What follows belongs to an exercise in optimizing a design on an open flow for small area and a short achievable clock period; a production flow would make more cautious choices. Function was checked by simulation only, so behaviour that the tests miss may differ from the original. Some runs may be left out. An edit can pass the tests and still lose a function that they never use.

Run 1, met1 routing:
Scale: 1.5 px per um. Supply wires on this layer in grey.
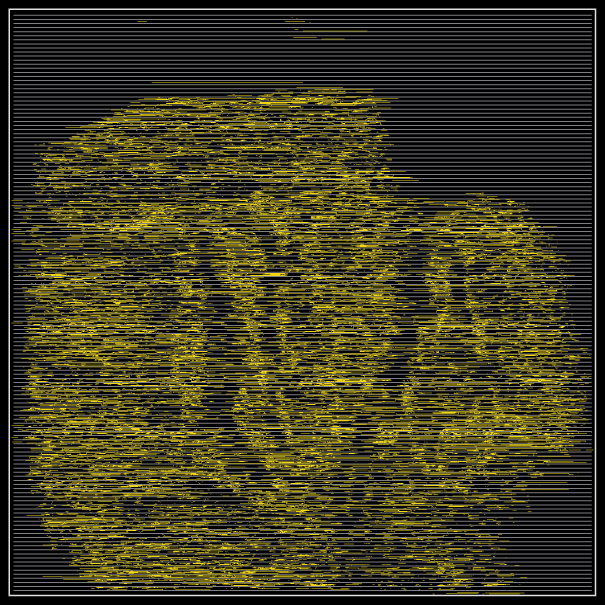
Run 1, the metal 2 layer:
Scale: 1 px per um.
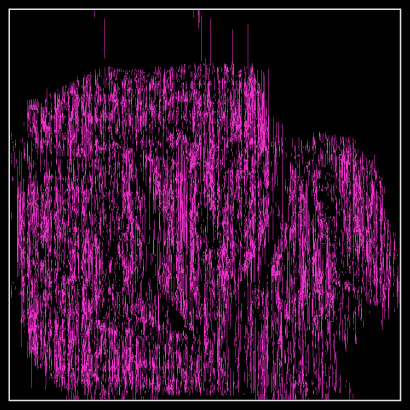
Run 1, M3 wires:
Scale: 1.5 px per um.
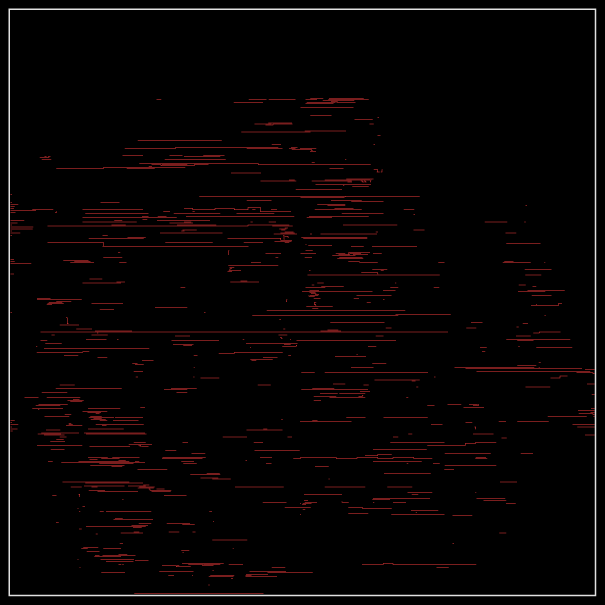
`flow/run.sh`:
```
#!/bin/bash
# synth_recipe.tcl (not shown) runs the flow's synth.tcl, then flattens the netlist and writes it again
# the make line also repeats each setting of config.mk as NAME=value (left out here)
make -C /OpenROAD-flow-scripts/flow DESIGN_CONFIG=/design/flow/config.mk WORK_HOME=/design/flow/orfs CLKGATE_MAP_FILE= SYNTH_SCRIPT=/design/flow/synth_recipe.tcl finish
```
`flow/config.mk`:
```
export PLATFORM = sky130hd
export DESIGN_NAME = mult_unit
export DESIGN_NICKNAME = mult_unit
export VERILOG_FILES = /design/flow/design.v
export SDC_FILE = /design/flow/constraint.sdc
export NUM_CORES = 4
export LEC_CHECK = 0
export CAP_MARGIN = 20
export CORE_MARGIN = 2
export CORE_UTILIZATION = 40
export PLACE_DENSITY = 0.6
export SLEW_MARGIN = 20
```
`flow/constraint.sdc`:
```
create_clock -name core_clock -period 9.5 [get_ports {clock}]
set_input_delay 1.9000 -clock core_clock [delete_from_list [all_inputs] [get_ports {clock}]]
set_output_delay 1.9000 -clock core_clock [all_outputs]
set_load 0.01 [all_outputs]
```
`flow/design.v`:
```
module mult_unit (
    input  logic        clock,
    input  logic        reset,
    input  logic        start,
    input  logic [31:0] rs1,
    input  logic [31:0] rs2,
    input  logic [2:0]  func,
    input  logic [5:0]  dest_tag_in,
    input  logic        cdb_taken,
    input  logic        branch_mispredict,
    output logic [5:0]  dest_tag_out,
    output logic [31:0] result,
    output logic        done,
    output logic        full
);
    mult u_mult (
        .clock             (clock),
        .reset             (reset),
        .start             (start),
        .rs1               (rs1),
        .rs2               (rs2),
        .func              (func),
        .dest_tag_in       (dest_tag_in),
        .cdb_taken         (cdb_taken),
        .branch_mispredict (branch_mispredict),
        .dest_tag_out      (dest_tag_out),
        .result            (result),
        .done              (done),
        .full              (full)
    );
endmodule

`timescale 1ns/100ps
typedef logic [31:0] DATA;
typedef enum logic [2:0] {
    M_MUL,
    M_MULH,
    M_MULHSU,
    M_MULHU
} MULT_FUNC;
module mult (
    input clock, reset, start,
    input DATA rs1, rs2,
    input MULT_FUNC func,
    input logic [6-1:0] dest_tag_in,
    input logic cdb_taken,
    input logic branch_mispredict,
    output logic [6-1:0] dest_tag_out,
    output DATA result,
    output logic done,
    output logic full
);
    MULT_FUNC [4-2:0] internal_funcs;
    MULT_FUNC func_out;
    logic cool;
    logic [(64*(4-1))-1:0] internal_sums, internal_mcands, internal_mpliers;
    logic [4-2:0] internal_dones;
    logic  [4-2:0][6-1:0] dest_tag_internal;
    logic [63:0] mcand, mplier, product;
    logic [63:0] mcand_out, mplier_out;  
    logic [4-1:0][63:0] product_sum_reg, next_mplier_reg, next_mcand_reg;
    logic [4-1:0] empty, new_empty, new_start, new_done, new_done2;
    mult_stage mstage [4-1:0] (
        .clock (clock),
        .reset (reset || branch_mispredict),
        .func        ({internal_funcs,   func}),
        .dest_tag_in({dest_tag_internal, dest_tag_in}),
        .start       (new_start),  
        .prev_sum    ({internal_sums,    64'h0}),  
        .mplier      ({internal_mpliers, mplier}),
        .mcand       ({internal_mcands,  mcand}),
        .product_sum ({product,    internal_sums}),
        .next_mplier ({mplier_out, internal_mpliers}),
        .next_mcand  ({mcand_out,  internal_mcands}),
        .next_func   ({func_out,   internal_funcs}),
        .done        ({cool,       internal_dones}),  
        .dest_tag_out({dest_tag_out, dest_tag_internal})
    );
   always_ff @(posedge clock) begin
        if(reset || branch_mispredict)begin
            empty <= '1;
            new_done <= '0;
            done <= 0;
        end else begin
            empty <= new_empty;
            new_done <= new_done2;
            done <= new_done2[4 - 1];
        end
   end
   always_comb begin
        new_empty = empty;
        new_start = '0;
        new_done2 = new_done;
        full = 0;
        if(cdb_taken)begin
            new_empty = new_empty << 1;
            new_empty[0] = ~start;
            new_start = ~new_empty;
            new_done2 = ~new_empty;
        end else begin
            for(int i = 4 - 2; i >=0; i--)begin
                if(new_empty[i+1] && !new_empty[i])begin
                    new_empty[i+1] = 0;
                    new_empty[i] = 1;
                    new_start[i+1] = 1;
                    new_done2[i+1] = 1;
                    new_done2[i] = 0;
                end else begin
                    new_start[i+1] = 0;
                end
            end
            if(new_empty[0])begin
                new_empty[0] = ~start;
                new_start[0] = start;
                new_done2[0] = start;
            end else begin
                new_start[0] = 0;
            end
        end
        if(~cdb_taken && ~new_empty[0] && ~new_empty[1] && ~new_empty[2] && ~new_empty[3]) begin
            full = 1;
        end
   end
    always_comb begin
        case (func)
            M_MUL, M_MULH, M_MULHSU: mcand = {{(32){rs1[31]}}, rs1};
            default:                 mcand = {32'b0, rs1};
        endcase
        case (func)
            M_MUL, M_MULH: mplier = {{(32){rs2[31]}}, rs2};
            default:       mplier = {32'b0, rs2};
        endcase
    end
    assign result = (func_out == M_MUL) ? product[31:0] : product[63:32];
    logic [31:0] count;
endmodule  
module mult_stage (
    input clock, reset, start,
    input [63:0] prev_sum, mplier, mcand,
    input MULT_FUNC func,
    input  [6-1:0] dest_tag_in,
    output logic [63:0] product_sum, next_mplier, next_mcand,
    output MULT_FUNC next_func,
    output logic done,
    output logic [6-1:0] dest_tag_out
);
    parameter SHIFT = 64/4;
    logic [63:0] partial_product, shifted_mplier, shifted_mcand;
    assign partial_product = mplier[SHIFT-1:0] * mcand;
    assign shifted_mplier = {{SHIFT{1'b0}}, mplier[63:SHIFT]};
    assign shifted_mcand = {mcand[63-SHIFT:0], {SHIFT{1'b0}}};
    always_ff @(posedge clock) begin
        if(start) begin
            product_sum <= prev_sum + partial_product;
            next_mplier <= shifted_mplier;
            next_mcand  <= shifted_mcand;
            next_func   <= func;
            dest_tag_out <= dest_tag_in;
        end
    end
    always_ff @(posedge clock) begin
        if (reset) begin
            done <= 1'b0;
        end else begin
            done <= start;
        end
    end
endmodule  
```
==> impl_metrics.py, run 1 <==
metrics = {
    "die": {
        "starting_density_of_the_core_pct": 40.3,
        "pin_count": 118,
        "fp.dieW_um": 390,
        "nWellTaps": 1930,
        "coreArea_sq_um": 148000,
        "fp-row-count": 141,
        "dieArea_sq_um": 152000,
        "die_span_y_um": 390,
    },
    "synthesis": {
        "dominantRegCellSynth": "sky130_fd_sc_hd__edfxtp_1",
        "synth_cell_types": 87,
        "synth-edff-count": 392,
        "synth.net_count": 7436,
        "ys_ff_latch": 397,
        "post_synth.cell_area_avg_sq_um": 10.2,
        "synthesis.area_sq_um": 59500,
        "yosysWarnings": 2,
        "asyncSetResetFlopFracSynth_pct": 0,
        "synthesis.instances": 5816,
        "ys_seq_area_share_pct": 19.9,
    },
    "placement": {
        "dpl.hpwl_um": 130000,
        "placed_cells": 7831,
        "place_worst_setup_slack_ns": 0.141,
        "port-buffer-count": 117,
        "final_estimated_routing_congestion_in_global_placement": 0.900,
    },
    "cells_and_area": {
        "dominant-cell-class": "multi-input gates",
        "signal_buffer_area_fraction_pct": 4.18,
        "num-multi-input-gates": 3979,
        "clock_buffers": 53,
        "num-nets-final": 7582,
        "sequential_cell_total": 397,
        "n_antenna_cell": 0,
        "multi_input_area_share_pct": 64.6,
        "layout_stage_area_growth_over_the_synthesis_result_pct": 9.94,
        "num-nonclk-buffers": 299,
        "layout_commonest_cell": "sky130_fd_sc_hd__inv_1",
        "drive_gt1_share_pct": 5.37,
        "fillerInstances": 14000,
        "flip_flop_and_latch_share_of_the_layout_cell_area_pct": 18.1,
        "flip_flop_count_of_the_largest_register_after_layout": 256,
        "mostFrequentLayoutCells": "sky130_fd_sc_hd__inv_1 (1239), sky130_fd_sc_hd__fa_1 (1219), sky130_fd_sc_hd__nand2_1 (841), sky130_fd_sc_hd__edfxtp_1 (392), sky130_fd_sc_hd__and2_1 (374)",
        "multi_input_comb_area_sq_um": 42300,
        "layout.non_clock_inverters": 1239,
        "clockNetworkAreaShare_pct": 2.26,
        "ff_latch_area_sq_um": 11900,
        "layout.cells.non_filler": 7927,
    },
    "cts": {
        "clk_root_buffer_cell": "sky130_fd_sc_hd__clkbuf_16",
        "cts-root-to-sink-buffers": 3,
        "cts-hold-fix-buffers": 0,
        "cts_htree_levels": 2,
        "worst_skew_pair.late_latency_ns": 0.62,
        "cts_num_sinks": 397,
        "clk_pin_slew_worst_paths_ns": 0.07,
        "tritoncts_clock_tree": "done",
        "numCtsBuffers": 46,
    },
    "timing": {
        "final_worst_clock_skew_ns": 0.0294,
        "setup_viol": 0,
        "fin_setup_tns_ns": 0,
        "rsz_0062_raised_after_global_routing": "no",
        "timing.max_slew.rel_slack_pct": 28.1,
        "period_minus_slack_ns": 9.09,
        "final.period_utilization_pct": 95.7,
        "worst-slew-pin-transition_ns": 1.08,
        "finalMaxSlewViolations": 0,
        "final.setup.worst_slack_ns": 0.406,
        "hold_violations": 0,
        "max_freq_ghz": 0.110,
    },
    "critical_path": {
        "kind_of_start_point_of_the_critical_path": "flip-flop",
        "crit_type": "reg -> reg",
        "r2r_slack_ns": 0.41,
        "end_point_of_the_critical_path": "u_mult.mstage[1].product_sum[58]",
        "worstPathArrival_ns": 9.45,
        "worst_r2r_endpoint": "u_mult.mstage[1].product_sum[58]",
        "cp_num_buf_inv": 3,
        "critical_path.endpoint_type": "flip-flop",
        "crit_slowest_cell": "sky130_fd_sc_hd__edfxtp_1",
        "start_point_of_the_critical_path": "u_mult.mstage[0].next_mcand[27]",
        "r2r-start": "u_mult.mstage[0].next_mcand[27]",
        "cp_max_fo": 11,
        "timing.reg2reg.worst_path_depth": 28,
        "critical_path.most_common_cell": "sky130_fd_sc_hd__fa_1",
        "critPathTopFamily": "adder cells",
        "cp_slowest_stage_delay_ns": 0.75,
        "worstSetupPathDepth": 28,
        "cp_data_required_time_ns": 9.85,
    },
    "grt": {
        "grt_util_all_layers_pct": 21.0,
        "grt_first_pass_wirelength_um": 248000,
        "antenna_found_initial": 9,
        "vias_in_the_first_global_route": 43500,
        "largest_net_degree_at_the_start_of_global_routing": 75,
        "grt_overflow_total": 0,
    },
    "flow_run": {
        "maximum_capacitance_violations": 0,
    },
    "run_status": {
        "outcome": "no timing/DRC/antenna violations",
    },
    "routing": {
        "vias_per_cell": 5.09,
        "ant_nets": 0,
        "remaining_drc_errors": 0,
        "detailedRoute.firstPassIterationCount": 5,
        "post_drt_wl_per_cell_um": 19.6,
        "first_iter_violations": 2470,
    },
    "min_path": {
        "startpoint_of_the_lowest_slack_hold_path": "u_mult.mstage[0].dest_tag_out[3]",
        "worstHoldPathCells": 0,
        "hold_critical_path_endpoint": "u_mult.mstage[1].dest_tag_out[3]",
        "hold_path_class": "reg -> reg",
    },
}
About 'met1 routing':
wire length on this layer	69.7 mm
share of all routed wire	45%

About 'the metal 2 layer':
longest straight run	127 um
wire length on this layer	74.0 mm
main direction	vertical
nets with wire on the layer	6450
share of all routed wire	48%
Vias: 40300
met2 capacity usage during global routing: 34.8%
Total Wirelength: 155000 um

About 'M3 wires':
wire length on this layer	9060 um
main direction	horizontal
longest straight run	271 um
nets with wire on the layer	386

==> run 1: per-stage QoR <==
| stage | area, sq um | utilization, % | hold slack [ns] |
|---|---|---|---|
| final | 65500 | 44.3 | 0.405 |
| after CTS | 65300 | 44.2 | 0.400 |
| after global routing | 65500 | 44.3 | 0.416 |
| after floorplan | 59500 | - | 0.400 |
| after global placement | 63800 | 43.2 | 0.401 |
| after detailed placement | 63800 | 43.2 | 0.405 |
==> run 1: routing by layer <==
metal  track usage [%]  vias up  part of all wire (%)  wire [um]
met4              3.73        8                   1.6       2530
met3              2.89      171                   5.8       9060
met1              29.9    20800                    45      69700
met5                 0        -                 0.033         52
met2              34.8     1117                    48      74000
li1                  -    18200                     -          -
==> run 1: logic make-up after synthesis <==
| kind of cell | share of synthesized area, % |
|---|---|
| AND/OR/NAND/NOR | 12.3 |
| adder cells (fa/ha/maj) | 47.8 |
| buffers and inverters | 9.08 |
| AO/OA/AOI/OAI | 6.78 |
| flip-flops | 19.9 |
| XOR/XNOR | 3.47 |
| multiplexers | 0.639 |
==> run 1: synthesized netlist by cell type (all sizes together) (4+ instances only) <==
library cell	n	area share (%)
o22ai	4	0.065
a211oi	23	0.30
nor2	119	0.75
o21ai	104	0.88
nand2	841	5.3
and4	7	0.11
xor2	64	0.94
fa	1219	41
ha	323	6.8
a32o	5	0.084
a221oi	5	0.11
o2111ai	4	0.059
a211o	9	0.13
inv	1239	7.8
a21boi	6	0.076
nand4	25	0.26
o2bb2ai	5	0.074
o21bai	26	0.33
a21oi	192	1.6
nor2b	30	0.32
and3	27	0.28
dfxtp	5	0.17
or2	6	0.063
xnor2	169	2.5
or3	14	0.16
and2	375	3.9
o21a	33	0.43
clkbuf	199	1.3
o31a	6	0.088
nor3	40	0.35
nand2b	24	0.25
edfxtp	392	20
o31ai	7	0.12
nor4	4	0.042
a21o	105	1.3
o211ai	15	0.19
mux2	32	0.61
a31o	7	0.12
nand3	39	0.33
a31oi	15	0.16
==> run 1: what timing repair did <==
item / in CTS / in global routing
endpoints found under the setup margin: 0 / 7
setup buffers: 0 / 13
resized for setup: 0 / 1
## Run 2: large edit since run 1, in outline
flow/design.v: 168 -> 1795 lines; modules unchanged: 1
  mult: edited, 96 -> 66 lines
  mul33: new, 1689 lines
  removed: mult_stage
==> module mult as of run 2 <==
module mult (
    input clock, reset, start,
    input DATA rs1, rs2,
    input MULT_FUNC func,
    input logic [6-1:0] dest_tag_in,
    input logic cdb_taken,
    input logic branch_mispredict,
    output logic [6-1:0] dest_tag_out,
    output DATA result,
    output logic done,
    output logic full
);
    logic [3:0] v, nv;
    logic [3:0] en;          
    logic [3:0] stay;        
    assign stay[3] = v[3];
    assign stay[2] = v[2] & v[3];
    assign stay[1] = v[1] & stay[2];
    assign stay[0] = v[0] & stay[1];
    assign en = {4{cdb_taken}} | ~stay;
    always_comb begin
        nv[0] = start | (~cdb_taken & stay[0]);
        nv[1] = v[0]  | (~cdb_taken & stay[1]);
        nv[2] = v[1]  | (~cdb_taken & stay[2]);
        nv[3] = v[2]  | (~cdb_taken & stay[3]);
    end
    assign full = ~cdb_taken & (start | stay[0]) & (v[0] | stay[1])
                & (v[1] | stay[2]) & (v[2] | v[3]);
    always_ff @(posedge clock) begin
        if (reset || branch_mispredict) v <= '0;
        else                            v <= nv;
    end
    assign done = v[3];
    logic [31:0] a, b;
    logic        sa, sb, hi;
    logic [6-1:0] tag0, tag1, tag2, tag3;
    logic [31:0] res1, res2, res3;
    always_ff @(posedge clock) begin
        if (en[0]) begin
            a    <= rs1;
            b    <= rs2;
            sa   <= rs1[31] & ((func == M_MUL) | (func == M_MULH) | (func == M_MULHSU));
            sb   <= rs2[31] & ((func == M_MUL) | (func == M_MULH));
            hi   <= (func != M_MUL);
            tag0 <= dest_tag_in;
        end
    end
    logic [63:0] prod;
    mul33 u_mul (.x({sa, a}), .y({sb, b}), .p(prod));
    always_ff @(posedge clock) begin
        if (en[1]) begin
            res1 <= hi ? prod[63:32] : prod[31:0];
            tag1 <= tag0;
        end
        if (en[2]) begin
            res2 <= res1;
            tag2 <= tag1;
        end
        if (en[3]) begin
            res3 <= res2;
            tag3 <= tag2;
        end
    end
    assign result = res3;
    assign dest_tag_out = tag3;
endmodule
--- a/flow/config.mk
+++ b/flow/config.mk
@@ -6,4 +6,5 @@
 export NUM_CORES = 4
 export LEC_CHECK = 0
+export ABC_AREA = 1
 export CAP_MARGIN = 20
 export CORE_MARGIN = 2
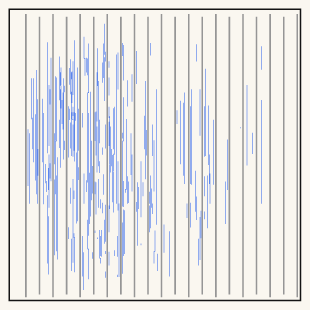
Run 2: signal wires on met4
Scale: 1 px per um. Supply wires on this layer in grey.
main direction	vertical
longest straight run	154 um
wire length on this layer	8230 um
share of all routed wire	6.4%

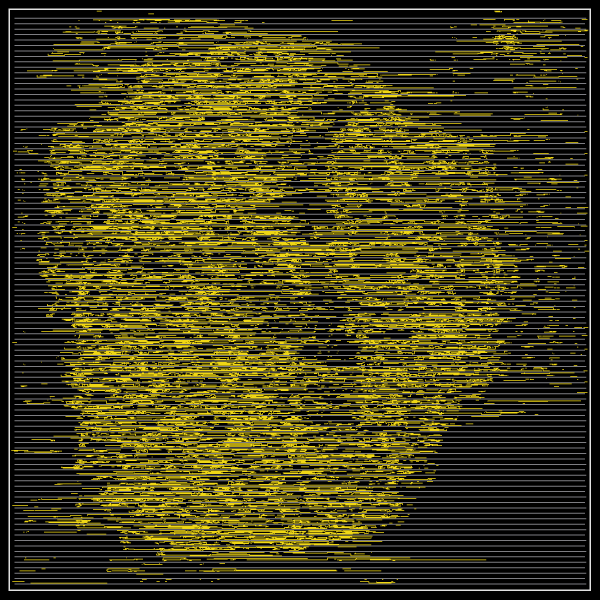
Run 2: met1 routing
Scale: 2 px per um. Supply wires on this layer in grey.
share of all routed wire	38%
main direction	horizontal
longest straight run	69.9 um
wire length on this layer	48.8 mm

==> impl_metrics.py, run 2 <==
metrics = {
    "run_status": {
        "outcome": "no timing/DRC/antenna violations",
    },
    "cts": {
        "cts_setup_buffers": 0,
        "tritoncts_clock_tree": "done",
        "cts-root-to-sink-buffers": 2,
        "clk_pin_slew_worst_paths_ns": 0.09,
        "cts-hold-fix-buffers": 0,
        "numCtsBuffers": 17,
        "quantity_of_gates_resized_following_cts": 0,
        "cts_htree_levels": 4,
        "clk_root_buffer_cell": "sky130_fd_sc_hd__clkbuf_16",
        "cts_num_sinks": 191,
        "worst_skew_pair.late_latency_ns": 0.52,
    },
    "timing": {
        "period_minus_slack_ns": 8.81,
        "setup_viol": 0,
        "timing.max_slew.rel_slack_pct": 18.2,
        "hold_violations": 0,
        "fin_setup_tns_ns": 0,
        "final_worst_clock_skew_ns": 0.0263,
        "finalMaxSlewViolations": 0,
        "worst-slew-pin-transition_ns": 1.23,
        "rsz_0062_raised_after_global_routing": "no",
        "final.setup.worst_slack_ns": 0.686,
        "final.period_utilization_pct": 92.8,
        "fin_hold_ws_ns": 0.414,
        "max_freq_ghz": 0.113,
    },
    "die": {
        "starting_density_of_the_core_pct": 40.5,
        "fp.dieW_um": 290,
        "dieArea_sq_um": 84000,
        "die_span_y_um": 290,
        "pin_count": 118,
        "coreArea_sq_um": 80700,
        "fp-row-count": 104,
    },
    "cells_and_area": {
        "final_area_sq_um": 35600,
        "layout_stage_area_growth_over_the_synthesis_result_pct": 8.91,
        "num-nets-final": 4442,
        "final_core_utilization_pct": 44.1,
        "layout_commonest_cell": "sky130_fd_sc_hd__inv_1",
        "layout.cells.non_filler": 4848,
        "mostFrequentLayoutCells": "sky130_fd_sc_hd__inv_1 (658), sky130_fd_sc_hd__xor2_1 (528), sky130_fd_sc_hd__o22ai_1 (510), sky130_fd_sc_hd__fa_1 (464), sky130_fd_sc_hd__nand2_1 (356)",
        "n_antenna_cell": 0,
        "drive_gt1_share_pct": 5.52,
    },
    "synthesis": {
        "synth_cell_types": 38,
        "yosysMostFrequentCell": "sky130_fd_sc_hd__inv_1",
        "synth-edff-count": 187,
        "ys_seq_area_share_pct": 17.4,
        "asyncSetResetFlopFracSynth_pct": 0,
        "yosysWarnings": 1,
        "netlist.area_leader.share_pct": 28.4,
        "post_synth.cell_area_avg_sq_um": 8.56,
        "synth.net_count": 4481,
        "synth_area_leader_cell": "sky130_fd_sc_hd__fa_1",
        "synthesis.instances": 3814,
        "ys_ff_latch": 191,
        "synth_top_cells_by_area": "sky130_fd_sc_hd__fa_1 (28%), sky130_fd_sc_hd__edfxtp_1 (17%), sky130_fd_sc_hd__xor2_1 (14%)",
        "synth.top_cells.by_count": "sky130_fd_sc_hd__inv_1 (673), sky130_fd_sc_hd__xor2_1 (528), sky130_fd_sc_hd__o22ai_1 (510), sky130_fd_sc_hd__fa_1 (464), sky130_fd_sc_hd__nand2_1 (368)",
        "synthesis.area_sq_um": 32700,
        "dominantRegCellSynth": "sky130_fd_sc_hd__edfxtp_1",
    },
    "critical_path": {
        "start_point_of_the_critical_path": "u_mult.b[23]",
        "crit_type": "reg -> reg",
        "crit_slowest_cell": "sky130_fd_sc_hd__o21ai_2",
        "worstPathArrival_ns": 9.06,
        "cp_slowest_stage_delay_ns": 1.09,
        "kind_of_start_point_of_the_critical_path": "flip-flop",
        "critical_path.most_common_cell": "sky130_fd_sc_hd__fa_1",
        "cp_data_required_time_ns": 9.74,
        "cp_num_buf_inv": 5,
        "cp_max_fo": 28,
        "r2r-start": "u_mult.b[23]",
        "timing.reg2reg.worst_path_depth": 23,
        "critPathTopFamily": "adder cells",
        "critical_path.endpoint_type": "flip-flop",
        "path_cells": "inv_2 > o21ai_2 > o22ai_1 > xor2_1 > fa_1 > fa_1 > fa_1 > fa_1 > inv_1 > fa_1 > inv_1 > fa_1 > inv_1 > fa_1 > inv_1 > ha_1 > a21oi_1 > o21ai_0 > a21oi_1 > nand2_1 > nand3b_1 > o21ai_1 > o21ai_1",
        "r2r_slack_ns": 0.69,
        "worstSetupPathDepth": 23,
        "worst_r2r_endpoint": "u_mult.res1[6]",
    },
    "grt": {
        "global_route.peak_usage_layer": "met2",
        "vias_in_the_first_global_route": 28800,
        "antenna_found_initial": 3,
        "global_route.usage.met1_pct": 39.4,
        "grtUsageMet3_pct": 9.76,
        "grt_util_all_layers_pct": 30.8,
        "met2_usage_pct": 46.4,
        "grt_first_pass_wirelength_um": 189000,
        "largest_net_degree_at_the_start_of_global_routing": 58,
        "grt_overflow_total": 0,
    },
    "min_path": {
        "worstHoldPathCells": 0,
        "startpoint_of_the_lowest_slack_hold_path": "u_mult.res2[8]",
        "hold_critical_path_endpoint": "u_mult.res3[8]",
        "hold_path_class": "reg -> reg",
    },
    "routing": {
        "vias_per_cell": 5.87,
        "top_layer": "met5",
        "remaining_drc_errors": 0,
        "ant_nets": 0,
        "detailedRoute.firstPassIterationCount": 8,
        "wirelength_met1_um": 48800,
        "first_iter_violations": 3354,
        "dr_wl_met2_um": 54900,
        "vias": 28400,
        "routed-wl-met3_um": 16400,
        "drt_wl_total_um": 128000,
        "post_drt_wl_per_cell_um": 26.5,
    },
    "placement": {
        "placed_cells": 4815,
        "final_estimated_routing_congestion_in_global_placement": 1.02,
        "place_worst_setup_slack_ns": 1.06,
        "placed_area_sq_um": 34900,
        "port-buffer-count": 117,
        "dpl.hpwl_um": 94400,
    },
    "flow_run": {
        "maximum_capacitance_violations": 0,
    },
}
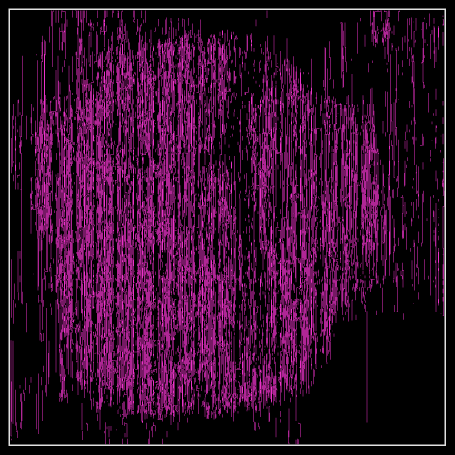
Run 2: the metal 2 layer
Scale: 1.5 px per um.
main direction	vertical
nets with wire on the layer	3562
share of all routed wire	43%
longest straight run	108 um
wire length on this layer	54.9 mm

-- run 2: cell count changes in the layout (fill, tap and decap cells not counted), moves of 37 or more --
| cell | previous run | this run |
|---|---|---|
| sky130_fd_sc_hd__and2_1 | 374 | 0 |
| sky130_fd_sc_hd__ha_1 | 323 | 125 |
| sky130_fd_sc_hd__o22ai_1 | 3 | 510 |
| sky130_fd_sc_hd__edfxtp_1 | 392 | 187 |
| sky130_fd_sc_hd__xor2_1 | 64 | 528 |
| sky130_fd_sc_hd__nand2_1 | 841 | 356 |
| sky130_fd_sc_hd__fa_1 | 1219 | 464 |
| sky130_fd_sc_hd__buf_4 | 166 | 92 |
| sky130_fd_sc_hd__inv_1 | 1239 | 658 |
| sky130_fd_sc_hd__nor2_1 | 116 | 199 |
| sky130_fd_sc_hd__a21oi_1 | 190 | 130 |
| sky130_fd_sc_hd__a21o_1 | 105 | 8 |
| sky130_fd_sc_hd__inv_2 | 0 | 37 |
| sky130_fd_sc_hd__xnor2_1 | 169 | 2 |
-- run 2: final cells by class --
| class | instances | area [sq um] |
|---|---|---|
| clock inverters | 14 | 204 |
| multi-input cells | 2648 | 23400 |
| inverters | 707 | 2650 |
| clock buffers | 18 | 439 |
| fillers | 8034 | 45100 |
| flip-flops and latches | 191 | 5700 |
| repair buffers | 210 | 1880 |
| well taps | 1060 | 1330 |
-- run 2: logic make-up (layout without fill, tap and decap cells) --
logic type | after synthesis | count (layout) | share of synthesized area (%)
xor gates and xnor gates | 530 | 530 | 14.2
and+or+nand+nor | 694 | 694 | 8.65
DFF | 191 | 191 | 17.4
adders and majority gates | 589 | 589 | 33.2
AOI/OAI and AO/OA | 835 | 835 | 15.1
buffers and inverters | 975 | 949 | 11.3
-- run 2: worst max-delay path by stage --
stage | to | slack, ns
6_report | u_mult.res1[6] | 0.69
5_1_grt | u_mult.res1[6] | 0.54
4_1_cts | u_mult.res1[6] | 1.02
3_5_place_dp | u_mult.res1[6] | 1.06
2_1_floorplan | u_mult.res1[28] | 3.42
3_3_place_gp | u_mult.res1[6] | 1.02
==> run 3: changes to the inputs <==
--- a/flow/config.mk
+++ b/flow/config.mk
@@ -10,4 +10,5 @@
 export CORE_MARGIN = 2
 export CORE_UTILIZATION = 40
 export PLACE_DENSITY = 0.6
+export SETUP_SLACK_MARGIN = 5
 export SLEW_MARGIN = 20
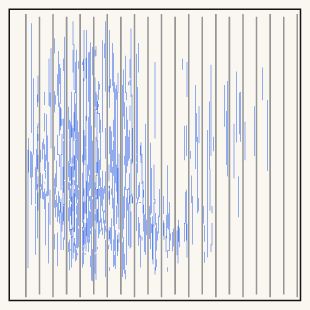
Run 3: signal wires on met4
Scale: 1 px per um. Supply wires on this layer in grey.
main direction	vertical
nets with wire on the layer	245
wire length on this layer	12400 um

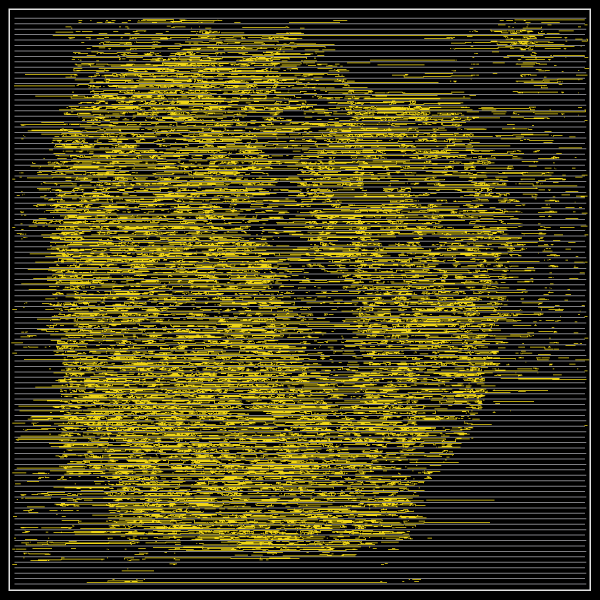
Run 3: met1 routing
Scale: 2 px per um. Supply wires on this layer in grey.
nets with wire on the layer	4427
wire length on this layer	53.2 mm
longest straight run	245 um
share of all routed wire	35%
Vias: 31700
met1 global-route usage: 43.2%
Total Wirelength: 151000 um

==> impl_metrics.py, run 3 <==
metrics = {
    "timing": {
        "setup_viol": 0,
        "final.setup.worst_slack_ns": 2.94,
        "rsz_0062_raised_after_global_routing": "yes",
        "finalMaxSlewViolations": 0,
        "worst-slew-pin-transition_ns": 1.14,
        "final_worst_clock_skew_ns": 0.0310,
        "timing.max_slew.rel_slack_pct": 23.5,
        "hold_violations": 0,
        "period_minus_slack_ns": 6.56,
        "final.period_utilization_pct": 69.1,
        "max_freq_ghz": 0.152,
        "fin_setup_tns_ns": 0,
        "fin_hold_ws_ns": 0.420,
    },
    "run_status": {
        "outcome": "no timing/DRC/antenna violations",
    },
    "min_path": {
        "worstHoldPathCells": 0,
        "startpoint_of_the_lowest_slack_hold_path": "u_mult.res2[7]",
        "hold_path_class": "reg -> reg",
        "hold_critical_path_endpoint": "u_mult.res3[7]",
    },
    "placement": {
        "dpl.hpwl_um": 93400,
        "place_worst_setup_slack_ns": 1.43,
        "port-buffer-count": 117,
        "placed_area_sq_um": 35400,
        "placed_cells": 4803,
        "final_estimated_routing_congestion_in_global_placement": 1.00,
    },
    "critical_path": {
        "r2r-start": "u_mult.a[8]",
        "r2r_slack_ns": 2.94,
        "timing.reg2reg.worst_path_depth": 25,
        "worst_r2r_endpoint": "u_mult.res1[16]",
        "critical_path.most_common_cell": "sky130_fd_sc_hd__fa_1",
        "cp_slowest_stage_delay_ns": 0.54,
        "critical_path.endpoint_type": "flip-flop",
        "cp_data_required_time_ns": 9.74,
        "kind_of_start_point_of_the_critical_path": "flip-flop",
        "cp_max_fo": 19,
        "worstPathArrival_ns": 6.80,
        "crit_slowest_cell": "sky130_fd_sc_hd__fa_1",
        "crit_type": "reg -> reg",
    },
    "routing": {
        "first_iter_violations": 4171,
        "vias_per_cell": 6.19,
        "ant_nets": 0,
        "post_drt_wl_per_cell_um": 29.4,
        "remaining_drc_errors": 0,
        "detailedRoute.firstPassIterationCount": 12,
    },
    "grt": {
        "grt_first_pass_wirelength_um": 216000,
        "largest_net_degree_at_the_start_of_global_routing": 59,
        "grt_util_all_layers_pct": 35.7,
        "antenna_found_initial": 3,
        "grt_overflow_total": 0,
        "vias_in_the_first_global_route": 31900,
    },
    "synthesis": {
        "synth-edff-count": 187,
        "synth_top_cells_by_area": "sky130_fd_sc_hd__fa_1 (28%), sky130_fd_sc_hd__edfxtp_1 (17%), sky130_fd_sc_hd__xor2_1 (14%)",
        "asyncSetResetFlopFracSynth_pct": 0,
        "netlist.area_leader.share_pct": 28.4,
        "synth.top_cells.by_count": "sky130_fd_sc_hd__inv_1 (673), sky130_fd_sc_hd__xor2_1 (528), sky130_fd_sc_hd__o22ai_1 (510), sky130_fd_sc_hd__fa_1 (464), sky130_fd_sc_hd__nand2_1 (368)",
        "synthesis.area_sq_um": 32700,
        "yosysWarnings": 1,
        "synthesis.instances": 3814,
        "synth.net_count": 4481,
        "yosysMostFrequentCell": "sky130_fd_sc_hd__inv_1",
        "ys_seq_area_share_pct": 17.4,
        "synth_area_leader_cell": "sky130_fd_sc_hd__fa_1",
        "dominantRegCellSynth": "sky130_fd_sc_hd__edfxtp_1",
        "ys_ff_latch": 191,
        "synth_cell_types": 38,
        "post_synth.cell_area_avg_sq_um": 8.56,
    },
    "die": {
        "coreArea_sq_um": 80700,
        "dieArea_sq_um": 84000,
        "fp-row-count": 104,
        "starting_density_of_the_core_pct": 40.5,
        "pin_count": 118,
        "fp.dieW_um": 290,
        "die_span_y_um": 290,
    },
    "cells_and_area": {
        "num-nets-final": 4717,
        "multi_input_comb_area_sq_um": 26200,
        "fillerInstances": 7341,
        "layout_commonest_cell": "sky130_fd_sc_hd__inv_1",
        "layout.cells.non_filler": 5124,
        "mostFrequentLayoutCells": "sky130_fd_sc_hd__inv_1 (578), sky130_fd_sc_hd__xor2_1 (521), sky130_fd_sc_hd__o22ai_1 (483), sky130_fd_sc_hd__fa_1 (394), sky130_fd_sc_hd__nand2_1 (292)",
        "layout_stage_area_growth_over_the_synthesis_result_pct": 28.2,
        "final_area_sq_um": 41900,
        "ff_latch_area_sq_um": 5700,
        "final_core_utilization_pct": 51.9,
        "drive_gt1_share_pct": 23.5,
    },
    "cts": {
        "worst_skew_pair.late_latency_ns": 0.52,
        "tritoncts_clock_tree": "done",
        "cts_num_sinks": 191,
        "clk_root_buffer_cell": "sky130_fd_sc_hd__clkbuf_16",
        "cts_htree_levels": 4,
        "cts-root-to-sink-buffers": 2,
        "numCtsBuffers": 17,
        "clk_pin_slew_worst_paths_ns": 0.11,
    },
    "flow_run": {
        "maximum_capacitance_violations": 0,
    },
}
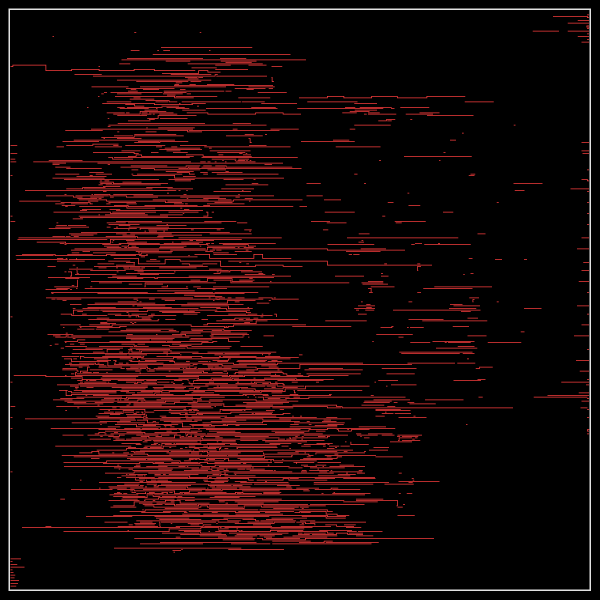
Run 3: M3 wires
Scale: 2 px per um.
longest straight run	107 um
main direction	horizontal

-- run 3: cell counts after synthesis --
Identical to the previous run, type by type.
-- run 3: how the worst max path moves through the flow --
stage                            start         endpoint  depth (start not counted)
after CTS                  u_mult.b[5]  u_mult.res1[12]                         33
after global routing      u_mult.b[15]  u_mult.res1[26]                         34
after floorplan           u_mult.b[13]  u_mult.res1[23]                         29
final                      u_mult.a[8]  u_mult.res1[16]                         25
after detailed placement  u_mult.b[23]  u_mult.res1[28]                         26
after global placement    u_mult.b[23]  u_mult.res1[28]                         26
-- run 3: final cells by class --
class	count	share of cell area (%)
clock inverters	15	0.433
clock buffers	17	1.02
inverters	707	7.01
flip-flops and latches	191	13.6
repair inverters	7	0.149
multi-input cells	2661	62.5
well taps	1060	3.17
repair buffers	465	12.1
diodes	1	0.00598
-- run 3: worst max-delay path: cells and delay by family (launching register included) --
| kind | cells | cell delay, ns |
|---|---|---|
| buffers and inverters | 7 | 1.13 |
| AND/OR/NAND/NOR | 9 | 1.01 |
| AO/OA/AOI/OAI | 1 | 0.17 |
| flip-flops | 1 | 0.48 |
| adder cells (fa/ha/maj) | 7 | 3.26 |
| XOR/XNOR | 1 | 0.21 |
-- run 3: repair_timing --
item	CTS	global route
setup buffers	212	37
gates resized for setup	502	236
hold buffers	0	0
setup endpoints to repair	33	33
gates cloned	34	3
pin swaps	122	85
-- run 3: logic make-up (layout without fill, tap and decap cells) --
kind of cell | count (synthesis) | in the layout | share of synthesized area (%)
flops | 191 | 191 | 17.4
buf+inv | 975 | 1211 | 11.3
xor+xnor | 530 | 530 | 14.2
other cells | 0 | 1 | 0
simple gates | 694 | 706 | 8.65
fa+ha+maj | 589 | 589 | 33.2
compound gates | 835 | 836 | 15.1
-- run 3: metal layers --
| layer | wire (um) | vias up | track usage, % |
|---|---|---|---|
| met5 | 167 | - | 1.36 |
| met2 | 61700 | 2821 | 52.0 |
| li1 | - | 12900 | - |
| met4 | 12400 | 8 | 21.4 |
| met3 | 23200 | 846 | 16.0 |
| met1 | 53200 | 15100 | 43.2 |
==> run 4: changes to the inputs <==
--- a/flow/design.v
+++ b/flow/design.v
@@ -71,22 +71,36 @@
         else                            v <= nv;
     end
     assign done = v[3];
-    logic [31:0] a, b;
-    logic        sa, sb, hi;
+    logic [31:0] a;
+    logic        sa, hi;
+    logic [16:0] one, two, neg;
+    logic        sbi;
+    logic [34:0] yy;
+    logic [16:0] one_in, two_in, neg_in;
+    assign sbi = rs2[31] & ((func == M_MUL) | (func == M_MULH));
+    assign yy  = {sbi, sbi, rs2, 1'b0};
+    always_comb begin
+        for (int j = 0; j < 17; j++) begin
+            one_in[j] = yy[2*j+1] ^ yy[2*j];
+            two_in[j] = (yy[2*j+2] & ~yy[2*j+1] & ~yy[2*j]) | (~yy[2*j+2] & yy[2*j+1] & yy[2*j]);
+            neg_in[j] = yy[2*j+2];
+        end
+    end
     logic [6-1:0] tag0, tag1, tag2, tag3;
     logic [31:0] res1, res2, res3;
     always_ff @(posedge clock) begin
         if (en[0]) begin
             a    <= rs1;
-            b    <= rs2;
+            one  <= one_in;
+            two  <= two_in;
+            neg  <= neg_in;
             sa   <= rs1[31] & ((func == M_MUL) | (func == M_MULH) | (func == M_MULHSU));
-            sb   <= rs2[31] & ((func == M_MUL) | (func == M_MULH));
             hi   <= (func != M_MUL);
             tag0 <= dest_tag_in;
         end
     end
     logic [63:0] prod;
-    mul33 u_mul (.x({sa, a}), .y({sb, b}), .p(prod));
+    mul33 u_mul (.x({sa, a}), .one(one), .two(two), .neg(neg), .p(prod));
     always_ff @(posedge clock) begin
         if (en[1]) begin
             res1 <= hi ? prod[63:32] : prod[31:0];
@@ -104,60 +118,7 @@
     assign result = res3;
     assign dest_tag_out = tag3;
 endmodule
-module mul33 (input [32:0] x, input [32:0] y, output [63:0] p);
-    wire [34:0] yy = {y[32], y, 1'b0};   
-    wire [16:0] one, two, neg;
-    assign one[0] = yy[1] ^ yy[0];
-    assign two[0] = (yy[2] & ~yy[1] & ~yy[0]) | (~yy[2] & yy[1] & yy[0]);
-    assign neg[0] = yy[2];
-    assign one[1] = yy[3] ^ yy[2];
-    assign two[1] = (yy[4] & ~yy[3] & ~yy[2]) | (~yy[4] & yy[3] & yy[2]);
-    assign neg[1] = yy[4];
-    assign one[2] = yy[5] ^ yy[4];
-    assign two[2] = (yy[6] & ~yy[5] & ~yy[4]) | (~yy[6] & yy[5] & yy[4]);
-    assign neg[2] = yy[6];
-    assign one[3] = yy[7] ^ yy[6];
-    assign two[3] = (yy[8] & ~yy[7] & ~yy[6]) | (~yy[8] & yy[7] & yy[6]);
-    assign neg[3] = yy[8];
-    assign one[4] = yy[9] ^ yy[8];
-    assign two[4] = (yy[10] & ~yy[9] & ~yy[8]) | (~yy[10] & yy[9] & yy[8]);
-    assign neg[4] = yy[10];
-    assign one[5] = yy[11] ^ yy[10];
-    assign two[5] = (yy[12] & ~yy[11] & ~yy[10]) | (~yy[12] & yy[11] & yy[10]);
-    assign neg[5] = yy[12];
-    assign one[6] = yy[13] ^ yy[12];
-    assign two[6] = (yy[14] & ~yy[13] & ~yy[12]) | (~yy[14] & yy[13] & yy[12]);
-    assign neg[6] = yy[14];
-    assign one[7] = yy[15] ^ yy[14];
-    assign two[7] = (yy[16] & ~yy[15] & ~yy[14]) | (~yy[16] & yy[15] & yy[14]);
-    assign neg[7] = yy[16];
-    assign one[8] = yy[17] ^ yy[16];
-    assign two[8] = (yy[18] & ~yy[17] & ~yy[16]) | (~yy[18] & yy[17] & yy[16]);
-    assign neg[8] = yy[18];
-    assign one[9] = yy[19] ^ yy[18];
-    assign two[9] = (yy[20] & ~yy[19] & ~yy[18]) | (~yy[20] & yy[19] & yy[18]);
-    assign neg[9] = yy[20];
-    assign one[10] = yy[21] ^ yy[20];
-    assign two[10] = (yy[22] & ~yy[21] & ~yy[20]) | (~yy[22] & yy[21] & yy[20]);
-    assign neg[10] = yy[22];
-    assign one[11] = yy[23] ^ yy[22];
-    assign two[11] = (yy[24] & ~yy[23] & ~yy[22]) | (~yy[24] & yy[23] & yy[22]);
-    assign neg[11] = yy[24];
-    assign one[12] = yy[25] ^ yy[24];
-    assign two[12] = (yy[26] & ~yy[25] & ~yy[24]) | (~yy[26] & yy[25] & yy[24]);
-    assign neg[12] = yy[26];
-    assign one[13] = yy[27] ^ yy[26];
-    assign two[13] = (yy[28] & ~yy[27] & ~yy[26]) | (~yy[28] & yy[27] & yy[26]);
-    assign neg[13] = yy[28];
-    assign one[14] = yy[29] ^ yy[28];
-    assign two[14] = (yy[30] & ~yy[29] & ~yy[28]) | (~yy[30] & yy[29] & yy[28]);
-    assign neg[14] = yy[30];
-    assign one[15] = yy[31] ^ yy[30];
-    assign two[15] = (yy[32] & ~yy[31] & ~yy[30]) | (~yy[32] & yy[31] & yy[30]);
-    assign neg[15] = yy[32];
-    assign one[16] = yy[33] ^ yy[32];
-    assign two[16] = (yy[34] & ~yy[33] & ~yy[32]) | (~yy[34] & yy[33] & yy[32]);
-    assign neg[16] = yy[34];
+module mul33 (input [32:0] x, input [16:0] one, input [16:0] two, input [16:0] neg, output [63:0] p);
     wire [34:0] xx = {x[32], x, 1'b0};   
     wire pp0_0 = ((one[0] & xx[1]) | (two[0] & xx[0])) ^ neg[0];
     wire pp0_1 = ((one[0] & xx[2]) | (two[0] & xx[1])) ^ neg[0];
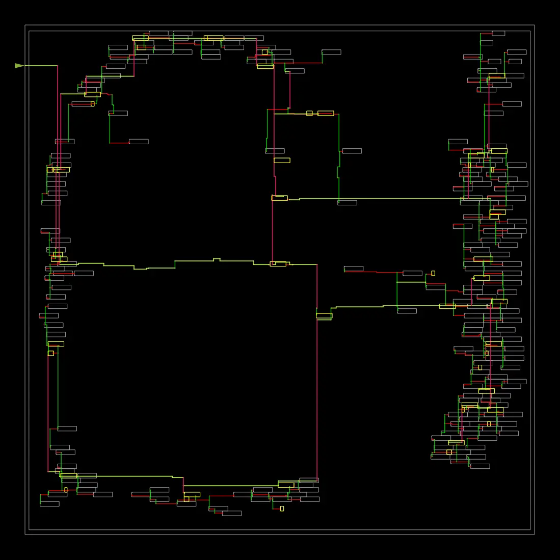
Run 4: clock nets
final worst clock skew: 0.0203 ns
clock buffers: 34

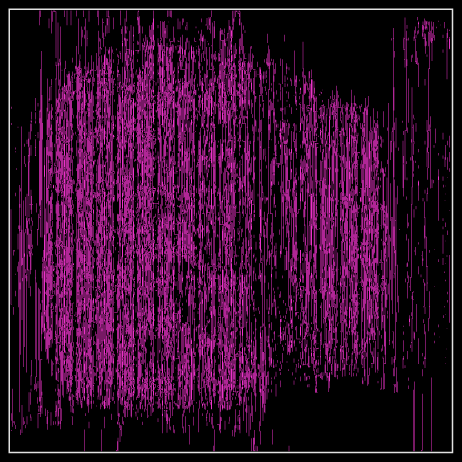
Run 4: the metal 2 layer
Scale: 1.5 px per um.
share of all routed wire	42%
main direction	vertical
longest straight run	152 um
wire length on this layer	59.8 mm
nets with wire on the layer	3922
Vias: 30800
met2 capacity usage during global routing: 48.9%
Total Wirelength: 144000 um

==> impl_metrics.py, run 4 <==
metrics = {
    "critical_path": {
        "r2r_slack_ns": 3.42,
        "cp_slowest_stage_delay_ns": 0.62,
        "timing.reg2reg.worst_path_depth": 21,
        "crit_type": "reg -> reg",
        "critical_path.endpoint_type": "flip-flop",
        "path_cells": "inv_1 > buf_4 > o22ai_2 > xor2_2 > fa_1 > fa_1 > fa_1 > inv_1 > fa_1 > fa_2 > inv_1 > ha_1 > ha_4 > a21oi_1 > o21ai_0 > inv_1 > o21ai_1 > inv_1 > nand2_1 > o21ai_0 > nand2_1",
        "kind_of_start_point_of_the_critical_path": "flip-flop",
        "critical_path.most_common_cell": "sky130_fd_sc_hd__inv_1",
        "worstPathArrival_ns": 6.37,
        "cp_data_required_time_ns": 9.79,
        "cp_max_fo": 17,
        "crit_slowest_cell": "sky130_fd_sc_hd__fa_2",
    },
    "synthesis": {
        "post_synth.cell_area_avg_sq_um": 8.73,
        "yosysMostFrequentCell": "sky130_fd_sc_hd__inv_1",
        "ys_ff_latch": 208,
        "synth.top_cells.by_count": "sky130_fd_sc_hd__inv_1 (699), sky130_fd_sc_hd__xor2_1 (580), sky130_fd_sc_hd__o22ai_1 (512), sky130_fd_sc_hd__fa_1 (464), sky130_fd_sc_hd__nand2_1 (343)",
        "yosysWarnings": 1,
        "synthesis.instances": 3865,
        "dominantRegCellSynth": "sky130_fd_sc_hd__edfxtp_1",
        "netlist.area_leader.share_pct": 27.5,
        "synthesis.area_sq_um": 33800,
        "synth-edff-count": 204,
        "ys_seq_area_share_pct": 18.4,
        "synth_cell_types": 51,
        "synth.net_count": 4532,
        "synth_area_leader_cell": "sky130_fd_sc_hd__fa_1",
        "asyncSetResetFlopFracSynth_pct": 0,
        "synth_top_cells_by_area": "sky130_fd_sc_hd__fa_1 (28%), sky130_fd_sc_hd__edfxtp_1 (18%), sky130_fd_sc_hd__xor2_1 (15%)",
    },
    "placement": {
        "dpl.hpwl_um": 94900,
        "final_estimated_routing_congestion_in_global_placement": 0.991,
        "place_worst_setup_slack_ns": 2.35,
        "placed_cells": 4870,
        "port-buffer-count": 117,
    },
    "die": {
        "fp-row-count": 106,
        "dieArea_sq_um": 86700,
        "starting_density_of_the_core_pct": 40.4,
        "coreArea_sq_um": 83600,
        "die_span_y_um": 295,
        "pin_count": 118,
        "fp.dieW_um": 295,
    },
    "cells_and_area": {
        "layout_stage_area_growth_over_the_synthesis_result_pct": 25.3,
        "mostFrequentLayoutCells": "sky130_fd_sc_hd__inv_1 (593), sky130_fd_sc_hd__xor2_1 (549), sky130_fd_sc_hd__o22ai_1 (463), sky130_fd_sc_hd__fa_1 (379), sky130_fd_sc_hd__nand2_1 (300)",
        "layout.cells.non_filler": 5154,
        "fillerInstances": 7681,
        "layout_commonest_cell": "sky130_fd_sc_hd__inv_1",
        "final_core_utilization_pct": 50.6,
        "drive_gt1_share_pct": 23.8,
        "num-nets-final": 4719,
    },
    "grt": {
        "vias_in_the_first_global_route": 30800,
        "grt_overflow_total": 0,
        "grt_util_all_layers_pct": 32.7,
        "antenna_found_initial": 1,
        "largest_net_degree_at_the_start_of_global_routing": 55,
        "grt_first_pass_wirelength_um": 207000,
    },
    "timing": {
        "finalMaxSlewViolations": 0,
        "fin_setup_tns_ns": 0,
        "rsz_0062_raised_after_global_routing": "yes",
        "worst-slew-pin-transition_ns": 0.873,
        "final.setup.worst_slack_ns": 3.42,
        "hold_violations": 0,
        "period_minus_slack_ns": 6.08,
        "timing.max_slew.rel_slack_pct": 41.6,
        "max_freq_ghz": 0.164,
        "setup_viol": 0,
        "final.period_utilization_pct": 64.0,
        "fin_hold_ws_ns": 0.414,
    },
    "cts": {
        "cts_htree_levels": 1,
        "worst_skew_pair.late_latency_ns": 0.58,
        "numCtsBuffers": 26,
        "clk_pin_slew_worst_paths_ns": 0.06,
        "cts-root-to-sink-buffers": 3,
        "clk_root_buffer_cell": "sky130_fd_sc_hd__clkbuf_16",
        "tritoncts_clock_tree": "done",
        "cts_num_sinks": 208,
    },
    "routing": {
        "ant_nets": 0,
        "detailedRoute.firstPassIterationCount": 9,
        "first_iter_violations": 4291,
        "vias_per_cell": 5.98,
        "remaining_drc_errors": 0,
        "post_drt_wl_per_cell_um": 27.9,
    },
    "run_status": {
        "outcome": "no timing/DRC/antenna violations",
    },
    "min_path": {
        "hold_path_class": "reg -> reg",
        "worstHoldPathCells": 0,
    },
    "flow_run": {
        "maximum_capacitance_violations": 0,
    },
}
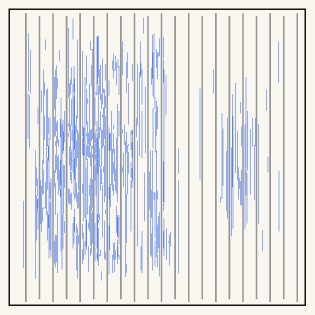
Run 4: signal wires on met4
Scale: 1 px per um. Supply wires on this layer in grey.
nets with wire on the layer	220
main direction	vertical
share of all routed wire	8.3%

## run 4: logic make-up after synthesis
family                     after synthesis  synth area share (%)
buffers and inverters                 1012                  11.5
AOI/OAI and AO/OA                      765                  13.6
xor gates and xnor gates               584                  15.2
and+or+nand+nor                        693                  8.78
adders and majority gates              589                  32.1
DFF                                    208                  18.4
muxes                                   14                 0.467
## run 4: final cells by class
type                            count  area [sq um]  area share (%)
Sequential cell                   208          6210            14.7
Timing Repair Buffer              398          4180            9.88
Timing Repair inverter             20           163           0.384
Clock inverter                     14           114           0.269
Inverter                          753          3460            8.18
Antenna cell                        2          5.00          0.0118
Tap cell                         1080          1350            3.19
Clock buffer                       34           732            1.73
Multi-Input combinational cell   2645         26100            61.7
## run 4: final timing paths
check                                      from               to
worst min register to register  u_mult.res2[24]  u_mult.res3[24]
worst min-delay path            u_mult.res2[24]  u_mult.res3[24]
worst max-delay path                u_mult.a[1]  u_mult.res1[21]
worst max register to register      u_mult.a[1]  u_mult.res1[21]
## run 4: repair_timing
action                     4_1_cts  5_1_grt
pin swaps                       77      103
gates resized for setup        565      187
setup endpoints to repair       33       33
hold buffers                     0        0
buffers inserted               168       35
gates cloned                    28        2
## run 4: stage by stage
stage / area [sq um]
finish: 42300
global route: 42300
CTS: 41200
detailed placement: 36400
global placement: 36400
floorplan: 35200
## run 4: per-layer routing
| metal | vias to the layer above | GRT usage (%) | part of all wire, % |
|---|---|---|---|
| li1 | 12800 | - | - |
| met1 | 14700 | 40.4 | 36 |
| met2 | 2564 | 48.9 | 42 |
| met3 | 747 | 12.0 | 14 |
| met4 | 4 | 19.2 | 8.3 |
| met5 | - | 1.08 | 0.088 |
## run 4: worst max-delay path: cells and delay by family, from the launching register on
family | cells | cell delay (ns)
xor+xnor | 1 | 0.24
buf+inv | 6 | 0.74
fa+ha+maj | 7 | 2.87
flops | 1 | 0.42
compound gates | 5 | 1.18
simple gates | 2 | 0.31
## Run 5: large edit since run 4, in outline
flow/design.v: 1756 -> 1224 lines; modules unchanged: 1
  mult: edited, 80 -> 113 lines
  tree8: new, 1071 lines
  removed: mul33
==> module mult as of run 5 <==
module mult (
    input clock, reset, start,
    input DATA rs1, rs2,
    input MULT_FUNC func,
    input logic [6-1:0] dest_tag_in,
    input logic cdb_taken,
    input logic branch_mispredict,
    output logic [6-1:0] dest_tag_out,
    output DATA result,
    output logic done,
    output logic full
);
    logic [3:0] v, nv;
    logic [3:0] en;          
    logic [3:0] stay;        
    assign stay[3] = v[3];
    assign stay[2] = v[2] & v[3];
    assign stay[1] = v[1] & stay[2];
    assign stay[0] = v[0] & stay[1];
    assign en = {4{cdb_taken}} | ~stay;
    always_comb begin
        nv[0] = start | (~cdb_taken & stay[0]);
        nv[1] = v[0]  | (~cdb_taken & stay[1]);
        nv[2] = v[1]  | (~cdb_taken & stay[2]);
        nv[3] = v[2]  | (~cdb_taken & stay[3]);
    end
    assign full = ~cdb_taken & (start | stay[0]) & (v[0] | stay[1])
                & (v[1] | stay[2]) & (v[2] | v[3]);
    always_ff @(posedge clock) begin
        if (reset || branch_mispredict) v <= '0;
        else                            v <= nv;
    end
    assign done = v[3];
    logic [31:0] a;
    logic        sa, hi;
    logic [34:0] t;
    logic [10:0] s1, s2, s3, s4, neg;
    logic [6-1:0] tag0, tag1, tag2, tag3;
    logic        sai, sbi;
    logic [35:0] yy;
    logic [34:0] xin;
    logic [10:0] s1_in, s2_in, s3_in, s4_in, neg_in;
    logic [2:0]  mag [11];
    assign sai = rs1[31] & ((func == M_MUL) | (func == M_MULH) | (func == M_MULHSU));
    assign sbi = rs2[31] & ((func == M_MUL) | (func == M_MULH));
    assign xin = {sai, sai, sai, rs1};
    assign yy  = {sbi, sbi, sbi, rs2, 1'b0};
    always_comb begin
        for (int j = 0; j < 11; j++) begin
            mag[j] = {1'b0, yy[3*j+2], 1'b0} + {2'b0, yy[3*j+1]} + {2'b0, yy[3*j]};
            if (yy[3*j+3]) mag[j] = 3'd4 - mag[j];
            s1_in[j] = (mag[j] == 3'd1);
            s2_in[j] = (mag[j] == 3'd2);
            s3_in[j] = (mag[j] == 3'd3);
            s4_in[j] = (mag[j] == 3'd4);
            neg_in[j] = yy[3*j+3];
        end
    end
    always_ff @(posedge clock) begin
        if (en[0]) begin
            a    <= rs1;
            sa   <= sai;
            t    <= xin + {xin[33:0], 1'b0};
            s1   <= s1_in;
            s2   <= s2_in;
            s3   <= s3_in;
            s4   <= s4_in;
            neg  <= neg_in;
            hi   <= (func != M_MUL);
            tag0 <= dest_tag_in;
        end
    end
    logic [63:0] ra, rb;
    tree8 u_tree (.x({sa, a}), .t(t), .s1(s1), .s2(s2), .s3(s3), .s4(s4), .neg(neg), .ra(ra), .rb(rb));
    logic [7:0] g_lo, p_lo;
    always_comb begin
        for (int k = 0; k < 8; k++) begin
            logic [4:0] s;
            s = {1'b0, ra[4*k +: 4]} + {1'b0, rb[4*k +: 4]};
            g_lo[k] = s[4];
            p_lo[k] = &(ra[4*k +: 4] ^ rb[4*k +: 4]);
        end
    end
    logic [31:0] ua, ub;
    logic [7:0]  ug, up;
    always_ff @(posedge clock) begin
        if (en[1]) begin
            ua   <= hi ? ra[63:32] : ra[31:0];
            ub   <= hi ? rb[63:32] : rb[31:0];
            ug   <= hi ? g_lo : 8'b0;
            up   <= p_lo;
            tag1 <= tag0;
        end
    end
    logic        cin;
    logic [31:0] res2, res3;
    always_comb begin
        cin = 1'b0;
        for (int k = 0; k < 8; k++) cin = ug[k] | (up[k] & cin);
    end
    always_ff @(posedge clock) begin
        if (en[2]) begin
            res2 <= ua + ub + {31'b0, cin};
            tag2 <= tag1;
        end
        if (en[3]) begin
            res3 <= res2;
            tag3 <= tag2;
        end
    end
    assign result = res3;
    assign dest_tag_out = tag3;
endmodule
--- a/flow/config.mk
+++ b/flow/config.mk
@@ -11,4 +11,4 @@
 export CORE_UTILIZATION = 40
 export PLACE_DENSITY = 0.6
-export SETUP_SLACK_MARGIN = 5
+export SETUP_SLACK_MARGIN = 3
 export SLEW_MARGIN = 20
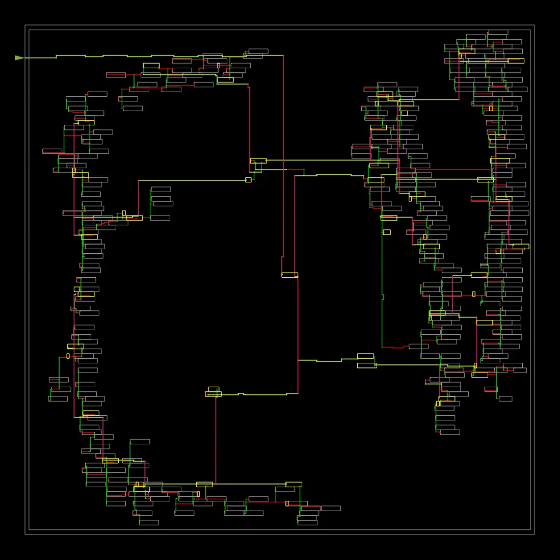
Run 5: clock nets
final worst clock skew: 0.0654 ns
clock buffers: 37

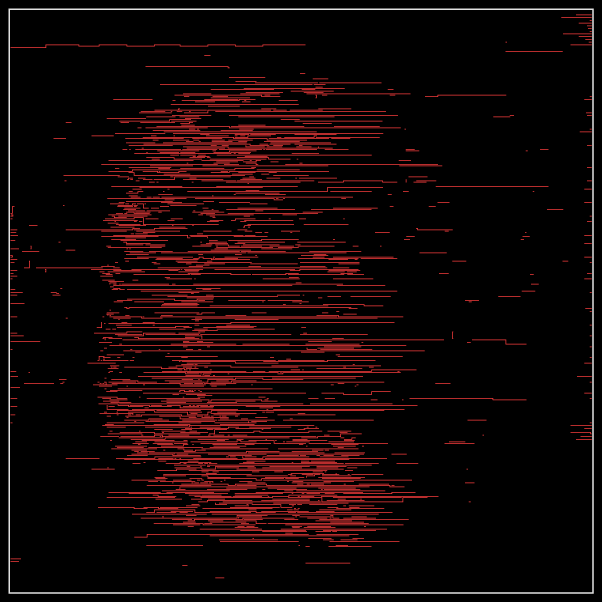
Run 5: M3 wires
Scale: 2 px per um.
share of all routed wire	14%
nets with wire on the layer	531

==> impl_metrics.py, run 5 <==
metrics = {
    "placement": {
        "port-buffer-count": 117,
        "placed_area_sq_um": 34700,
        "placed_cells": 4510,
        "dpl.hpwl_um": 103000,
        "final_estimated_routing_congestion_in_global_placement": 1.07,
    },
    "cells_and_area": {
        "layout_commonest_cell": "sky130_fd_sc_hd__inv_1",
        "drive_gt1_share_pct": 5.46,
        "final_area_sq_um": 35800,
        "multi_input_comb_area_sq_um": 21100,
        "final_core_utilization_pct": 43.7,
        "num-nets-final": 4019,
        "mostFrequentLayoutCells": "sky130_fd_sc_hd__inv_1 (437), sky130_fd_sc_hd__nand2_1 (428), sky130_fd_sc_hd__xor2_1 (422), sky130_fd_sc_hd__o22ai_1 (340), sky130_fd_sc_hd__a221oi_1 (337)",
        "layout.cells.non_filler": 4571,
        "layout_stage_area_growth_over_the_synthesis_result_pct": 8.43,
        "largest_register": "u_mult.t",
        "flip_flop_count_of_the_largest_register_after_layout": 35,
        "fillerInstances": 8073,
        "ff_latch_area_sq_um": 8760,
    },
    "timing": {
        "hold_violations": 0,
        "max_freq_ghz": 0.170,
        "finalMaxSlewViolations": 0,
        "timing.max_slew.rel_slack_pct": 18.9,
        "final.period_utilization_pct": 61.9,
        "worst-slew-pin-transition_ns": 1.22,
        "rsz_0062_raised_after_global_routing": "no",
        "fin_hold_ws_ns": 0.414,
        "setup_viol": 0,
        "fin_setup_tns_ns": 0,
        "period_minus_slack_ns": 5.88,
    },
    "critical_path": {
        "cp_num_buf_inv": 3,
        "path_cells": "inv_1 > o22ai_1 > a221oi_1 > xor2_1 > fa_1 > fa_1 > fa_1 > inv_1 > fa_1 > inv_1 > ha_1 > ha_1 > a21oi_1 > or2_2 > a21oi_1",
        "cp_max_fo": 22,
        "worstSetupPathDepth": 15,
        "cp_slowest_stage_delay_ns": 0.97,
        "worstPathArrival_ns": 6.33,
        "crit_type": "reg -> reg",
        "crit_slowest_cell": "sky130_fd_sc_hd__a221oi_1",
        "critical_path.most_common_cell": "sky130_fd_sc_hd__fa_1",
        "kind_of_start_point_of_the_critical_path": "flip-flop",
        "cp_data_required_time_ns": 9.95,
        "critPathTopFamily": "adder cells",
        "timing.reg2reg.worst_path_depth": 15,
        "critical_path.endpoint_type": "flip-flop",
    },
    "grt": {
        "grt_first_pass_wirelength_um": 203000,
        "grt_overflow_total": 0,
        "grt_util_all_layers_pct": 32.8,
        "largest_net_degree_at_the_start_of_global_routing": 78,
        "vias_in_the_first_global_route": 28400,
        "antenna_found_initial": 2,
    },
    "routing": {
        "dr_wl_met2_um": 59400,
        "detailedRoute.firstPassIterationCount": 9,
        "first_iter_violations": 4806,
        "ant_nets": 0,
        "remaining_drc_errors": 0,
        "post_drt_wl_per_cell_um": 31.1,
        "top_layer": "met5",
        "wirelength_met1_um": 53300,
        "vias_per_cell": 6.45,
        "routed-wl-met3_um": 19400,
    },
    "synthesis": {
        "ys_seq_area_share_pct": 26.6,
        "yosysMostFrequentCell": "sky130_fd_sc_hd__inv_1",
        "post_synth.cell_area_avg_sq_um": 9.23,
        "synth_top_cells_by_area": "sky130_fd_sc_hd__edfxtp_1 (26%), sky130_fd_sc_hd__fa_1 (17%), sky130_fd_sc_hd__xor2_1 (11%)",
        "ys_ff_latch": 293,
        "synth.top_cells.by_count": "sky130_fd_sc_hd__inv_1 (438), sky130_fd_sc_hd__nand2_1 (430), sky130_fd_sc_hd__xor2_1 (422), sky130_fd_sc_hd__o22ai_1 (340), sky130_fd_sc_hd__a221oi_1 (337)",
        "netlist.area_leader.share_pct": 26.3,
        "synth-edff-count": 289,
        "synthesis.area_sq_um": 33000,
        "synth_cell_types": 47,
        "synth.net_count": 4115,
        "synthesis.instances": 3573,
        "yosysWarnings": 2,
        "dominantRegCellSynth": "sky130_fd_sc_hd__edfxtp_1",
        "asyncSetResetFlopFracSynth_pct": 0,
        "synth_area_leader_cell": "sky130_fd_sc_hd__edfxtp_1",
    },
    "die": {
        "fp-row-count": 105,
        "die_span_y_um": 291,
        "pin_count": 118,
        "dieArea_sq_um": 84800,
        "starting_density_of_the_core_pct": 40.3,
        "fp.dieW_um": 291,
        "coreArea_sq_um": 81800,
    },
    "cts": {
        "cts-root-to-sink-buffers": 3,
        "cts-hold-fix-buffers": 0,
        "worst_skew_pair.late_latency_ns": 0.61,
        "tritoncts_clock_tree": "done",
        "quantity_of_gates_resized_following_cts": 0,
        "cts_htree_levels": 2,
        "cts_setup_buffers": 0,
        "cts_num_sinks": 293,
        "clk_pin_slew_worst_paths_ns": 0.06,
        "numCtsBuffers": 35,
        "clk_root_buffer_cell": "sky130_fd_sc_hd__clkbuf_16",
    },
    "min_path": {
        "hold_path_class": "reg -> reg",
        "worstHoldPathCells": 0,
    },
    "flow_run": {
        "maximum_capacitance_violations": 0,
    },
    "run_status": {
        "outcome": "no timing/DRC/antenna violations",
    },
}
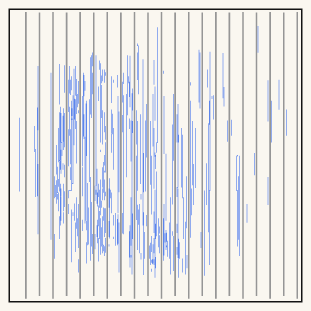
Run 5: signal wires on met4
Scale: 1 px per um. Supply wires on this layer in grey.
nets with wire on the layer	197
wire length on this layer	9910 um
main direction	vertical
Total Wirelength: 142000 um
Vias: 29500

run 5: cell count changes after synthesis, moves of 87 or more:
| cell | before | now |
|---|---|---|
| sky130_fd_sc_hd__fa_1 | 464 | 273 |
| sky130_fd_sc_hd__o22ai_1 | 512 | 340 |
| sky130_fd_sc_hd__xor2_1 | 580 | 422 |
| sky130_fd_sc_hd__nand2_1 | 343 | 430 |
| sky130_fd_sc_hd__inv_1 | 699 | 438 |
| sky130_fd_sc_hd__a221oi_1 | 0 | 337 |
| sky130_fd_sc_hd__buf_2 | 49 | 166 |
| sky130_fd_sc_hd__nor2_1 | 193 | 84 |
run 5: final cells by class:
class | instances | share of cell area (%)
Sequential cell | 293 | 24.5
Timing Repair Buffer | 200 | 5.02
Clock inverter | 23 | 0.591
Clock buffer | 37 | 2.47
Inverter | 453 | 4.76
Antenna cell | 1 | 0.00700
Tap cell | 1070 | 3.74
Multi-Input combinational cell | 2494 | 58.9
run 5: cell families (layout without fill, tap and decap cells):
| kind of cell | after synthesis | after routing | synth area share, % |
|---|---|---|---|
| AO/OA/AOI/OAI | 945 | 945 | 20.2 |
| XOR/XNOR | 442 | 442 | 11.7 |
| adder cells (fa/ha/maj) | 464 | 464 | 23.8 |
| buffers and inverters | 786 | 713 | 9.61 |
| flip-flops | 293 | 293 | 26.6 |
| other | 0 | 1 | 0 |
| AND/OR/NAND/NOR | 643 | 643 | 8.04 |
run 5: final timing paths:
kind,start,end,slack (ns)
worst max-delay path,u_mult.a[12],u_mult.ug[6],3.62
worst min-delay path,u_mult.res2[21],u_mult.res3[21],0.41
worst max register to register,u_mult.a[12],u_mult.ug[6],3.62
worst min register to register,u_mult.res2[21],u_mult.res3[21],0.41
run 5: metrics by stage:
step           setup WS [ns]
6_report                3.62
5_1_grt                 3.47
4_1_cts                 3.82
3_5_place_dp            3.82
3_3_place_gp            3.83
2_1_floorplan           4.27
run 5: routing by layer:
metal	vias to the layer above	global-route usage, %
met3	612	13.1
met2	2240	49.0
met1	14200	40.7
li1	12500	-
met5	-	0
met4	4	17.1
==> run 6: changes to the inputs <==
--- a/flow/design.v
+++ b/flow/design.v
@@ -112,35 +112,35 @@
     end
     logic [63:0] ra, rb;
     tree8 u_tree (.x({sa, a}), .t(t), .s1(s1), .s2(s2), .s3(s3), .s4(s4), .neg(neg), .ra(ra), .rb(rb));
-    logic [7:0] g_lo, p_lo;
+    logic [15:0] g_lo, p_lo;
     always_comb begin
-        for (int k = 0; k < 8; k++) begin
-            logic [4:0] s;
-            s = {1'b0, ra[4*k +: 4]} + {1'b0, rb[4*k +: 4]};
-            g_lo[k] = s[4];
-            p_lo[k] = &(ra[4*k +: 4] ^ rb[4*k +: 4]);
+        for (int k = 0; k < 16; k++) begin
+            g_lo[k] = (ra[2*k+1] & rb[2*k+1])
+                    | ((ra[2*k+1] ^ rb[2*k+1]) & ra[2*k] & rb[2*k]);
+            p_lo[k] = (ra[2*k+1] ^ rb[2*k+1]) & (ra[2*k] ^ rb[2*k]);
         end
     end
     logic [31:0] ua, ub;
-    logic [7:0]  ug, up;
+    logic [15:0] ug, up;
     always_ff @(posedge clock) begin
         if (en[1]) begin
             ua   <= hi ? ra[63:32] : ra[31:0];
             ub   <= hi ? rb[63:32] : rb[31:0];
-            ug   <= hi ? g_lo : 8'b0;
+            ug   <= hi ? g_lo : 16'b0;
             up   <= p_lo;
             tag1 <= tag0;
         end
     end
     logic        cin;
-    logic [31:0] res2, res3;
+    logic [31:0] res2, res3, sum2;
+    add32bk u_add (.a(ua), .b(ub), .ci(cin), .s(sum2));
     always_comb begin
         cin = 1'b0;
-        for (int k = 0; k < 8; k++) cin = ug[k] | (up[k] & cin);
+        for (int k = 0; k < 16; k++) cin = ug[k] | (up[k] & cin);
     end
     always_ff @(posedge clock) begin
         if (en[2]) begin
-            res2 <= ua + ub + {31'b0, cin};
+            res2 <= sum2;
             tag2 <= tag1;
         end
         if (en[3]) begin
@@ -1222,3 +1222,155 @@
     assign ra = {fc678, fs677, fc674, fc670, fs669, fc662, fc656, fs655, fc644, fc636, fs635, fc620, fc610, fs609, fc590, fc578, fs577, fc554, fc540, fc526, fc512, fc496, fs495, fc464, fc446, fc428, fc410, fc390, fc370, fc350, fc330, fc310, fc290, fc270, fc252, fc234, fc216, fc200, fc184, fc168, fc154, fc140, fc126, fc114, fs111, fc90, fc80, fc70, fc60, fc52, fs49, fc36, fc30, fs27, fs21, fc14, fs11, fs7, fc4, fc2, pp1_0, pp0_2, pp0_1, neg[0]};
     assign rb = {fs679, fc676, fs675, fs673, fc666, fs665, fs661, fc650, fs649, fs643, fc628, fs627, fs619, fc600, fs599, fs589, fc566, fs565, fs553, fs539, fs525, fs511, fc480, fs479, fs463, fs445, fs427, fs409, fs389, fs369, fs349, fs329, fs309, fs289, fs269, fs251, fs233, fs215, fs199, fs183, fs167, fs153, fs139, fs125, fs113, fs101, fs89, fs79, fs69, fs59, fs51, fs43, fs35, fs29, fs23, fs17, fs13, fs9, fs5, fs3, fs1, 1'b0, 1'b0, pp0_0};
 endmodule
+module add32bk (input [31:0] a, input [31:0] b, input ci, output [31:0] s);
+    wire [31:0] p = a ^ b;
+    wire [31:0] g = a & b;
+    wire gg1 = g[0] | (p[0] & ci);
+    wire pp1 = p[0] & 1'b0;
+    wire gg2 = g[2] | (p[2] & g[1]);
+    wire pp2 = p[2] & p[1];
+    wire gg3 = g[4] | (p[4] & g[3]);
+    wire pp3 = p[4] & p[3];
+    wire gg4 = g[6] | (p[6] & g[5]);
+    wire pp4 = p[6] & p[5];
+    wire gg5 = g[8] | (p[8] & g[7]);
+    wire pp5 = p[8] & p[7];
+    wire gg6 = g[10] | (p[10] & g[9]);
+    wire pp6 = p[10] & p[9];
+    wire gg7 = g[12] | (p[12] & g[11]);
+    wire pp7 = p[12] & p[11];
+    wire gg8 = g[14] | (p[14] & g[13]);
+    wire pp8 = p[14] & p[13];
+    wire gg9 = g[16] | (p[16] & g[15]);
+    wire pp9 = p[16] & p[15];
+    wire gg10 = g[18] | (p[18] & g[17]);
+    wire pp10 = p[18] & p[17];
+    wire gg11 = g[20] | (p[20] & g[19]);
+    wire pp11 = p[20] & p[19];
+    wire gg12 = g[22] | (p[22] & g[21]);
+    wire pp12 = p[22] & p[21];
+    wire gg13 = g[24] | (p[24] & g[23]);
+    wire pp13 = p[24] & p[23];
+    wire gg14 = g[26] | (p[26] & g[25]);
+    wire pp14 = p[26] & p[25];
+    wire gg15 = g[28] | (p[28] & g[27]);
+    wire pp15 = p[28] & p[27];
+    wire gg16 = g[30] | (p[30] & g[29]);
+    wire pp16 = p[30] & p[29];
+    wire gg17 = gg2 | (pp2 & gg1);
+    wire pp17 = pp2 & pp1;
+    wire gg18 = gg4 | (pp4 & gg3);
+    wire pp18 = pp4 & pp3;
+    wire gg19 = gg6 | (pp6 & gg5);
+    wire pp19 = pp6 & pp5;
+    wire gg20 = gg8 | (pp8 & gg7);
+    wire pp20 = pp8 & pp7;
+    wire gg21 = gg10 | (pp10 & gg9);
+    wire pp21 = pp10 & pp9;
+    wire gg22 = gg12 | (pp12 & gg11);
+    wire pp22 = pp12 & pp11;
+    wire gg23 = gg14 | (pp14 & gg13);
+    wire pp23 = pp14 & pp13;
+    wire gg24 = gg16 | (pp16 & gg15);
+    wire pp24 = pp16 & pp15;
+    wire gg25 = gg18 | (pp18 & gg17);
+    wire pp25 = pp18 & pp17;
+    wire gg26 = gg20 | (pp20 & gg19);
+    wire pp26 = pp20 & pp19;
+    wire gg27 = gg22 | (pp22 & gg21);
+    wire pp27 = pp22 & pp21;
+    wire gg28 = gg24 | (pp24 & gg23);
+    wire pp28 = pp24 & pp23;
+    wire gg29 = gg26 | (pp26 & gg25);
+    wire pp29 = pp26 & pp25;
+    wire gg30 = gg28 | (pp28 & gg27);
+    wire pp30 = pp28 & pp27;
+    wire gg31 = gg30 | (pp30 & gg29);
+    wire pp31 = pp30 & pp29;
+    wire gg32 = gg27 | (pp27 & gg29);
+    wire pp32 = pp27 & pp29;
+    wire gg33 = gg19 | (pp19 & gg25);
+    wire pp33 = pp19 & pp25;
+    wire gg34 = gg21 | (pp21 & gg29);
+    wire pp34 = pp21 & pp29;
+    wire gg35 = gg23 | (pp23 & gg32);
+    wire pp35 = pp23 & pp32;
+    wire gg36 = gg3 | (pp3 & gg17);
+    wire pp36 = pp3 & pp17;
+    wire gg37 = gg5 | (pp5 & gg25);
+    wire pp37 = pp5 & pp25;
+    wire gg38 = gg7 | (pp7 & gg33);
+    wire pp38 = pp7 & pp33;
+    wire gg39 = gg9 | (pp9 & gg29);
+    wire pp39 = pp9 & pp29;
+    wire gg40 = gg11 | (pp11 & gg34);
+    wire pp40 = pp11 & pp34;
+    wire gg41 = gg13 | (pp13 & gg32);
+    wire pp41 = pp13 & pp32;
+    wire gg42 = gg15 | (pp15 & gg35);
+    wire pp42 = pp15 & pp35;
+    wire gg43 = g[1] | (p[1] & gg1);
+    wire pp43 = p[1] & pp1;
+    wire gg44 = g[3] | (p[3] & gg17);
+    wire pp44 = p[3] & pp17;
+    wire gg45 = g[5] | (p[5] & gg36);
+    wire pp45 = p[5] & pp36;
+    wire gg46 = g[7] | (p[7] & gg25);
+    wire pp46 = p[7] & pp25;
+    wire gg47 = g[9] | (p[9] & gg37);
+    wire pp47 = p[9] & pp37;
+    wire gg48 = g[11] | (p[11] & gg33);
+    wire pp48 = p[11] & pp33;
+    wire gg49 = g[13] | (p[13] & gg38);
+    wire pp49 = p[13] & pp38;
+    wire gg50 = g[15] | (p[15] & gg29);
+    wire pp50 = p[15] & pp29;
+    wire gg51 = g[17] | (p[17] & gg39);
+    wire pp51 = p[17] & pp39;
+    wire gg52 = g[19] | (p[19] & gg34);
+    wire pp52 = p[19] & pp34;
+    wire gg53 = g[21] | (p[21] & gg40);
+    wire pp53 = p[21] & pp40;
+    wire gg54 = g[23] | (p[23] & gg32);
+    wire pp54 = p[23] & pp32;
+    wire gg55 = g[25] | (p[25] & gg41);
+    wire pp55 = p[25] & pp41;
+    wire gg56 = g[27] | (p[27] & gg35);
+    wire pp56 = p[27] & pp35;
+    wire gg57 = g[29] | (p[29] & gg42);
+    wire pp57 = p[29] & pp42;
+    wire gg58 = g[31] | (p[31] & gg31);
+    wire pp58 = p[31] & pp31;
+    assign s[0] = p[0] ^ ci;
+    assign s[1] = p[1] ^ gg1;
+    assign s[2] = p[2] ^ gg43;
+    assign s[3] = p[3] ^ gg17;
+    assign s[4] = p[4] ^ gg44;
+    assign s[5] = p[5] ^ gg36;
+    assign s[6] = p[6] ^ gg45;
+    assign s[7] = p[7] ^ gg25;
+    assign s[8] = p[8] ^ gg46;
+    assign s[9] = p[9] ^ gg37;
+    assign s[10] = p[10] ^ gg47;
+    assign s[11] = p[11] ^ gg33;
+    assign s[12] = p[12] ^ gg48;
+    assign s[13] = p[13] ^ gg38;
+    assign s[14] = p[14] ^ gg49;
+    assign s[15] = p[15] ^ gg29;
+    assign s[16] = p[16] ^ gg50;
+    assign s[17] = p[17] ^ gg39;
+    assign s[18] = p[18] ^ gg51;
+    assign s[19] = p[19] ^ gg34;
+    assign s[20] = p[20] ^ gg52;
+    assign s[21] = p[21] ^ gg40;
+    assign s[22] = p[22] ^ gg53;
+    assign s[23] = p[23] ^ gg32;
+    assign s[24] = p[24] ^ gg54;
+    assign s[25] = p[25] ^ gg41;
+    assign s[26] = p[26] ^ gg55;
+    assign s[27] = p[27] ^ gg35;
+    assign s[28] = p[28] ^ gg56;
+    assign s[29] = p[29] ^ gg42;
+    assign s[30] = p[30] ^ gg57;
+    assign s[31] = p[31] ^ gg31;
+endmodule
--- a/flow/config.mk
+++ b/flow/config.mk
@@ -10,5 +10,6 @@
 export CORE_MARGIN = 2
 export CORE_UTILIZATION = 40
 export PLACE_DENSITY = 0.6
-export SETUP_SLACK_MARGIN = 3
+export SETUP_SLACK_MARGIN = 5
 export SLEW_MARGIN = 20
+export TNS_END_PERCENT = 0
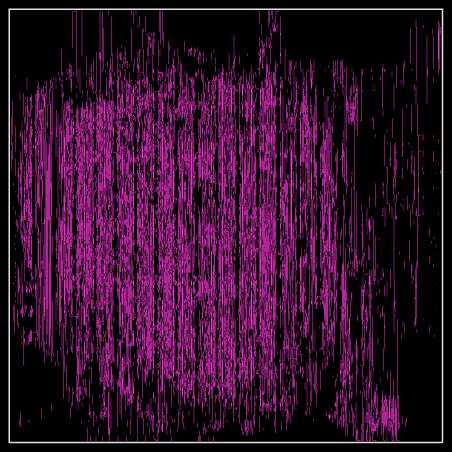
Run 6: the metal 2 layer
Scale: 1.5 px per um.
wire length on this layer	55.4 mm
longest straight run	135 um
met2 capacity usage during global routing: 47.1%
Vias: 29300
Total Wirelength: 137000 um

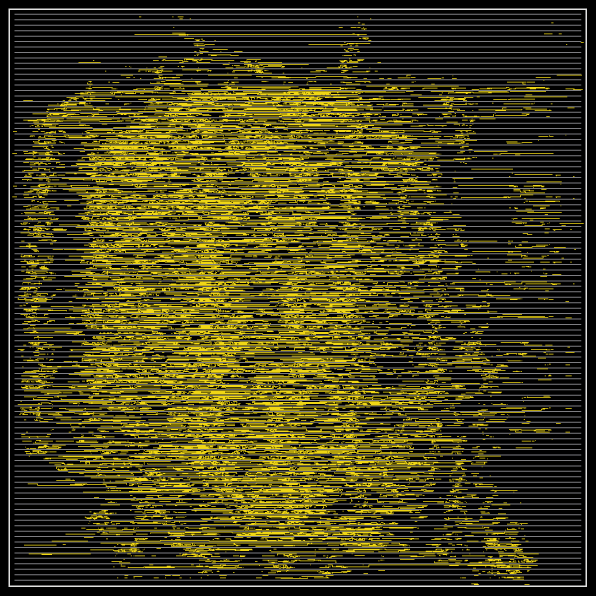
Run 6: met1 routing
Scale: 2 px per um. Supply wires on this layer in grey.
wire length on this layer	48.8 mm
share of all routed wire	36%
nets with wire on the layer	3639
main direction	horizontal
met1 global-route usage: 40.3%

==> impl_metrics.py, run 6 <==
metrics = {
    "placement": {
        "final_estimated_routing_congestion_in_global_placement": 1.02,
        "place_worst_setup_slack_ns": 4.08,
        "dpl.hpwl_um": 89100,
        "placed_cells": 4285,
        "port-buffer-count": 117,
        "placed_area_sq_um": 34100,
    },
    "synthesis": {
        "ys_ff_latch": 309,
        "ys_seq_area_share_pct": 28.7,
        "synth_top_cells_by_area": "sky130_fd_sc_hd__edfxtp_1 (28%), sky130_fd_sc_hd__fa_1 (18%), sky130_fd_sc_hd__xor2_1 (11%)",
        "post_synth.cell_area_avg_sq_um": 9.60,
        "asyncSetResetFlopFracSynth_pct": 0,
        "synthesis.area_sq_um": 32200,
        "dominantRegCellSynth": "sky130_fd_sc_hd__edfxtp_1",
        "synth.net_count": 3897,
        "synth-edff-count": 305,
        "synth.top_cells.by_count": "sky130_fd_sc_hd__inv_1 (437), sky130_fd_sc_hd__xor2_1 (411), sky130_fd_sc_hd__nand2_1 (359), sky130_fd_sc_hd__a221oi_1 (345), sky130_fd_sc_hd__o22ai_1 (341)",
        "netlist.area_leader.share_pct": 28.4,
        "yosysMostFrequentCell": "sky130_fd_sc_hd__inv_1",
        "synthesis.instances": 3356,
        "synth_cell_types": 41,
        "synth_area_leader_cell": "sky130_fd_sc_hd__edfxtp_1",
        "yosysWarnings": 2,
    },
    "cts": {
        "cts-root-to-sink-buffers": 3,
        "clk_pin_slew_worst_paths_ns": 0.06,
        "cts_htree_levels": 2,
        "numCtsBuffers": 38,
        "clk_root_buffer_cell": "sky130_fd_sc_hd__clkbuf_16",
        "tritoncts_clock_tree": "done",
    },
    "critical_path": {
        "end_point_of_the_critical_path": "u_mult.ug[10]",
        "timing.reg2reg.worst_path_depth": 14,
        "r2r_slack_ns": 4.44,
        "cp_max_fo": 11,
        "crit_type": "reg -> reg",
        "critical_path.endpoint_type": "flip-flop",
        "worstPathArrival_ns": 5.37,
    },
    "timing": {
        "hold_violations": 0,
        "finalMaxSlewViolations": 0,
        "period_minus_slack_ns": 5.06,
        "max_freq_ghz": 0.198,
        "fin_setup_tns_ns": 0,
        "final_worst_clock_skew_ns": 0.0550,
        "final.period_utilization_pct": 53.2,
        "final.setup.worst_slack_ns": 4.44,
        "fin_hold_ws_ns": 0.415,
        "worst-slew-pin-transition_ns": 0.990,
        "rsz_0062_raised_after_global_routing": "yes",
    },
    "cells_and_area": {
        "num-nets-final": 3930,
        "multi_input_comb_area_sq_um": 20200,
        "layout.cells.non_filler": 4477,
        "layout_stage_area_growth_over_the_synthesis_result_pct": 14.0,
        "final_area_sq_um": 36700,
        "ff_latch_area_sq_um": 9240,
        "drive_gt1_share_pct": 10.9,
        "final_core_utilization_pct": 45.8,
        "fillerInstances": 7726,
        "mostFrequentLayoutCells": "sky130_fd_sc_hd__xor2_1 (410), sky130_fd_sc_hd__inv_1 (399), sky130_fd_sc_hd__nand2_1 (346), sky130_fd_sc_hd__o22ai_1 (341), sky130_fd_sc_hd__a221oi_1 (333)",
    },
    "min_path": {
        "startpoint_of_the_lowest_slack_hold_path": "u_mult.tag1[5]",
        "hold_path_class": "reg -> reg",
    },
    "run_status": {
        "outcome": "no timing/DRC/antenna violations",
    },
    "grt": {
        "antenna_found_initial": 4,
        "grt_overflow_total": 0,
        "grt_first_pass_wirelength_um": 197000,
        "largest_net_degree_at_the_start_of_global_routing": 73,
    },
    "routing": {
        "first_iter_violations": 5307,
        "post_drt_wl_per_cell_um": 30.6,
        "vias_per_cell": 6.54,
        "ant_nets": 0,
    },
    "die": {
        "coreArea_sq_um": 80200,
        "fp.dieW_um": 288,
        "dieArea_sq_um": 82800,
        "fp-row-count": 104,
        "starting_density_of_the_core_pct": 40.2,
        "die_span_y_um": 288,
        "pin_count": 118,
    },
    "flow_run": {
        "maximum_capacitance_violations": 0,
    },
}
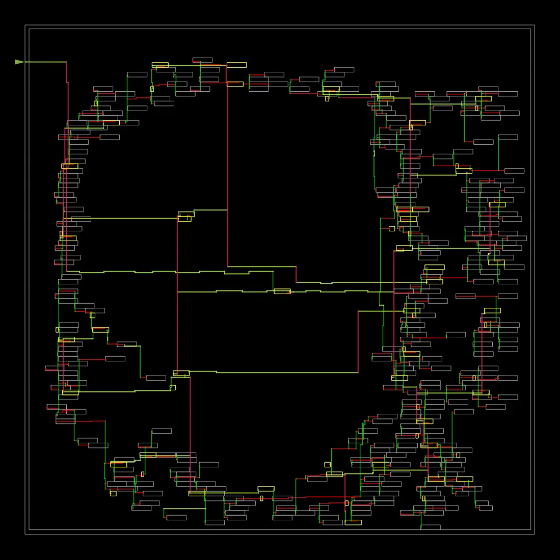
Run 6: clock nets
Clock Latency Late Sink: 0.61 ns
clock net sink count: 309

[run 6: cell types whose count changed in the layout (fill, tap and decap cells not counted), sizes merged, moves of 16 or more]
| cell | previous run | this run |
|---|---|---|
| a21oi | 118 | 71 |
| buf | 83 | 192 |
| clkinvlp | 1 | 50 |
| edfxtp | 289 | 305 |
| inv | 453 | 417 |
| nand2 | 440 | 363 |
| nand3 | 50 | 34 |
| nor2 | 90 | 58 |
| o21ai | 88 | 61 |
[run 6: metal layers]
layer | wire length (um) | up-vias | share of wire, % | track usage, %
met4 | 11300 | 10 | 8.3 | 18.7
li1 | - | 12000 | - | -
met2 | 55400 | 2516 | 40 | 47.1
met1 | 48800 | 14000 | 36 | 40.3
met3 | 21300 | 772 | 16 | 14.4
met5 | 115 | - | 0.084 | 0.640
[run 6: repair_timing]
| item | 4_1_cts | 5_1_grt |
|---|---|---|
| gates cloned | 21 | 0 |
| pin swaps | 10 | 15 |
| endpoints found under the hold margin | 0 | 0 |
| endpoints found under the setup margin | 98 | 102 |
| hold buffers | 0 | 0 |
| gates resized for setup | 122 | 13 |
| buffers inserted | 100 | 3 |
[run 6: cell families after synthesis]
group	after synthesis	synth area share (%)
AO/OA/AOI/OAI	864	19.4
XOR/XNOR	440	12.0
adder cells (fa/ha/maj)	463	24.7
buffers and inverters	781	9.10
flip-flops	309	28.7
AND/OR/NAND/NOR	499	6.17
[run 6: critical path, cell delays in order (launching register included)]
cell and delay, ns:
sky130_fd_sc_hd__edfxtp_1 0.49, sky130_fd_sc_hd__buf_4 0.19, sky130_fd_sc_hd__clkinvlp_2 0.40, sky130_fd_sc_hd__o22ai_1 0.13, sky130_fd_sc_hd__a221oi_1 0.67, sky130_fd_sc_hd__xor2_1 0.19, sky130_fd_sc_hd__fa_1 0.51, sky130_fd_sc_hd__fa_1 0.45
sky130_fd_sc_hd__fa_1 0.53, sky130_fd_sc_hd__inv_1 0.07, sky130_fd_sc_hd__fa_1 0.43, sky130_fd_sc_hd__ha_1 0.25, sky130_fd_sc_hd__ha_1 0.31, sky130_fd_sc_hd__nand3_1 0.09, sky130_fd_sc_hd__a21oi_1 0.06
[run 6: area by class of cell]
class	count	share of cell area, %
antenna	1	0.00682
clock buffer	47	2.74
clock inverter	20	0.477
inverter	445	4.88
multi-input combinational	2266	55.1
sequential	309	25.2
tap	1060	3.61
timing repair buffer	309	7.67
timing repair inverter	20	0.314
==> run 7: too many edits to list; what changed since run 6 <==
flow/design.v: 1376 -> 1521 lines; modules unchanged: 1
  mult: edited, 113 -> 100 lines
  tree8: edited, 1071 -> 1071 lines
  add64bk: new, 310 lines
  removed: add32bk
==> module mult as of run 7 <==
module mult (
    input clock, reset, start,
    input DATA rs1, rs2,
    input MULT_FUNC func,
    input logic [6-1:0] dest_tag_in,
    input logic cdb_taken,
    input logic branch_mispredict,
    output logic [6-1:0] dest_tag_out,
    output DATA result,
    output logic done,
    output logic full
);
    logic [3:0] v, nv;
    logic [3:0] en;          
    logic [3:0] stay;        
    assign stay[3] = v[3];
    assign stay[2] = v[2] & v[3];
    assign stay[1] = v[1] & stay[2];
    assign stay[0] = v[0] & stay[1];
    assign en = {4{cdb_taken}} | ~stay;
    always_comb begin
        nv[0] = start | (~cdb_taken & stay[0]);
        nv[1] = v[0]  | (~cdb_taken & stay[1]);
        nv[2] = v[1]  | (~cdb_taken & stay[2]);
        nv[3] = v[2]  | (~cdb_taken & stay[3]);
    end
    assign full = ~cdb_taken & (start | stay[0]) & (v[0] | stay[1])
                & (v[1] | stay[2]) & (v[2] | v[3]);
    always_ff @(posedge clock) begin
        if (reset || branch_mispredict) v <= '0;
        else                            v <= nv;
    end
    assign done = v[3];
    logic [31:0] a;
    logic        sa, hi;
    logic [34:0] t;
    logic [10:0] s1, s2, s3, s4, neg;
    logic [6-1:0] tag0, tag1, tag2, tag3;
    logic        sai, sbi;
    logic [35:0] yy;
    logic [34:0] xin;
    logic [10:0] s1_in, s2_in, s3_in, s4_in, neg_in;
    logic [2:0]  mag [11];
    assign sai = rs1[31] & ((func == M_MUL) | (func == M_MULH) | (func == M_MULHSU));
    assign sbi = rs2[31] & ((func == M_MUL) | (func == M_MULH));
    assign xin = {sai, sai, sai, rs1};
    assign yy  = {sbi, sbi, sbi, rs2, 1'b0};
    always_comb begin
        for (int j = 0; j < 11; j++) begin
            mag[j] = {1'b0, yy[3*j+2], 1'b0} + {2'b0, yy[3*j+1]} + {2'b0, yy[3*j]};
            if (yy[3*j+3]) mag[j] = 3'd4 - mag[j];
            s1_in[j] = (mag[j] == 3'd1);
            s2_in[j] = (mag[j] == 3'd2);
            s3_in[j] = (mag[j] == 3'd3);
            s4_in[j] = (mag[j] == 3'd4);
            neg_in[j] = yy[3*j+3];
        end
    end
    always_ff @(posedge clock) begin
        if (en[0]) begin
            a    <= rs1;
            sa   <= sai;
            t    <= xin + {xin[33:0], 1'b0};
            s1   <= s1_in;
            s2   <= s2_in;
            s3   <= s3_in;
            s4   <= s4_in;
            neg  <= neg_in;
            hi   <= (func != M_MUL);
            tag0 <= dest_tag_in;
        end
    end
    logic [63:0] ra, rb;
    tree8 u_tree (.x({sa, a}), .t(t), .s1(s1), .s2(s2), .s3(s3), .s4(s4), .neg(neg), .ra(ra), .rb(rb));
    logic [63:0] ua, ub;
    logic        hi1;
    always_ff @(posedge clock) begin
        if (en[1]) begin
            ua   <= ra;
            ub   <= rb;
            hi1  <= hi;
            tag1 <= tag0;
        end
    end
    logic [63:0] sum2;
    logic [31:0] res2, res3;
    add64bk u_add (.a(ua), .b(ub), .ci(1'b0), .s(sum2));
    always_ff @(posedge clock) begin
        if (en[2]) begin
            res2 <= hi1 ? sum2[63:32] : sum2[31:0];
            tag2 <= tag1;
        end
        if (en[3]) begin
            res3 <= res2;
            tag3 <= tag2;
        end
    end
    assign result = res3;
    assign dest_tag_out = tag3;
endmodule
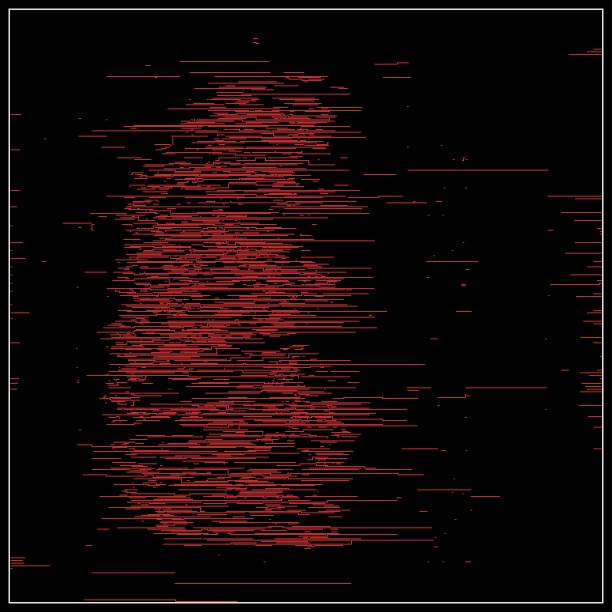
Run 7: M3 wires
Scale: 2 px per um.
main direction	horizontal
share of all routed wire	15%
wire length on this layer	19500 um
longest straight run	104 um
nets with wire on the layer	491

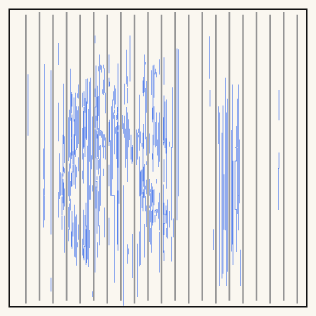
Run 7: signal wires on met4
Scale: 1 px per um. Supply wires on this layer in grey.
share of all routed wire	7.9%
nets with wire on the layer	186
wire length on this layer	10300 um
main direction	vertical
Total Wirelength: 131000 um
Vias: 29100

==> impl_metrics.py, run 7 <==
metrics = {
    "run_status": {
        "outcome": "no timing/DRC/antenna violations",
    },
    "critical_path": {
        "end_point_of_the_critical_path": "u_mult.ub[22]",
        "worstPathArrival_ns": 4.94,
        "critical_path.most_common_cell": "sky130_fd_sc_hd__fa_1",
        "worst_r2r_endpoint": "u_mult.ub[22]",
        "r2r-start": "u_mult.a[6]",
        "cp_max_fo": 13,
        "critical_path.endpoint_type": "flip-flop",
        "kind_of_start_point_of_the_critical_path": "flip-flop",
        "cp_data_required_time_ns": 9.77,
        "path_cells": "clkinvlp_2 > o22ai_1 > a221oi_1 > xor2_1 > ha_1 > fa_1 > inv_1 > fa_1 > inv_1 > fa_1",
        "crit_slowest_cell": "sky130_fd_sc_hd__edfxtp_1",
        "start_point_of_the_critical_path": "u_mult.a[6]",
        "crit_type": "reg -> reg",
        "cp_slowest_stage_delay_ns": 0.95,
        "r2r_slack_ns": 4.83,
        "timing.reg2reg.worst_path_depth": 10,
    },
    "cells_and_area": {
        "registers_with_the_most_flip_flops": "u_mult.ua x64, u_mult.ub x62, u_mult.t x35",
        "ff_latch_area_sq_um": 10200,
        "drive_gt1_share_pct": 7.19,
        "largest_register": "u_mult.ua",
        "layout_commonest_cell": "sky130_fd_sc_hd__inv_1",
        "num-nets-final": 3984,
        "mostFrequentLayoutCells": "sky130_fd_sc_hd__inv_1 (531), sky130_fd_sc_hd__xor2_1 (411), sky130_fd_sc_hd__a221oi_1 (352), sky130_fd_sc_hd__o22ai_1 (341), sky130_fd_sc_hd__edfxtp_1 (337)",
        "multi_input_comb_area_sq_um": 20600,
        "fillerInstances": 8065,
        "flip_flop_count_of_the_largest_register_after_layout": 64,
        "layout_stage_area_growth_over_the_synthesis_result_pct": 10.9,
    },
    "cts": {
        "tritoncts_clock_tree": "done",
        "worst_skew_pair.late_latency_ns": 0.61,
        "cts-hold-fix-buffers": 0,
        "cts-root-to-sink-buffers": 3,
        "numCtsBuffers": 38,
        "clk_pin_slew_worst_paths_ns": 0.06,
        "quantity_of_gates_resized_following_cts": 20,
        "cts_setup_buffers": 21,
        "clk_root_buffer_cell": "sky130_fd_sc_hd__clkbuf_16",
        "cts_htree_levels": 2,
    },
    "synthesis": {
        "yosysWarnings": 2,
        "synth.top_cells.by_count": "sky130_fd_sc_hd__inv_1 (547), sky130_fd_sc_hd__xor2_1 (413), sky130_fd_sc_hd__a221oi_1 (353), sky130_fd_sc_hd__o22ai_1 (341), sky130_fd_sc_hd__edfxtp_1 (337)",
        "synth_compound_area_share_pct": 18.7,
        "asyncSetResetFlopFracSynth_pct": 0,
        "synth.net_count": 4026,
        "synth_area_leader_cell": "sky130_fd_sc_hd__edfxtp_1",
        "ys_seq_area_share_pct": 29.9,
        "post_synth.cell_area_avg_sq_um": 9.85,
        "yosysMostFrequentCell": "sky130_fd_sc_hd__inv_1",
        "synth_top_family_by_area": "adder cells",
        "synth-edff-count": 337,
        "dominantRegCellSynth": "sky130_fd_sc_hd__edfxtp_1",
        "synth-adder-area-share_pct": 24.6,
        "synthesis.instances": 3463,
        "synth-xor-area-share_pct": 11.7,
        "post_synth_and_or_nand_nor_area_fraction_pct": 5.21,
        "synthesis.area_sq_um": 34100,
        "synth_top_cells_by_area": "sky130_fd_sc_hd__edfxtp_1 (30%), sky130_fd_sc_hd__fa_1 (18%), sky130_fd_sc_hd__xor2_1 (11%)",
        "synth.area.mux_share_pct": 0.117,
        "synth_cell_types": 46,
        "ys_ff_latch": 341,
        "netlist.area_leader.share_pct": 29.7,
    },
    "grt": {
        "antenna_found_initial": 1,
        "largest_net_degree_at_the_start_of_global_routing": 75,
        "grt_overflow_total": 0,
        "vias_in_the_first_global_route": 28500,
        "grt_util_all_layers_pct": 29.7,
        "grt_first_pass_wirelength_um": 191000,
    },
    "timing": {
        "finalMaxSlewViolations": 0,
        "timing.max_slew.rel_slack_pct": 26.8,
        "period_minus_slack_ns": 4.67,
        "max_freq_ghz": 0.214,
        "final_worst_clock_skew_ns": 0.0554,
        "fin_setup_tns_ns": 0,
        "final.setup.worst_slack_ns": 4.83,
        "setup_viol": 0,
        "rsz_0062_raised_after_global_routing": "yes",
        "worst-slew-pin-transition_ns": 1.09,
        "final.period_utilization_pct": 49.1,
        "hold_violations": 0,
    },
    "min_path": {
        "worstHoldPathCells": 0,
        "startpoint_of_the_lowest_slack_hold_path": "u_mult.res2[8]",
        "hold_path_class": "reg -> reg",
        "hold_critical_path_endpoint": "u_mult.res3[8]",
    },
    "routing": {
        "routed-wl-met3_um": 19500,
        "dr_wl_met2_um": 52700,
        "remaining_drc_errors": 0,
        "detailedRoute.firstPassIterationCount": 9,
        "wirelength_met1_um": 48400,
        "first_iter_violations": 4233,
        "vias_per_cell": 6.32,
        "top_layer": "met4",
        "ant_nets": 0,
        "post_drt_wl_per_cell_um": 28.5,
    },
    "flow_run": {
        "maximum_capacitance_violations": 0,
    },
    "placement": {
        "port-buffer-count": 117,
        "place_worst_setup_slack_ns": 4.34,
        "dpl.hpwl_um": 90300,
        "final_estimated_routing_congestion_in_global_placement": 1.04,
    },
    "die": {
        "fp.dieW_um": 296,
        "fp-row-count": 107,
        "coreArea_sq_um": 84900,
        "starting_density_of_the_core_pct": 40.2,
        "pin_count": 118,
        "dieArea_sq_um": 87600,
        "die_span_y_um": 296,
    },
}
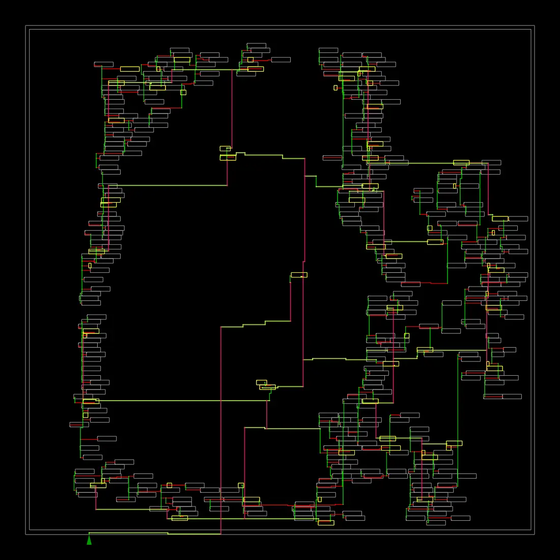
Run 7: clock nets
clock net sink count: 341
clock buffers: 43

[run 7: changes by cell type after synthesis, moves of 16 or more]
| cell | change |
|---|---|
| sky130_fd_sc_hd__buf_2 | +19 |
| sky130_fd_sc_hd__clkbuf_1 | -41 |
| sky130_fd_sc_hd__edfxtp_1 | +32 |
| sky130_fd_sc_hd__fa_1 | +22 |
| sky130_fd_sc_hd__inv_1 | +110 |
| sky130_fd_sc_hd__nand2_1 | -136 |
| sky130_fd_sc_hd__nor2_1 | +16 |
[run 7: stage by stage]
step / cell area, sq um / std cells / utilization, % / hold slack [ns]
3_5_place_dp: 36200 / 4486 / 42.6 / 0.405
6_report: 37800 / 4596 / 44.6 / 0.411
5_1_grt: 37800 / 4593 / 44.5 / 0.422
4_1_cts: 37700 / 4583 / 44.4 / 0.409
3_3_place_gp: 36200 / 4486 / 42.6 / 0.403
2_1_floorplan: 34100 / 3463 / - / 0.400
[run 7: routing by layer]
metal,vias to the layer above,GRT usage (%)
li1,12100,-
met1,13900,36.9
met2,2410,42.4
met3,657,13.3
met4,0,17.4
met5,-,0.277
[run 7: layout make-up]
| class | instances | area share (%) |
|---|---|---|
| Antenna cell | 3 | 0.0199 |
| Clock buffer | 43 | 2.62 |
| Clock inverter | 25 | 0.715 |
| Inverter | 557 | 5.68 |
| Multi-Input combinational cell | 2237 | 54.5 |
| Sequential cell | 341 | 27.0 |
| Tap cell | 1144 | 3.79 |
| Timing Repair Buffer | 237 | 5.54 |
| Timing Repair inverter | 9 | 0.126 |
[run 7: worst max-delay path, delay by kind of cell, from the launching register on]
kind | cells | cell delay (ns)
XOR/XNOR | 1 | 0.20
flip-flops | 1 | 0.95
adder cells (fa/ha/maj) | 4 | 1.83
buffers and inverters | 3 | 0.99
AO/OA/AOI/OAI | 2 | 0.38
[run 7: cell families after synthesis]
kind of cell             Yosys count
AND/OR/NAND/NOR                  405
XOR/XNOR                         454
multiplexers                       4
flip-flops                       341
buffers and inverters            885
adder cells (fa/ha/maj)          485
AO/OA/AOI/OAI                    889
==> run 8: changes to the inputs <==
--- a/flow/config.mk
+++ b/flow/config.mk
@@ -9,6 +9,7 @@
 export CAP_MARGIN = 20
 export CORE_MARGIN = 2
 export CORE_UTILIZATION = 40
+export CTS_BUF_LIST = sky130_fd_sc_hd__clkbuf_4 sky130_fd_sc_hd__clkbuf_8
 export PLACE_DENSITY = 0.6
 export SETUP_SLACK_MARGIN = 5
 export SLEW_MARGIN = 20
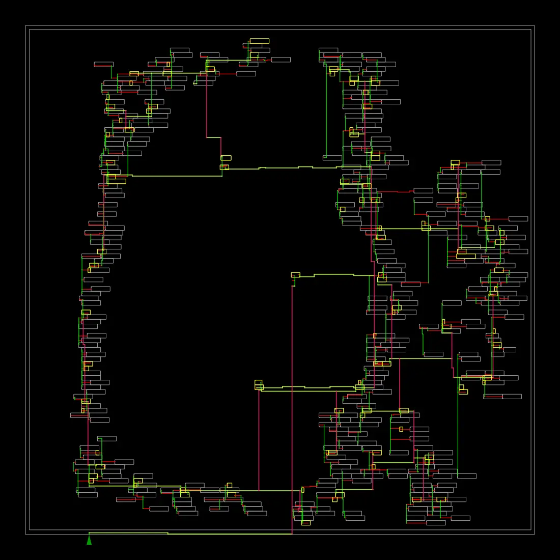
Run 8: clock nets
sequential cell count of the final layout: 341
clock buffers: 75

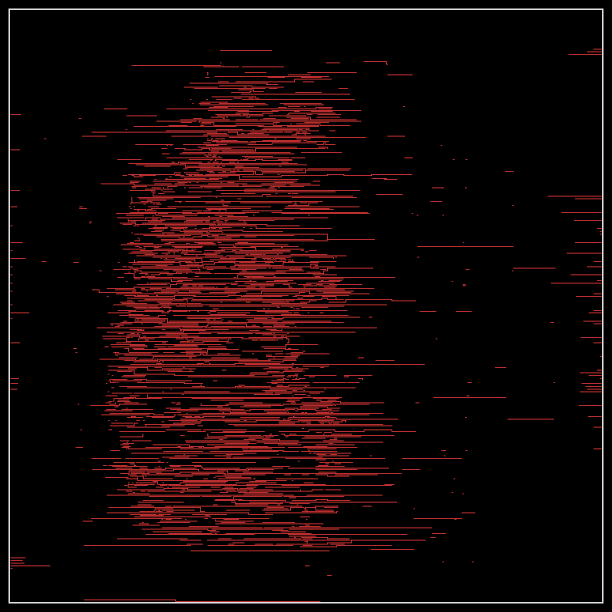
Run 8: M3 wires
Scale: 2 px per um.
wire length on this layer	20.4 mm
nets with wire on the layer	506
longest straight run	104 um
main direction	horizontal
Vias: 29100
Total Wirelength: 131000 um

==> impl_metrics.py, run 8 <==
metrics = {
    "run_status": {
        "outcome": "no timing/DRC/antenna violations",
    },
    "cells_and_area": {
        "layout_commonest_cell": "sky130_fd_sc_hd__inv_1",
        "layout_stage_area_growth_over_the_synthesis_result_pct": 10.8,
        "mostFrequentLayoutCells": "sky130_fd_sc_hd__inv_1 (531), sky130_fd_sc_hd__xor2_1 (410), sky130_fd_sc_hd__a221oi_1 (352), sky130_fd_sc_hd__o22ai_1 (341), sky130_fd_sc_hd__edfxtp_1 (337)",
        "largest_register": "u_mult.ua",
        "registers_with_the_most_flip_flops": "u_mult.ua x64, u_mult.ub x62, u_mult.t x35",
        "flip_flop_count_of_the_largest_register_after_layout": 64,
        "num-nets-final": 4008,
        "layout.cells.non_filler": 4640,
        "drive_gt1_share_pct": 8.10,
    },
    "routing": {
        "ant_nets": 0,
        "post_drt_wl_per_cell_um": 28.3,
        "vias_per_cell": 6.27,
        "remaining_drc_errors": 0,
        "first_iter_violations": 4304,
        "detailedRoute.firstPassIterationCount": 10,
    },
    "synthesis": {
        "synth.top_cells.by_count": "sky130_fd_sc_hd__inv_1 (547), sky130_fd_sc_hd__xor2_1 (413), sky130_fd_sc_hd__a221oi_1 (353), sky130_fd_sc_hd__o22ai_1 (341), sky130_fd_sc_hd__edfxtp_1 (337)",
        "synth_cell_types": 46,
        "ys_ff_latch": 341,
        "yosysWarnings": 2,
        "dominantRegCellSynth": "sky130_fd_sc_hd__edfxtp_1",
        "synthesis.area_sq_um": 34100,
        "synth.net_count": 4026,
        "synth-edff-count": 337,
        "synthesis.instances": 3463,
        "yosysMostFrequentCell": "sky130_fd_sc_hd__inv_1",
        "ys_seq_area_share_pct": 29.9,
        "synth_top_cells_by_area": "sky130_fd_sc_hd__edfxtp_1 (30%), sky130_fd_sc_hd__fa_1 (18%), sky130_fd_sc_hd__xor2_1 (11%)",
        "asyncSetResetFlopFracSynth_pct": 0,
        "synth_area_leader_cell": "sky130_fd_sc_hd__edfxtp_1",
        "netlist.area_leader.share_pct": 29.7,
        "post_synth.cell_area_avg_sq_um": 9.85,
    },
    "placement": {
        "dpl.hpwl_um": 90300,
        "placed_cells": 4486,
        "place_worst_setup_slack_ns": 4.34,
        "port-buffer-count": 117,
        "final_estimated_routing_congestion_in_global_placement": 1.04,
    },
    "die": {
        "fp-row-count": 107,
        "pin_count": 118,
        "fp.dieW_um": 296,
        "coreArea_sq_um": 84900,
        "starting_density_of_the_core_pct": 40.2,
        "dieArea_sq_um": 87600,
        "die_span_y_um": 296,
    },
    "grt": {
        "global_route.usage.met1_pct": 36.4,
        "grt_util_all_layers_pct": 29.8,
        "grt_overflow_total": 0,
        "vias_in_the_first_global_route": 28700,
        "grt_first_pass_wirelength_um": 191000,
        "grtUsageMet3_pct": 14.3,
        "antenna_found_initial": 3,
        "largest_net_degree_at_the_start_of_global_routing": 75,
        "global_route.peak_usage_layer": "met2",
    },
    "cts": {
        "cts-root-to-sink-buffers": 3,
        "clk_pin_slew_worst_paths_ns": 0.06,
        "clk_root_buffer_cell": "sky130_fd_sc_hd__clkbuf_8",
        "cts_htree_levels": 2,
        "cts_num_sinks": 341,
        "numCtsBuffers": 59,
        "worst_skew_pair.late_latency_ns": 0.69,
        "tritoncts_clock_tree": "done",
    },
    "timing": {
        "rsz_0062_raised_after_global_routing": "yes",
        "period_minus_slack_ns": 4.56,
        "max_freq_ghz": 0.219,
        "hold_violations": 0,
        "final.setup.worst_slack_ns": 4.94,
        "timing.max_slew.rel_slack_pct": 33.8,
        "setup_viol": 0,
        "finalMaxSlewViolations": 0,
        "fin_hold_ws_ns": 0.383,
        "final_worst_clock_skew_ns": 0.0569,
        "worst-slew-pin-transition_ns": 0.990,
        "final.period_utilization_pct": 48.0,
    },
    "critical_path": {
        "crit_slowest_cell": "sky130_fd_sc_hd__edfxtp_1",
        "critical_path.most_common_cell": "sky130_fd_sc_hd__fa_1",
        "cp_num_buf_inv": 3,
        "cp_data_required_time_ns": 9.92,
        "critical_path.endpoint_type": "flip-flop",
        "cp_slowest_stage_delay_ns": 0.97,
        "crit_type": "reg -> reg",
        "cp_max_fo": 13,
        "critPathTopFamily": "adder cells",
        "worstPathArrival_ns": 4.98,
        "kind_of_start_point_of_the_critical_path": "flip-flop",
        "path_cells": "clkinvlp_4 > o22ai_1 > a221oi_1 > xor2_1 > fa_1 > fa_1 > inv_1 > fa_1 > inv_1 > fa_1",
    },
    "flow_run": {
        "maximum_capacitance_violations": 0,
    },
    "min_path": {
        "hold_path_class": "reg -> reg",
    },
}
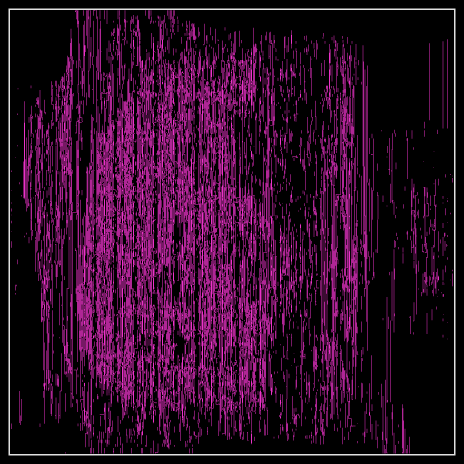
Run 8: the metal 2 layer
Scale: 1.5 px per um.
share of all routed wire	40%
nets with wire on the layer	3145
main direction	vertical
met2 capacity usage during global routing: 42.9%

==> run 8: worst paths after layout <==
kind | from | end | slack (ns) | cells past startpoint
max | u_mult.a[6] | u_mult.ub[32] | 4.94 | 10
min | u_mult.tag2[4] | u_mult.tag3[4] | 0.38 | 0
max reg2reg | u_mult.a[6] | u_mult.ub[32] | 4.94 | 10
min reg2reg | u_mult.tag2[4] | u_mult.tag3[4] | 0.38 | 0
==> run 8: logic make-up after synthesis <==
group | after synthesis | share of synthesized area [%]
AOI/OAI and AO/OA | 889 | 18.7
xor gates and xnor gates | 454 | 11.7
adders and majority gates | 485 | 24.6
buffers and inverters | 885 | 9.81
muxes | 4 | 0.117
DFF | 341 | 29.9
and+or+nand+nor | 405 | 5.21
==> run 8: stage by stage <==
step / instance area (sq um) / util (%)
floorplan: 34100 / -
global placement: 36200 / 42.6
detailed placement: 36200 / 42.6
CTS: 37600 / 44.3
global route: 37800 / 44.5
finish: 37800 / 44.5
==> run 8: routing by layer <==
metal | share of wire, % | vias up
met5 | 0 | -
met2 | 40 | 2414
li1 | - | 12200
met1 | 36 | 13800
met3 | 15 | 690
met4 | 7.9 | 0
==> run 8: layout make-up <==
cell class	instances	area (sq um)
Fill cell	8120	47100
Multi-Input combinational cell	2237	20600
Sequential cell	341	10200
Inverter	557	2150
Timing Repair Buffer	240	2120
Tap cell	1144	1430
Clock buffer	75	938
Clock inverter	34	248
Timing Repair inverter	9	50.0
Antenna cell	3	7.51
==> run 8: timing repair <==
item,in CTS,in global routing
hold buffers,0,0
endpoints found under the setup margin,31,41
pin swaps,1,0
gates cloned,8,1
hold endpoints to repair,0,0
setup buffers,21,12
gates resized for setup,19,21
==> run 9: changes to the inputs <==
--- a/flow/config.mk
+++ b/flow/config.mk
@@ -8,7 +8,7 @@
 export ABC_AREA = 1
 export CAP_MARGIN = 20
 export CORE_MARGIN = 2
-export CORE_UTILIZATION = 40
+export CORE_UTILIZATION = 50
 export CTS_BUF_LIST = sky130_fd_sc_hd__clkbuf_4 sky130_fd_sc_hd__clkbuf_8
 export PLACE_DENSITY = 0.6
 export SETUP_SLACK_MARGIN = 5
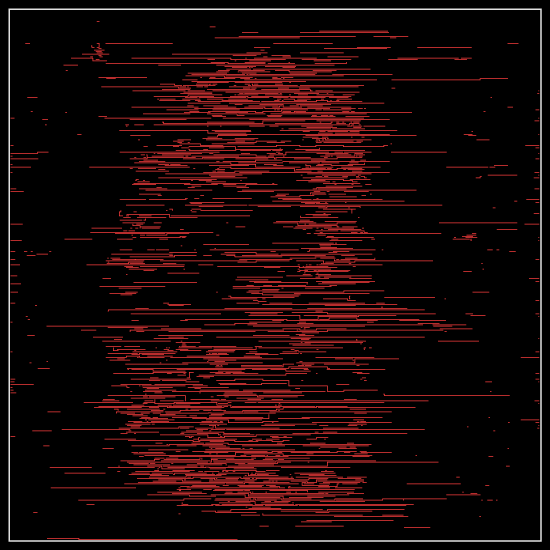
Run 9: M3 wires
Scale: 2 px per um.
longest straight run	158 um
nets with wire on the layer	508
share of all routed wire	14%

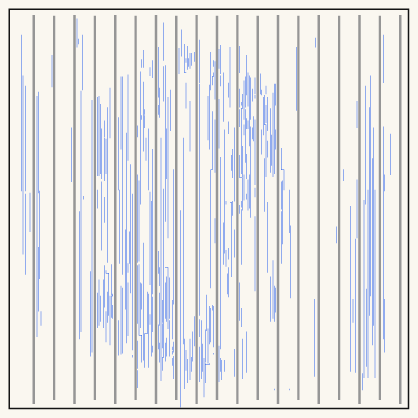
Run 9: signal wires on met4
Scale: 1.5 px per um. Supply wires on this layer in grey.
main direction	vertical
nets with wire on the layer	173
longest straight run	168 um
wire length on this layer	10300 um
share of all routed wire	7.3%
Total Wirelength: 141000 um
Vias: 29800

==> impl_metrics.py, run 9 <==
metrics = {
    "cts": {
        "clk_root_buffer_cell": "sky130_fd_sc_hd__clkbuf_8",
        "cts-root-to-sink-buffers": 3,
        "cts-hold-fix-buffers": 0,
        "cts_num_sinks": 341,
        "cts_htree_levels": 2,
        "quantity_of_gates_resized_following_cts": 34,
        "tritoncts_clock_tree": "done",
        "cts_setup_buffers": 19,
        "clk_pin_slew_worst_paths_ns": 0.06,
    },
    "synthesis": {
        "synth.net_count": 4026,
        "synth_top_cells_by_area": "sky130_fd_sc_hd__edfxtp_1 (30%), sky130_fd_sc_hd__fa_1 (18%), sky130_fd_sc_hd__xor2_1 (11%)",
        "asyncSetResetFlopFracSynth_pct": 0,
        "post_synth.cell_area_avg_sq_um": 9.85,
        "synth-edff-count": 337,
        "synthesis.area_sq_um": 34100,
        "synth.top_cells.by_count": "sky130_fd_sc_hd__inv_1 (547), sky130_fd_sc_hd__xor2_1 (413), sky130_fd_sc_hd__a221oi_1 (353), sky130_fd_sc_hd__o22ai_1 (341), sky130_fd_sc_hd__edfxtp_1 (337)",
        "ys_ff_latch": 341,
        "synthesis.instances": 3463,
        "dominantRegCellSynth": "sky130_fd_sc_hd__edfxtp_1",
        "ys_seq_area_share_pct": 29.9,
        "yosysWarnings": 2,
        "synth_cell_types": 46,
        "synth_area_leader_cell": "sky130_fd_sc_hd__edfxtp_1",
        "netlist.area_leader.share_pct": 29.7,
        "yosysMostFrequentCell": "sky130_fd_sc_hd__inv_1",
    },
    "cells_and_area": {
        "drive_gt1_share_pct": 8.74,
        "mostFrequentLayoutCells": "sky130_fd_sc_hd__inv_1 (514), sky130_fd_sc_hd__xor2_1 (411), sky130_fd_sc_hd__a221oi_1 (352), sky130_fd_sc_hd__o22ai_1 (341), sky130_fd_sc_hd__edfxtp_1 (337)",
        "final_area_sq_um": 37600,
        "flip_flop_count_of_the_largest_register_after_layout": 64,
        "layout_commonest_cell": "sky130_fd_sc_hd__inv_1",
        "num-nets-final": 4017,
        "registers_with_the_most_flip_flops": "u_mult.ua x64, u_mult.ub x62, u_mult.t x35",
        "largest_register": "u_mult.ua",
        "layout.cells.non_filler": 4378,
        "layout_stage_area_growth_over_the_synthesis_result_pct": 10.2,
    },
    "critical_path": {
        "r2r_slack_ns": 4.76,
        "worstPathArrival_ns": 5.13,
        "crit_type": "reg -> reg",
        "timing.reg2reg.worst_path_depth": 11,
        "kind_of_start_point_of_the_critical_path": "flip-flop",
        "cp_data_required_time_ns": 9.89,
        "worst_r2r_endpoint": "u_mult.ua[40]",
        "r2r-start": "u_mult.a[7]",
        "critical_path.endpoint_type": "flip-flop",
        "cp_max_fo": 13,
    },
    "timing": {
        "final.period_utilization_pct": 49.9,
        "fin_setup_tns_ns": 0,
        "fin_hold_ws_ns": 0.418,
        "period_minus_slack_ns": 4.74,
        "setup_viol": 0,
        "timing.max_slew.rel_slack_pct": 29.8,
        "final_worst_clock_skew_ns": 0.0508,
        "hold_violations": 0,
        "finalMaxSlewViolations": 0,
        "worst-slew-pin-transition_ns": 1.05,
        "rsz_0062_raised_after_global_routing": "yes",
        "max_freq_ghz": 0.211,
    },
    "grt": {
        "grt_first_pass_wirelength_um": 203000,
        "grt_overflow_total": 0,
        "largest_net_degree_at_the_start_of_global_routing": 135,
        "grt_util_all_layers_pct": 39.6,
        "vias_in_the_first_global_route": 29500,
        "antenna_found_initial": 7,
    },
    "routing": {
        "remaining_drc_errors": 0,
        "vias_per_cell": 6.80,
        "first_iter_violations": 4584,
        "ant_nets": 0,
        "detailedRoute.firstPassIterationCount": 11,
        "post_drt_wl_per_cell_um": 32.1,
    },
    "die": {
        "coreArea_sq_um": 67400,
        "dieArea_sq_um": 70300,
        "pin_count": 118,
        "starting_density_of_the_core_pct": 50.6,
        "die_span_y_um": 265,
        "fp.dieW_um": 265,
        "fp-row-count": 95,
    },
    "placement": {
        "final_estimated_routing_congestion_in_global_placement": 1.06,
        "placed_cells": 4198,
        "dpl.hpwl_um": 97000,
        "port-buffer-count": 117,
        "placed_area_sq_um": 35700,
    },
    "min_path": {
        "hold_critical_path_endpoint": "u_mult.res3[29]",
        "worstHoldPathCells": 0,
        "hold_path_class": "reg -> reg",
        "startpoint_of_the_lowest_slack_hold_path": "u_mult.res2[29]",
    },
    "flow_run": {
        "maximum_capacitance_violations": 0,
    },
    "run_status": {
        "outcome": "no timing/DRC/antenna violations",
    },
}
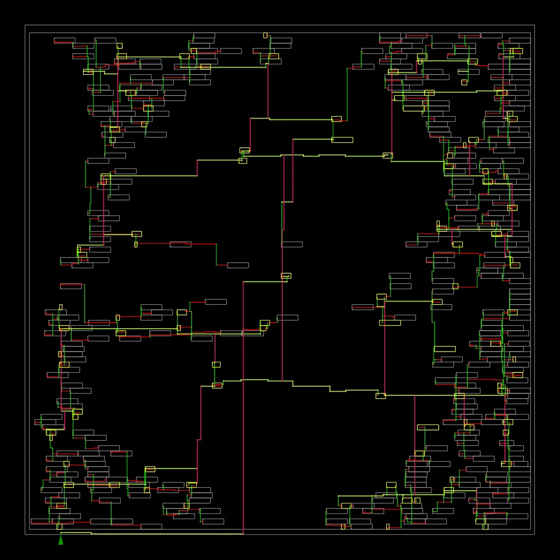
Run 9: clock nets
Clock Latency Late Sink: 0.73 ns
clock buffers: 80
clock buffer count from CTS: 61

[run 9: cell counts after synthesis]
Identical to the previous run, type by type.
[run 9: metrics by stage]
stage               utilization, %  worst slack [ns]
CTS                           55.4              4.96
floorplan                        -              4.24
global placement              53.0              4.32
global route                  55.8              4.85
detailed placement            53.0              4.37
finish                        55.8              4.76
[run 9: routing by layer]
metal	global-route usage (%)	share of wire, %	vias up
li1	-	-	12200
met4	21.6	7.3	4
met2	57.4	41	2439
met3	16.1	14	643
met1	50.6	37	14500
met5	0	0.026	-
[run 9: cell type report]
class	count	area, sq um
clock inverter	29	270
inverter	557	2190
sequential	341	10200
multi-input combinational	2237	20600
tap	873	1090
antenna	5	12.5
clock buffer	80	982
timing repair buffer	233	2120
timing repair inverter	23	120
fill	5997	29800
[run 9: critical path: stages (launching register included)]
cell                         delay [ns]
sky130_fd_sc_hd__edfxtp_1          0.92
sky130_fd_sc_hd__clkinvlp_2        0.89
sky130_fd_sc_hd__o22ai_1           0.31
sky130_fd_sc_hd__a221oi_1          0.10
sky130_fd_sc_hd__xor2_1            0.36
sky130_fd_sc_hd__fa_1              0.24
sky130_fd_sc_hd__inv_1             0.05
sky130_fd_sc_hd__fa_1              0.47
sky130_fd_sc_hd__inv_1             0.05
sky130_fd_sc_hd__fa_1              0.49
sky130_fd_sc_hd__inv_1             0.05
sky130_fd_sc_hd__fa_1              0.47
[run 9: worst max-delay path by stage]
stage,slack [ns],from,cells after the start,endpoint
2_1_floorplan,4.24,cdb_taken,2,u_mult.a[10]
3_3_place_gp,4.32,start,4,full
3_5_place_dp,4.37,start,4,full
4_1_cts,4.96,u_mult.s1[1],13,u_mult.ub[34]
5_1_grt,4.85,u_mult.s1[0],14,u_mult.ub[29]
6_report,4.76,u_mult.a[7],11,u_mult.ua[40]
[run 9: logic make-up after synthesis]
group	after synthesis	synth area share [%]
flip-flops	341	29.9
adder cells (fa/ha/maj)	485	24.6
AND/OR/NAND/NOR	405	5.21
XOR/XNOR	454	11.7
multiplexers	4	0.117
buffers and inverters	885	9.81
AO/OA/AOI/OAI	889	18.7

==> screenshots <==
The metal 2 layer.
panel A
Scale: 1.5 px per um.
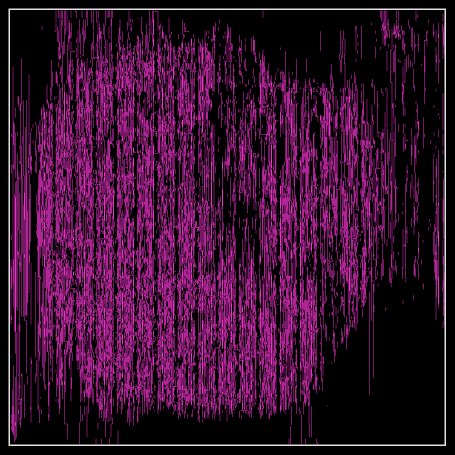
panel B
Scale: 1.5 px per um.
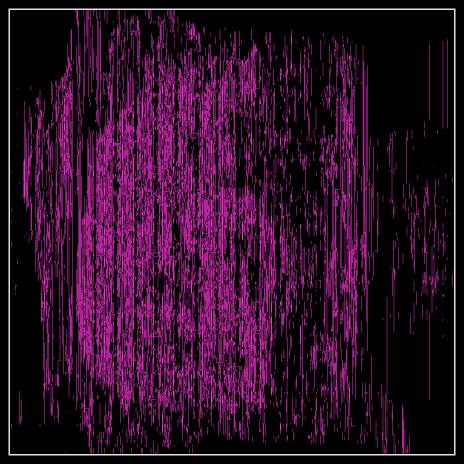
panel C
Scale: 1.5 px per um.
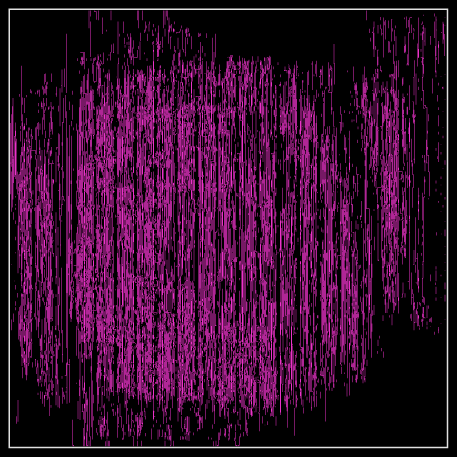
panel D
Scale: 2 px per um.
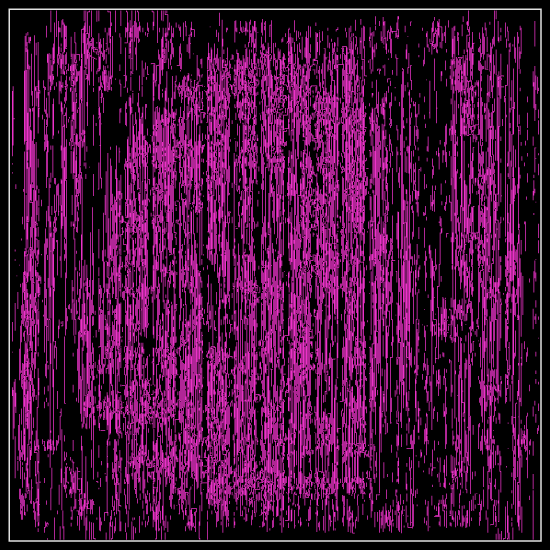
| picture | from |
|---|---|
| panel B | run 7 |
| panel D | run 9 |
| panel A | run 3 |
| panel C | run 5 |
Of these, smallest die: panel D

Key to panel D:
main direction	vertical
wire length on this layer	57.8 mm
longest straight run	150 um
share of all routed wire	41%
nets with wire on the layer	3326


==> layout pictures side by side <==
M3 wires.
Scale: 2 px per um.
shot_01.png
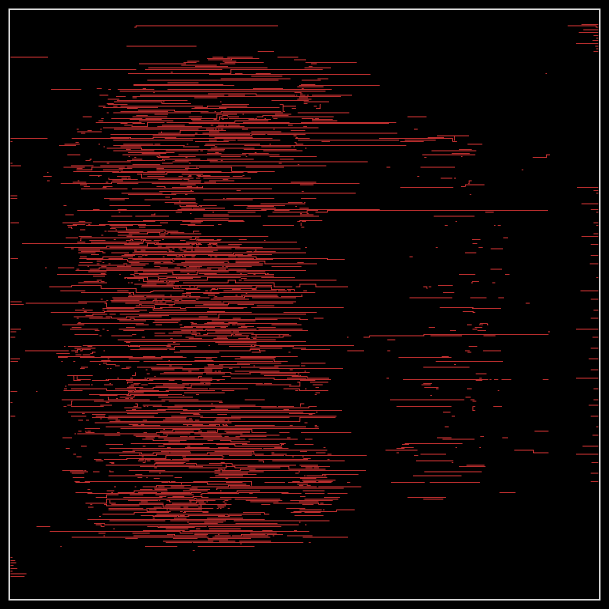
shot_02.png
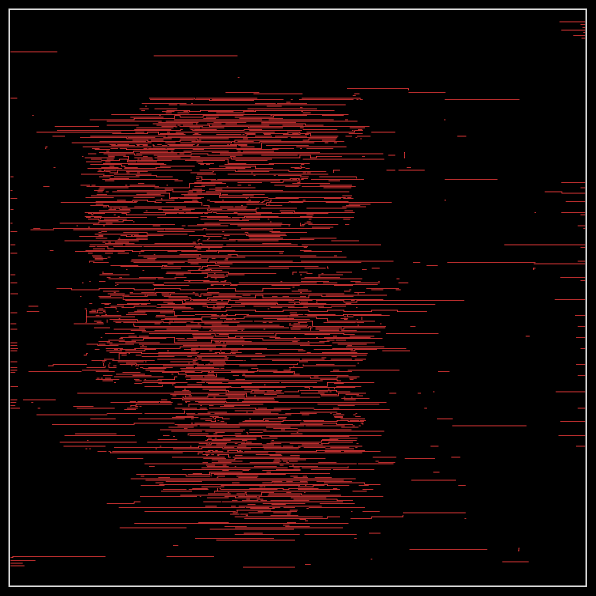
shot_02.png comes from run 6.
shot_01.png comes from run 4.

Key to shot_02.png:
longest straight run	119 um
nets with wire on the layer	567
main direction	horizontal
wire length on this layer	21.3 mm

separate check: timing with driven ports:
How much do the figures lean on ideal ports? The routed layouts below were timed once more, with nothing changed but the port constraints.
Step 1: set_driving_cell puts a clkbuf_16 on clock and a buf_2 on each other input, an assumption about the parent block.
Step 2, shift: input delay + t, output delay - t, t = (earliest + latest rising clock arrival at the registers) / 2. This alone moves slack from input paths to output paths.
Slacks: ideal ports / drivers / drivers and shift; pairs: ideal ports / drivers.
run	t (ns)	slack for setup (ns)	worst setup path after step 2
run 1	0.670	0.406 / 0.406 / 0.175	input to register
run 2	0.579	0.686 / 0.686 / 0.686	register to register
run 3	0.575	2.940 / 2.940 / 2.940	register to register
run 4	0.644	3.416 / 3.416 / 3.416	register to register
run 5	0.641	3.616 / 3.616 / 3.616	register to register
run 6	0.659	4.444 / 4.444 / 4.215	input to register
run 7	0.647	4.833 / 4.833 / 4.819	input to register
run 8	0.722	4.943 / 4.921 / 4.840	input to register
run 9	0.759	4.761 / 4.761 / 4.708	input to register
After both steps setup and hold are still met in every run listed. The setup slack of run 1, which loses most, moves by 0.000 ns with the drivers and by -0.231 ns with both steps.
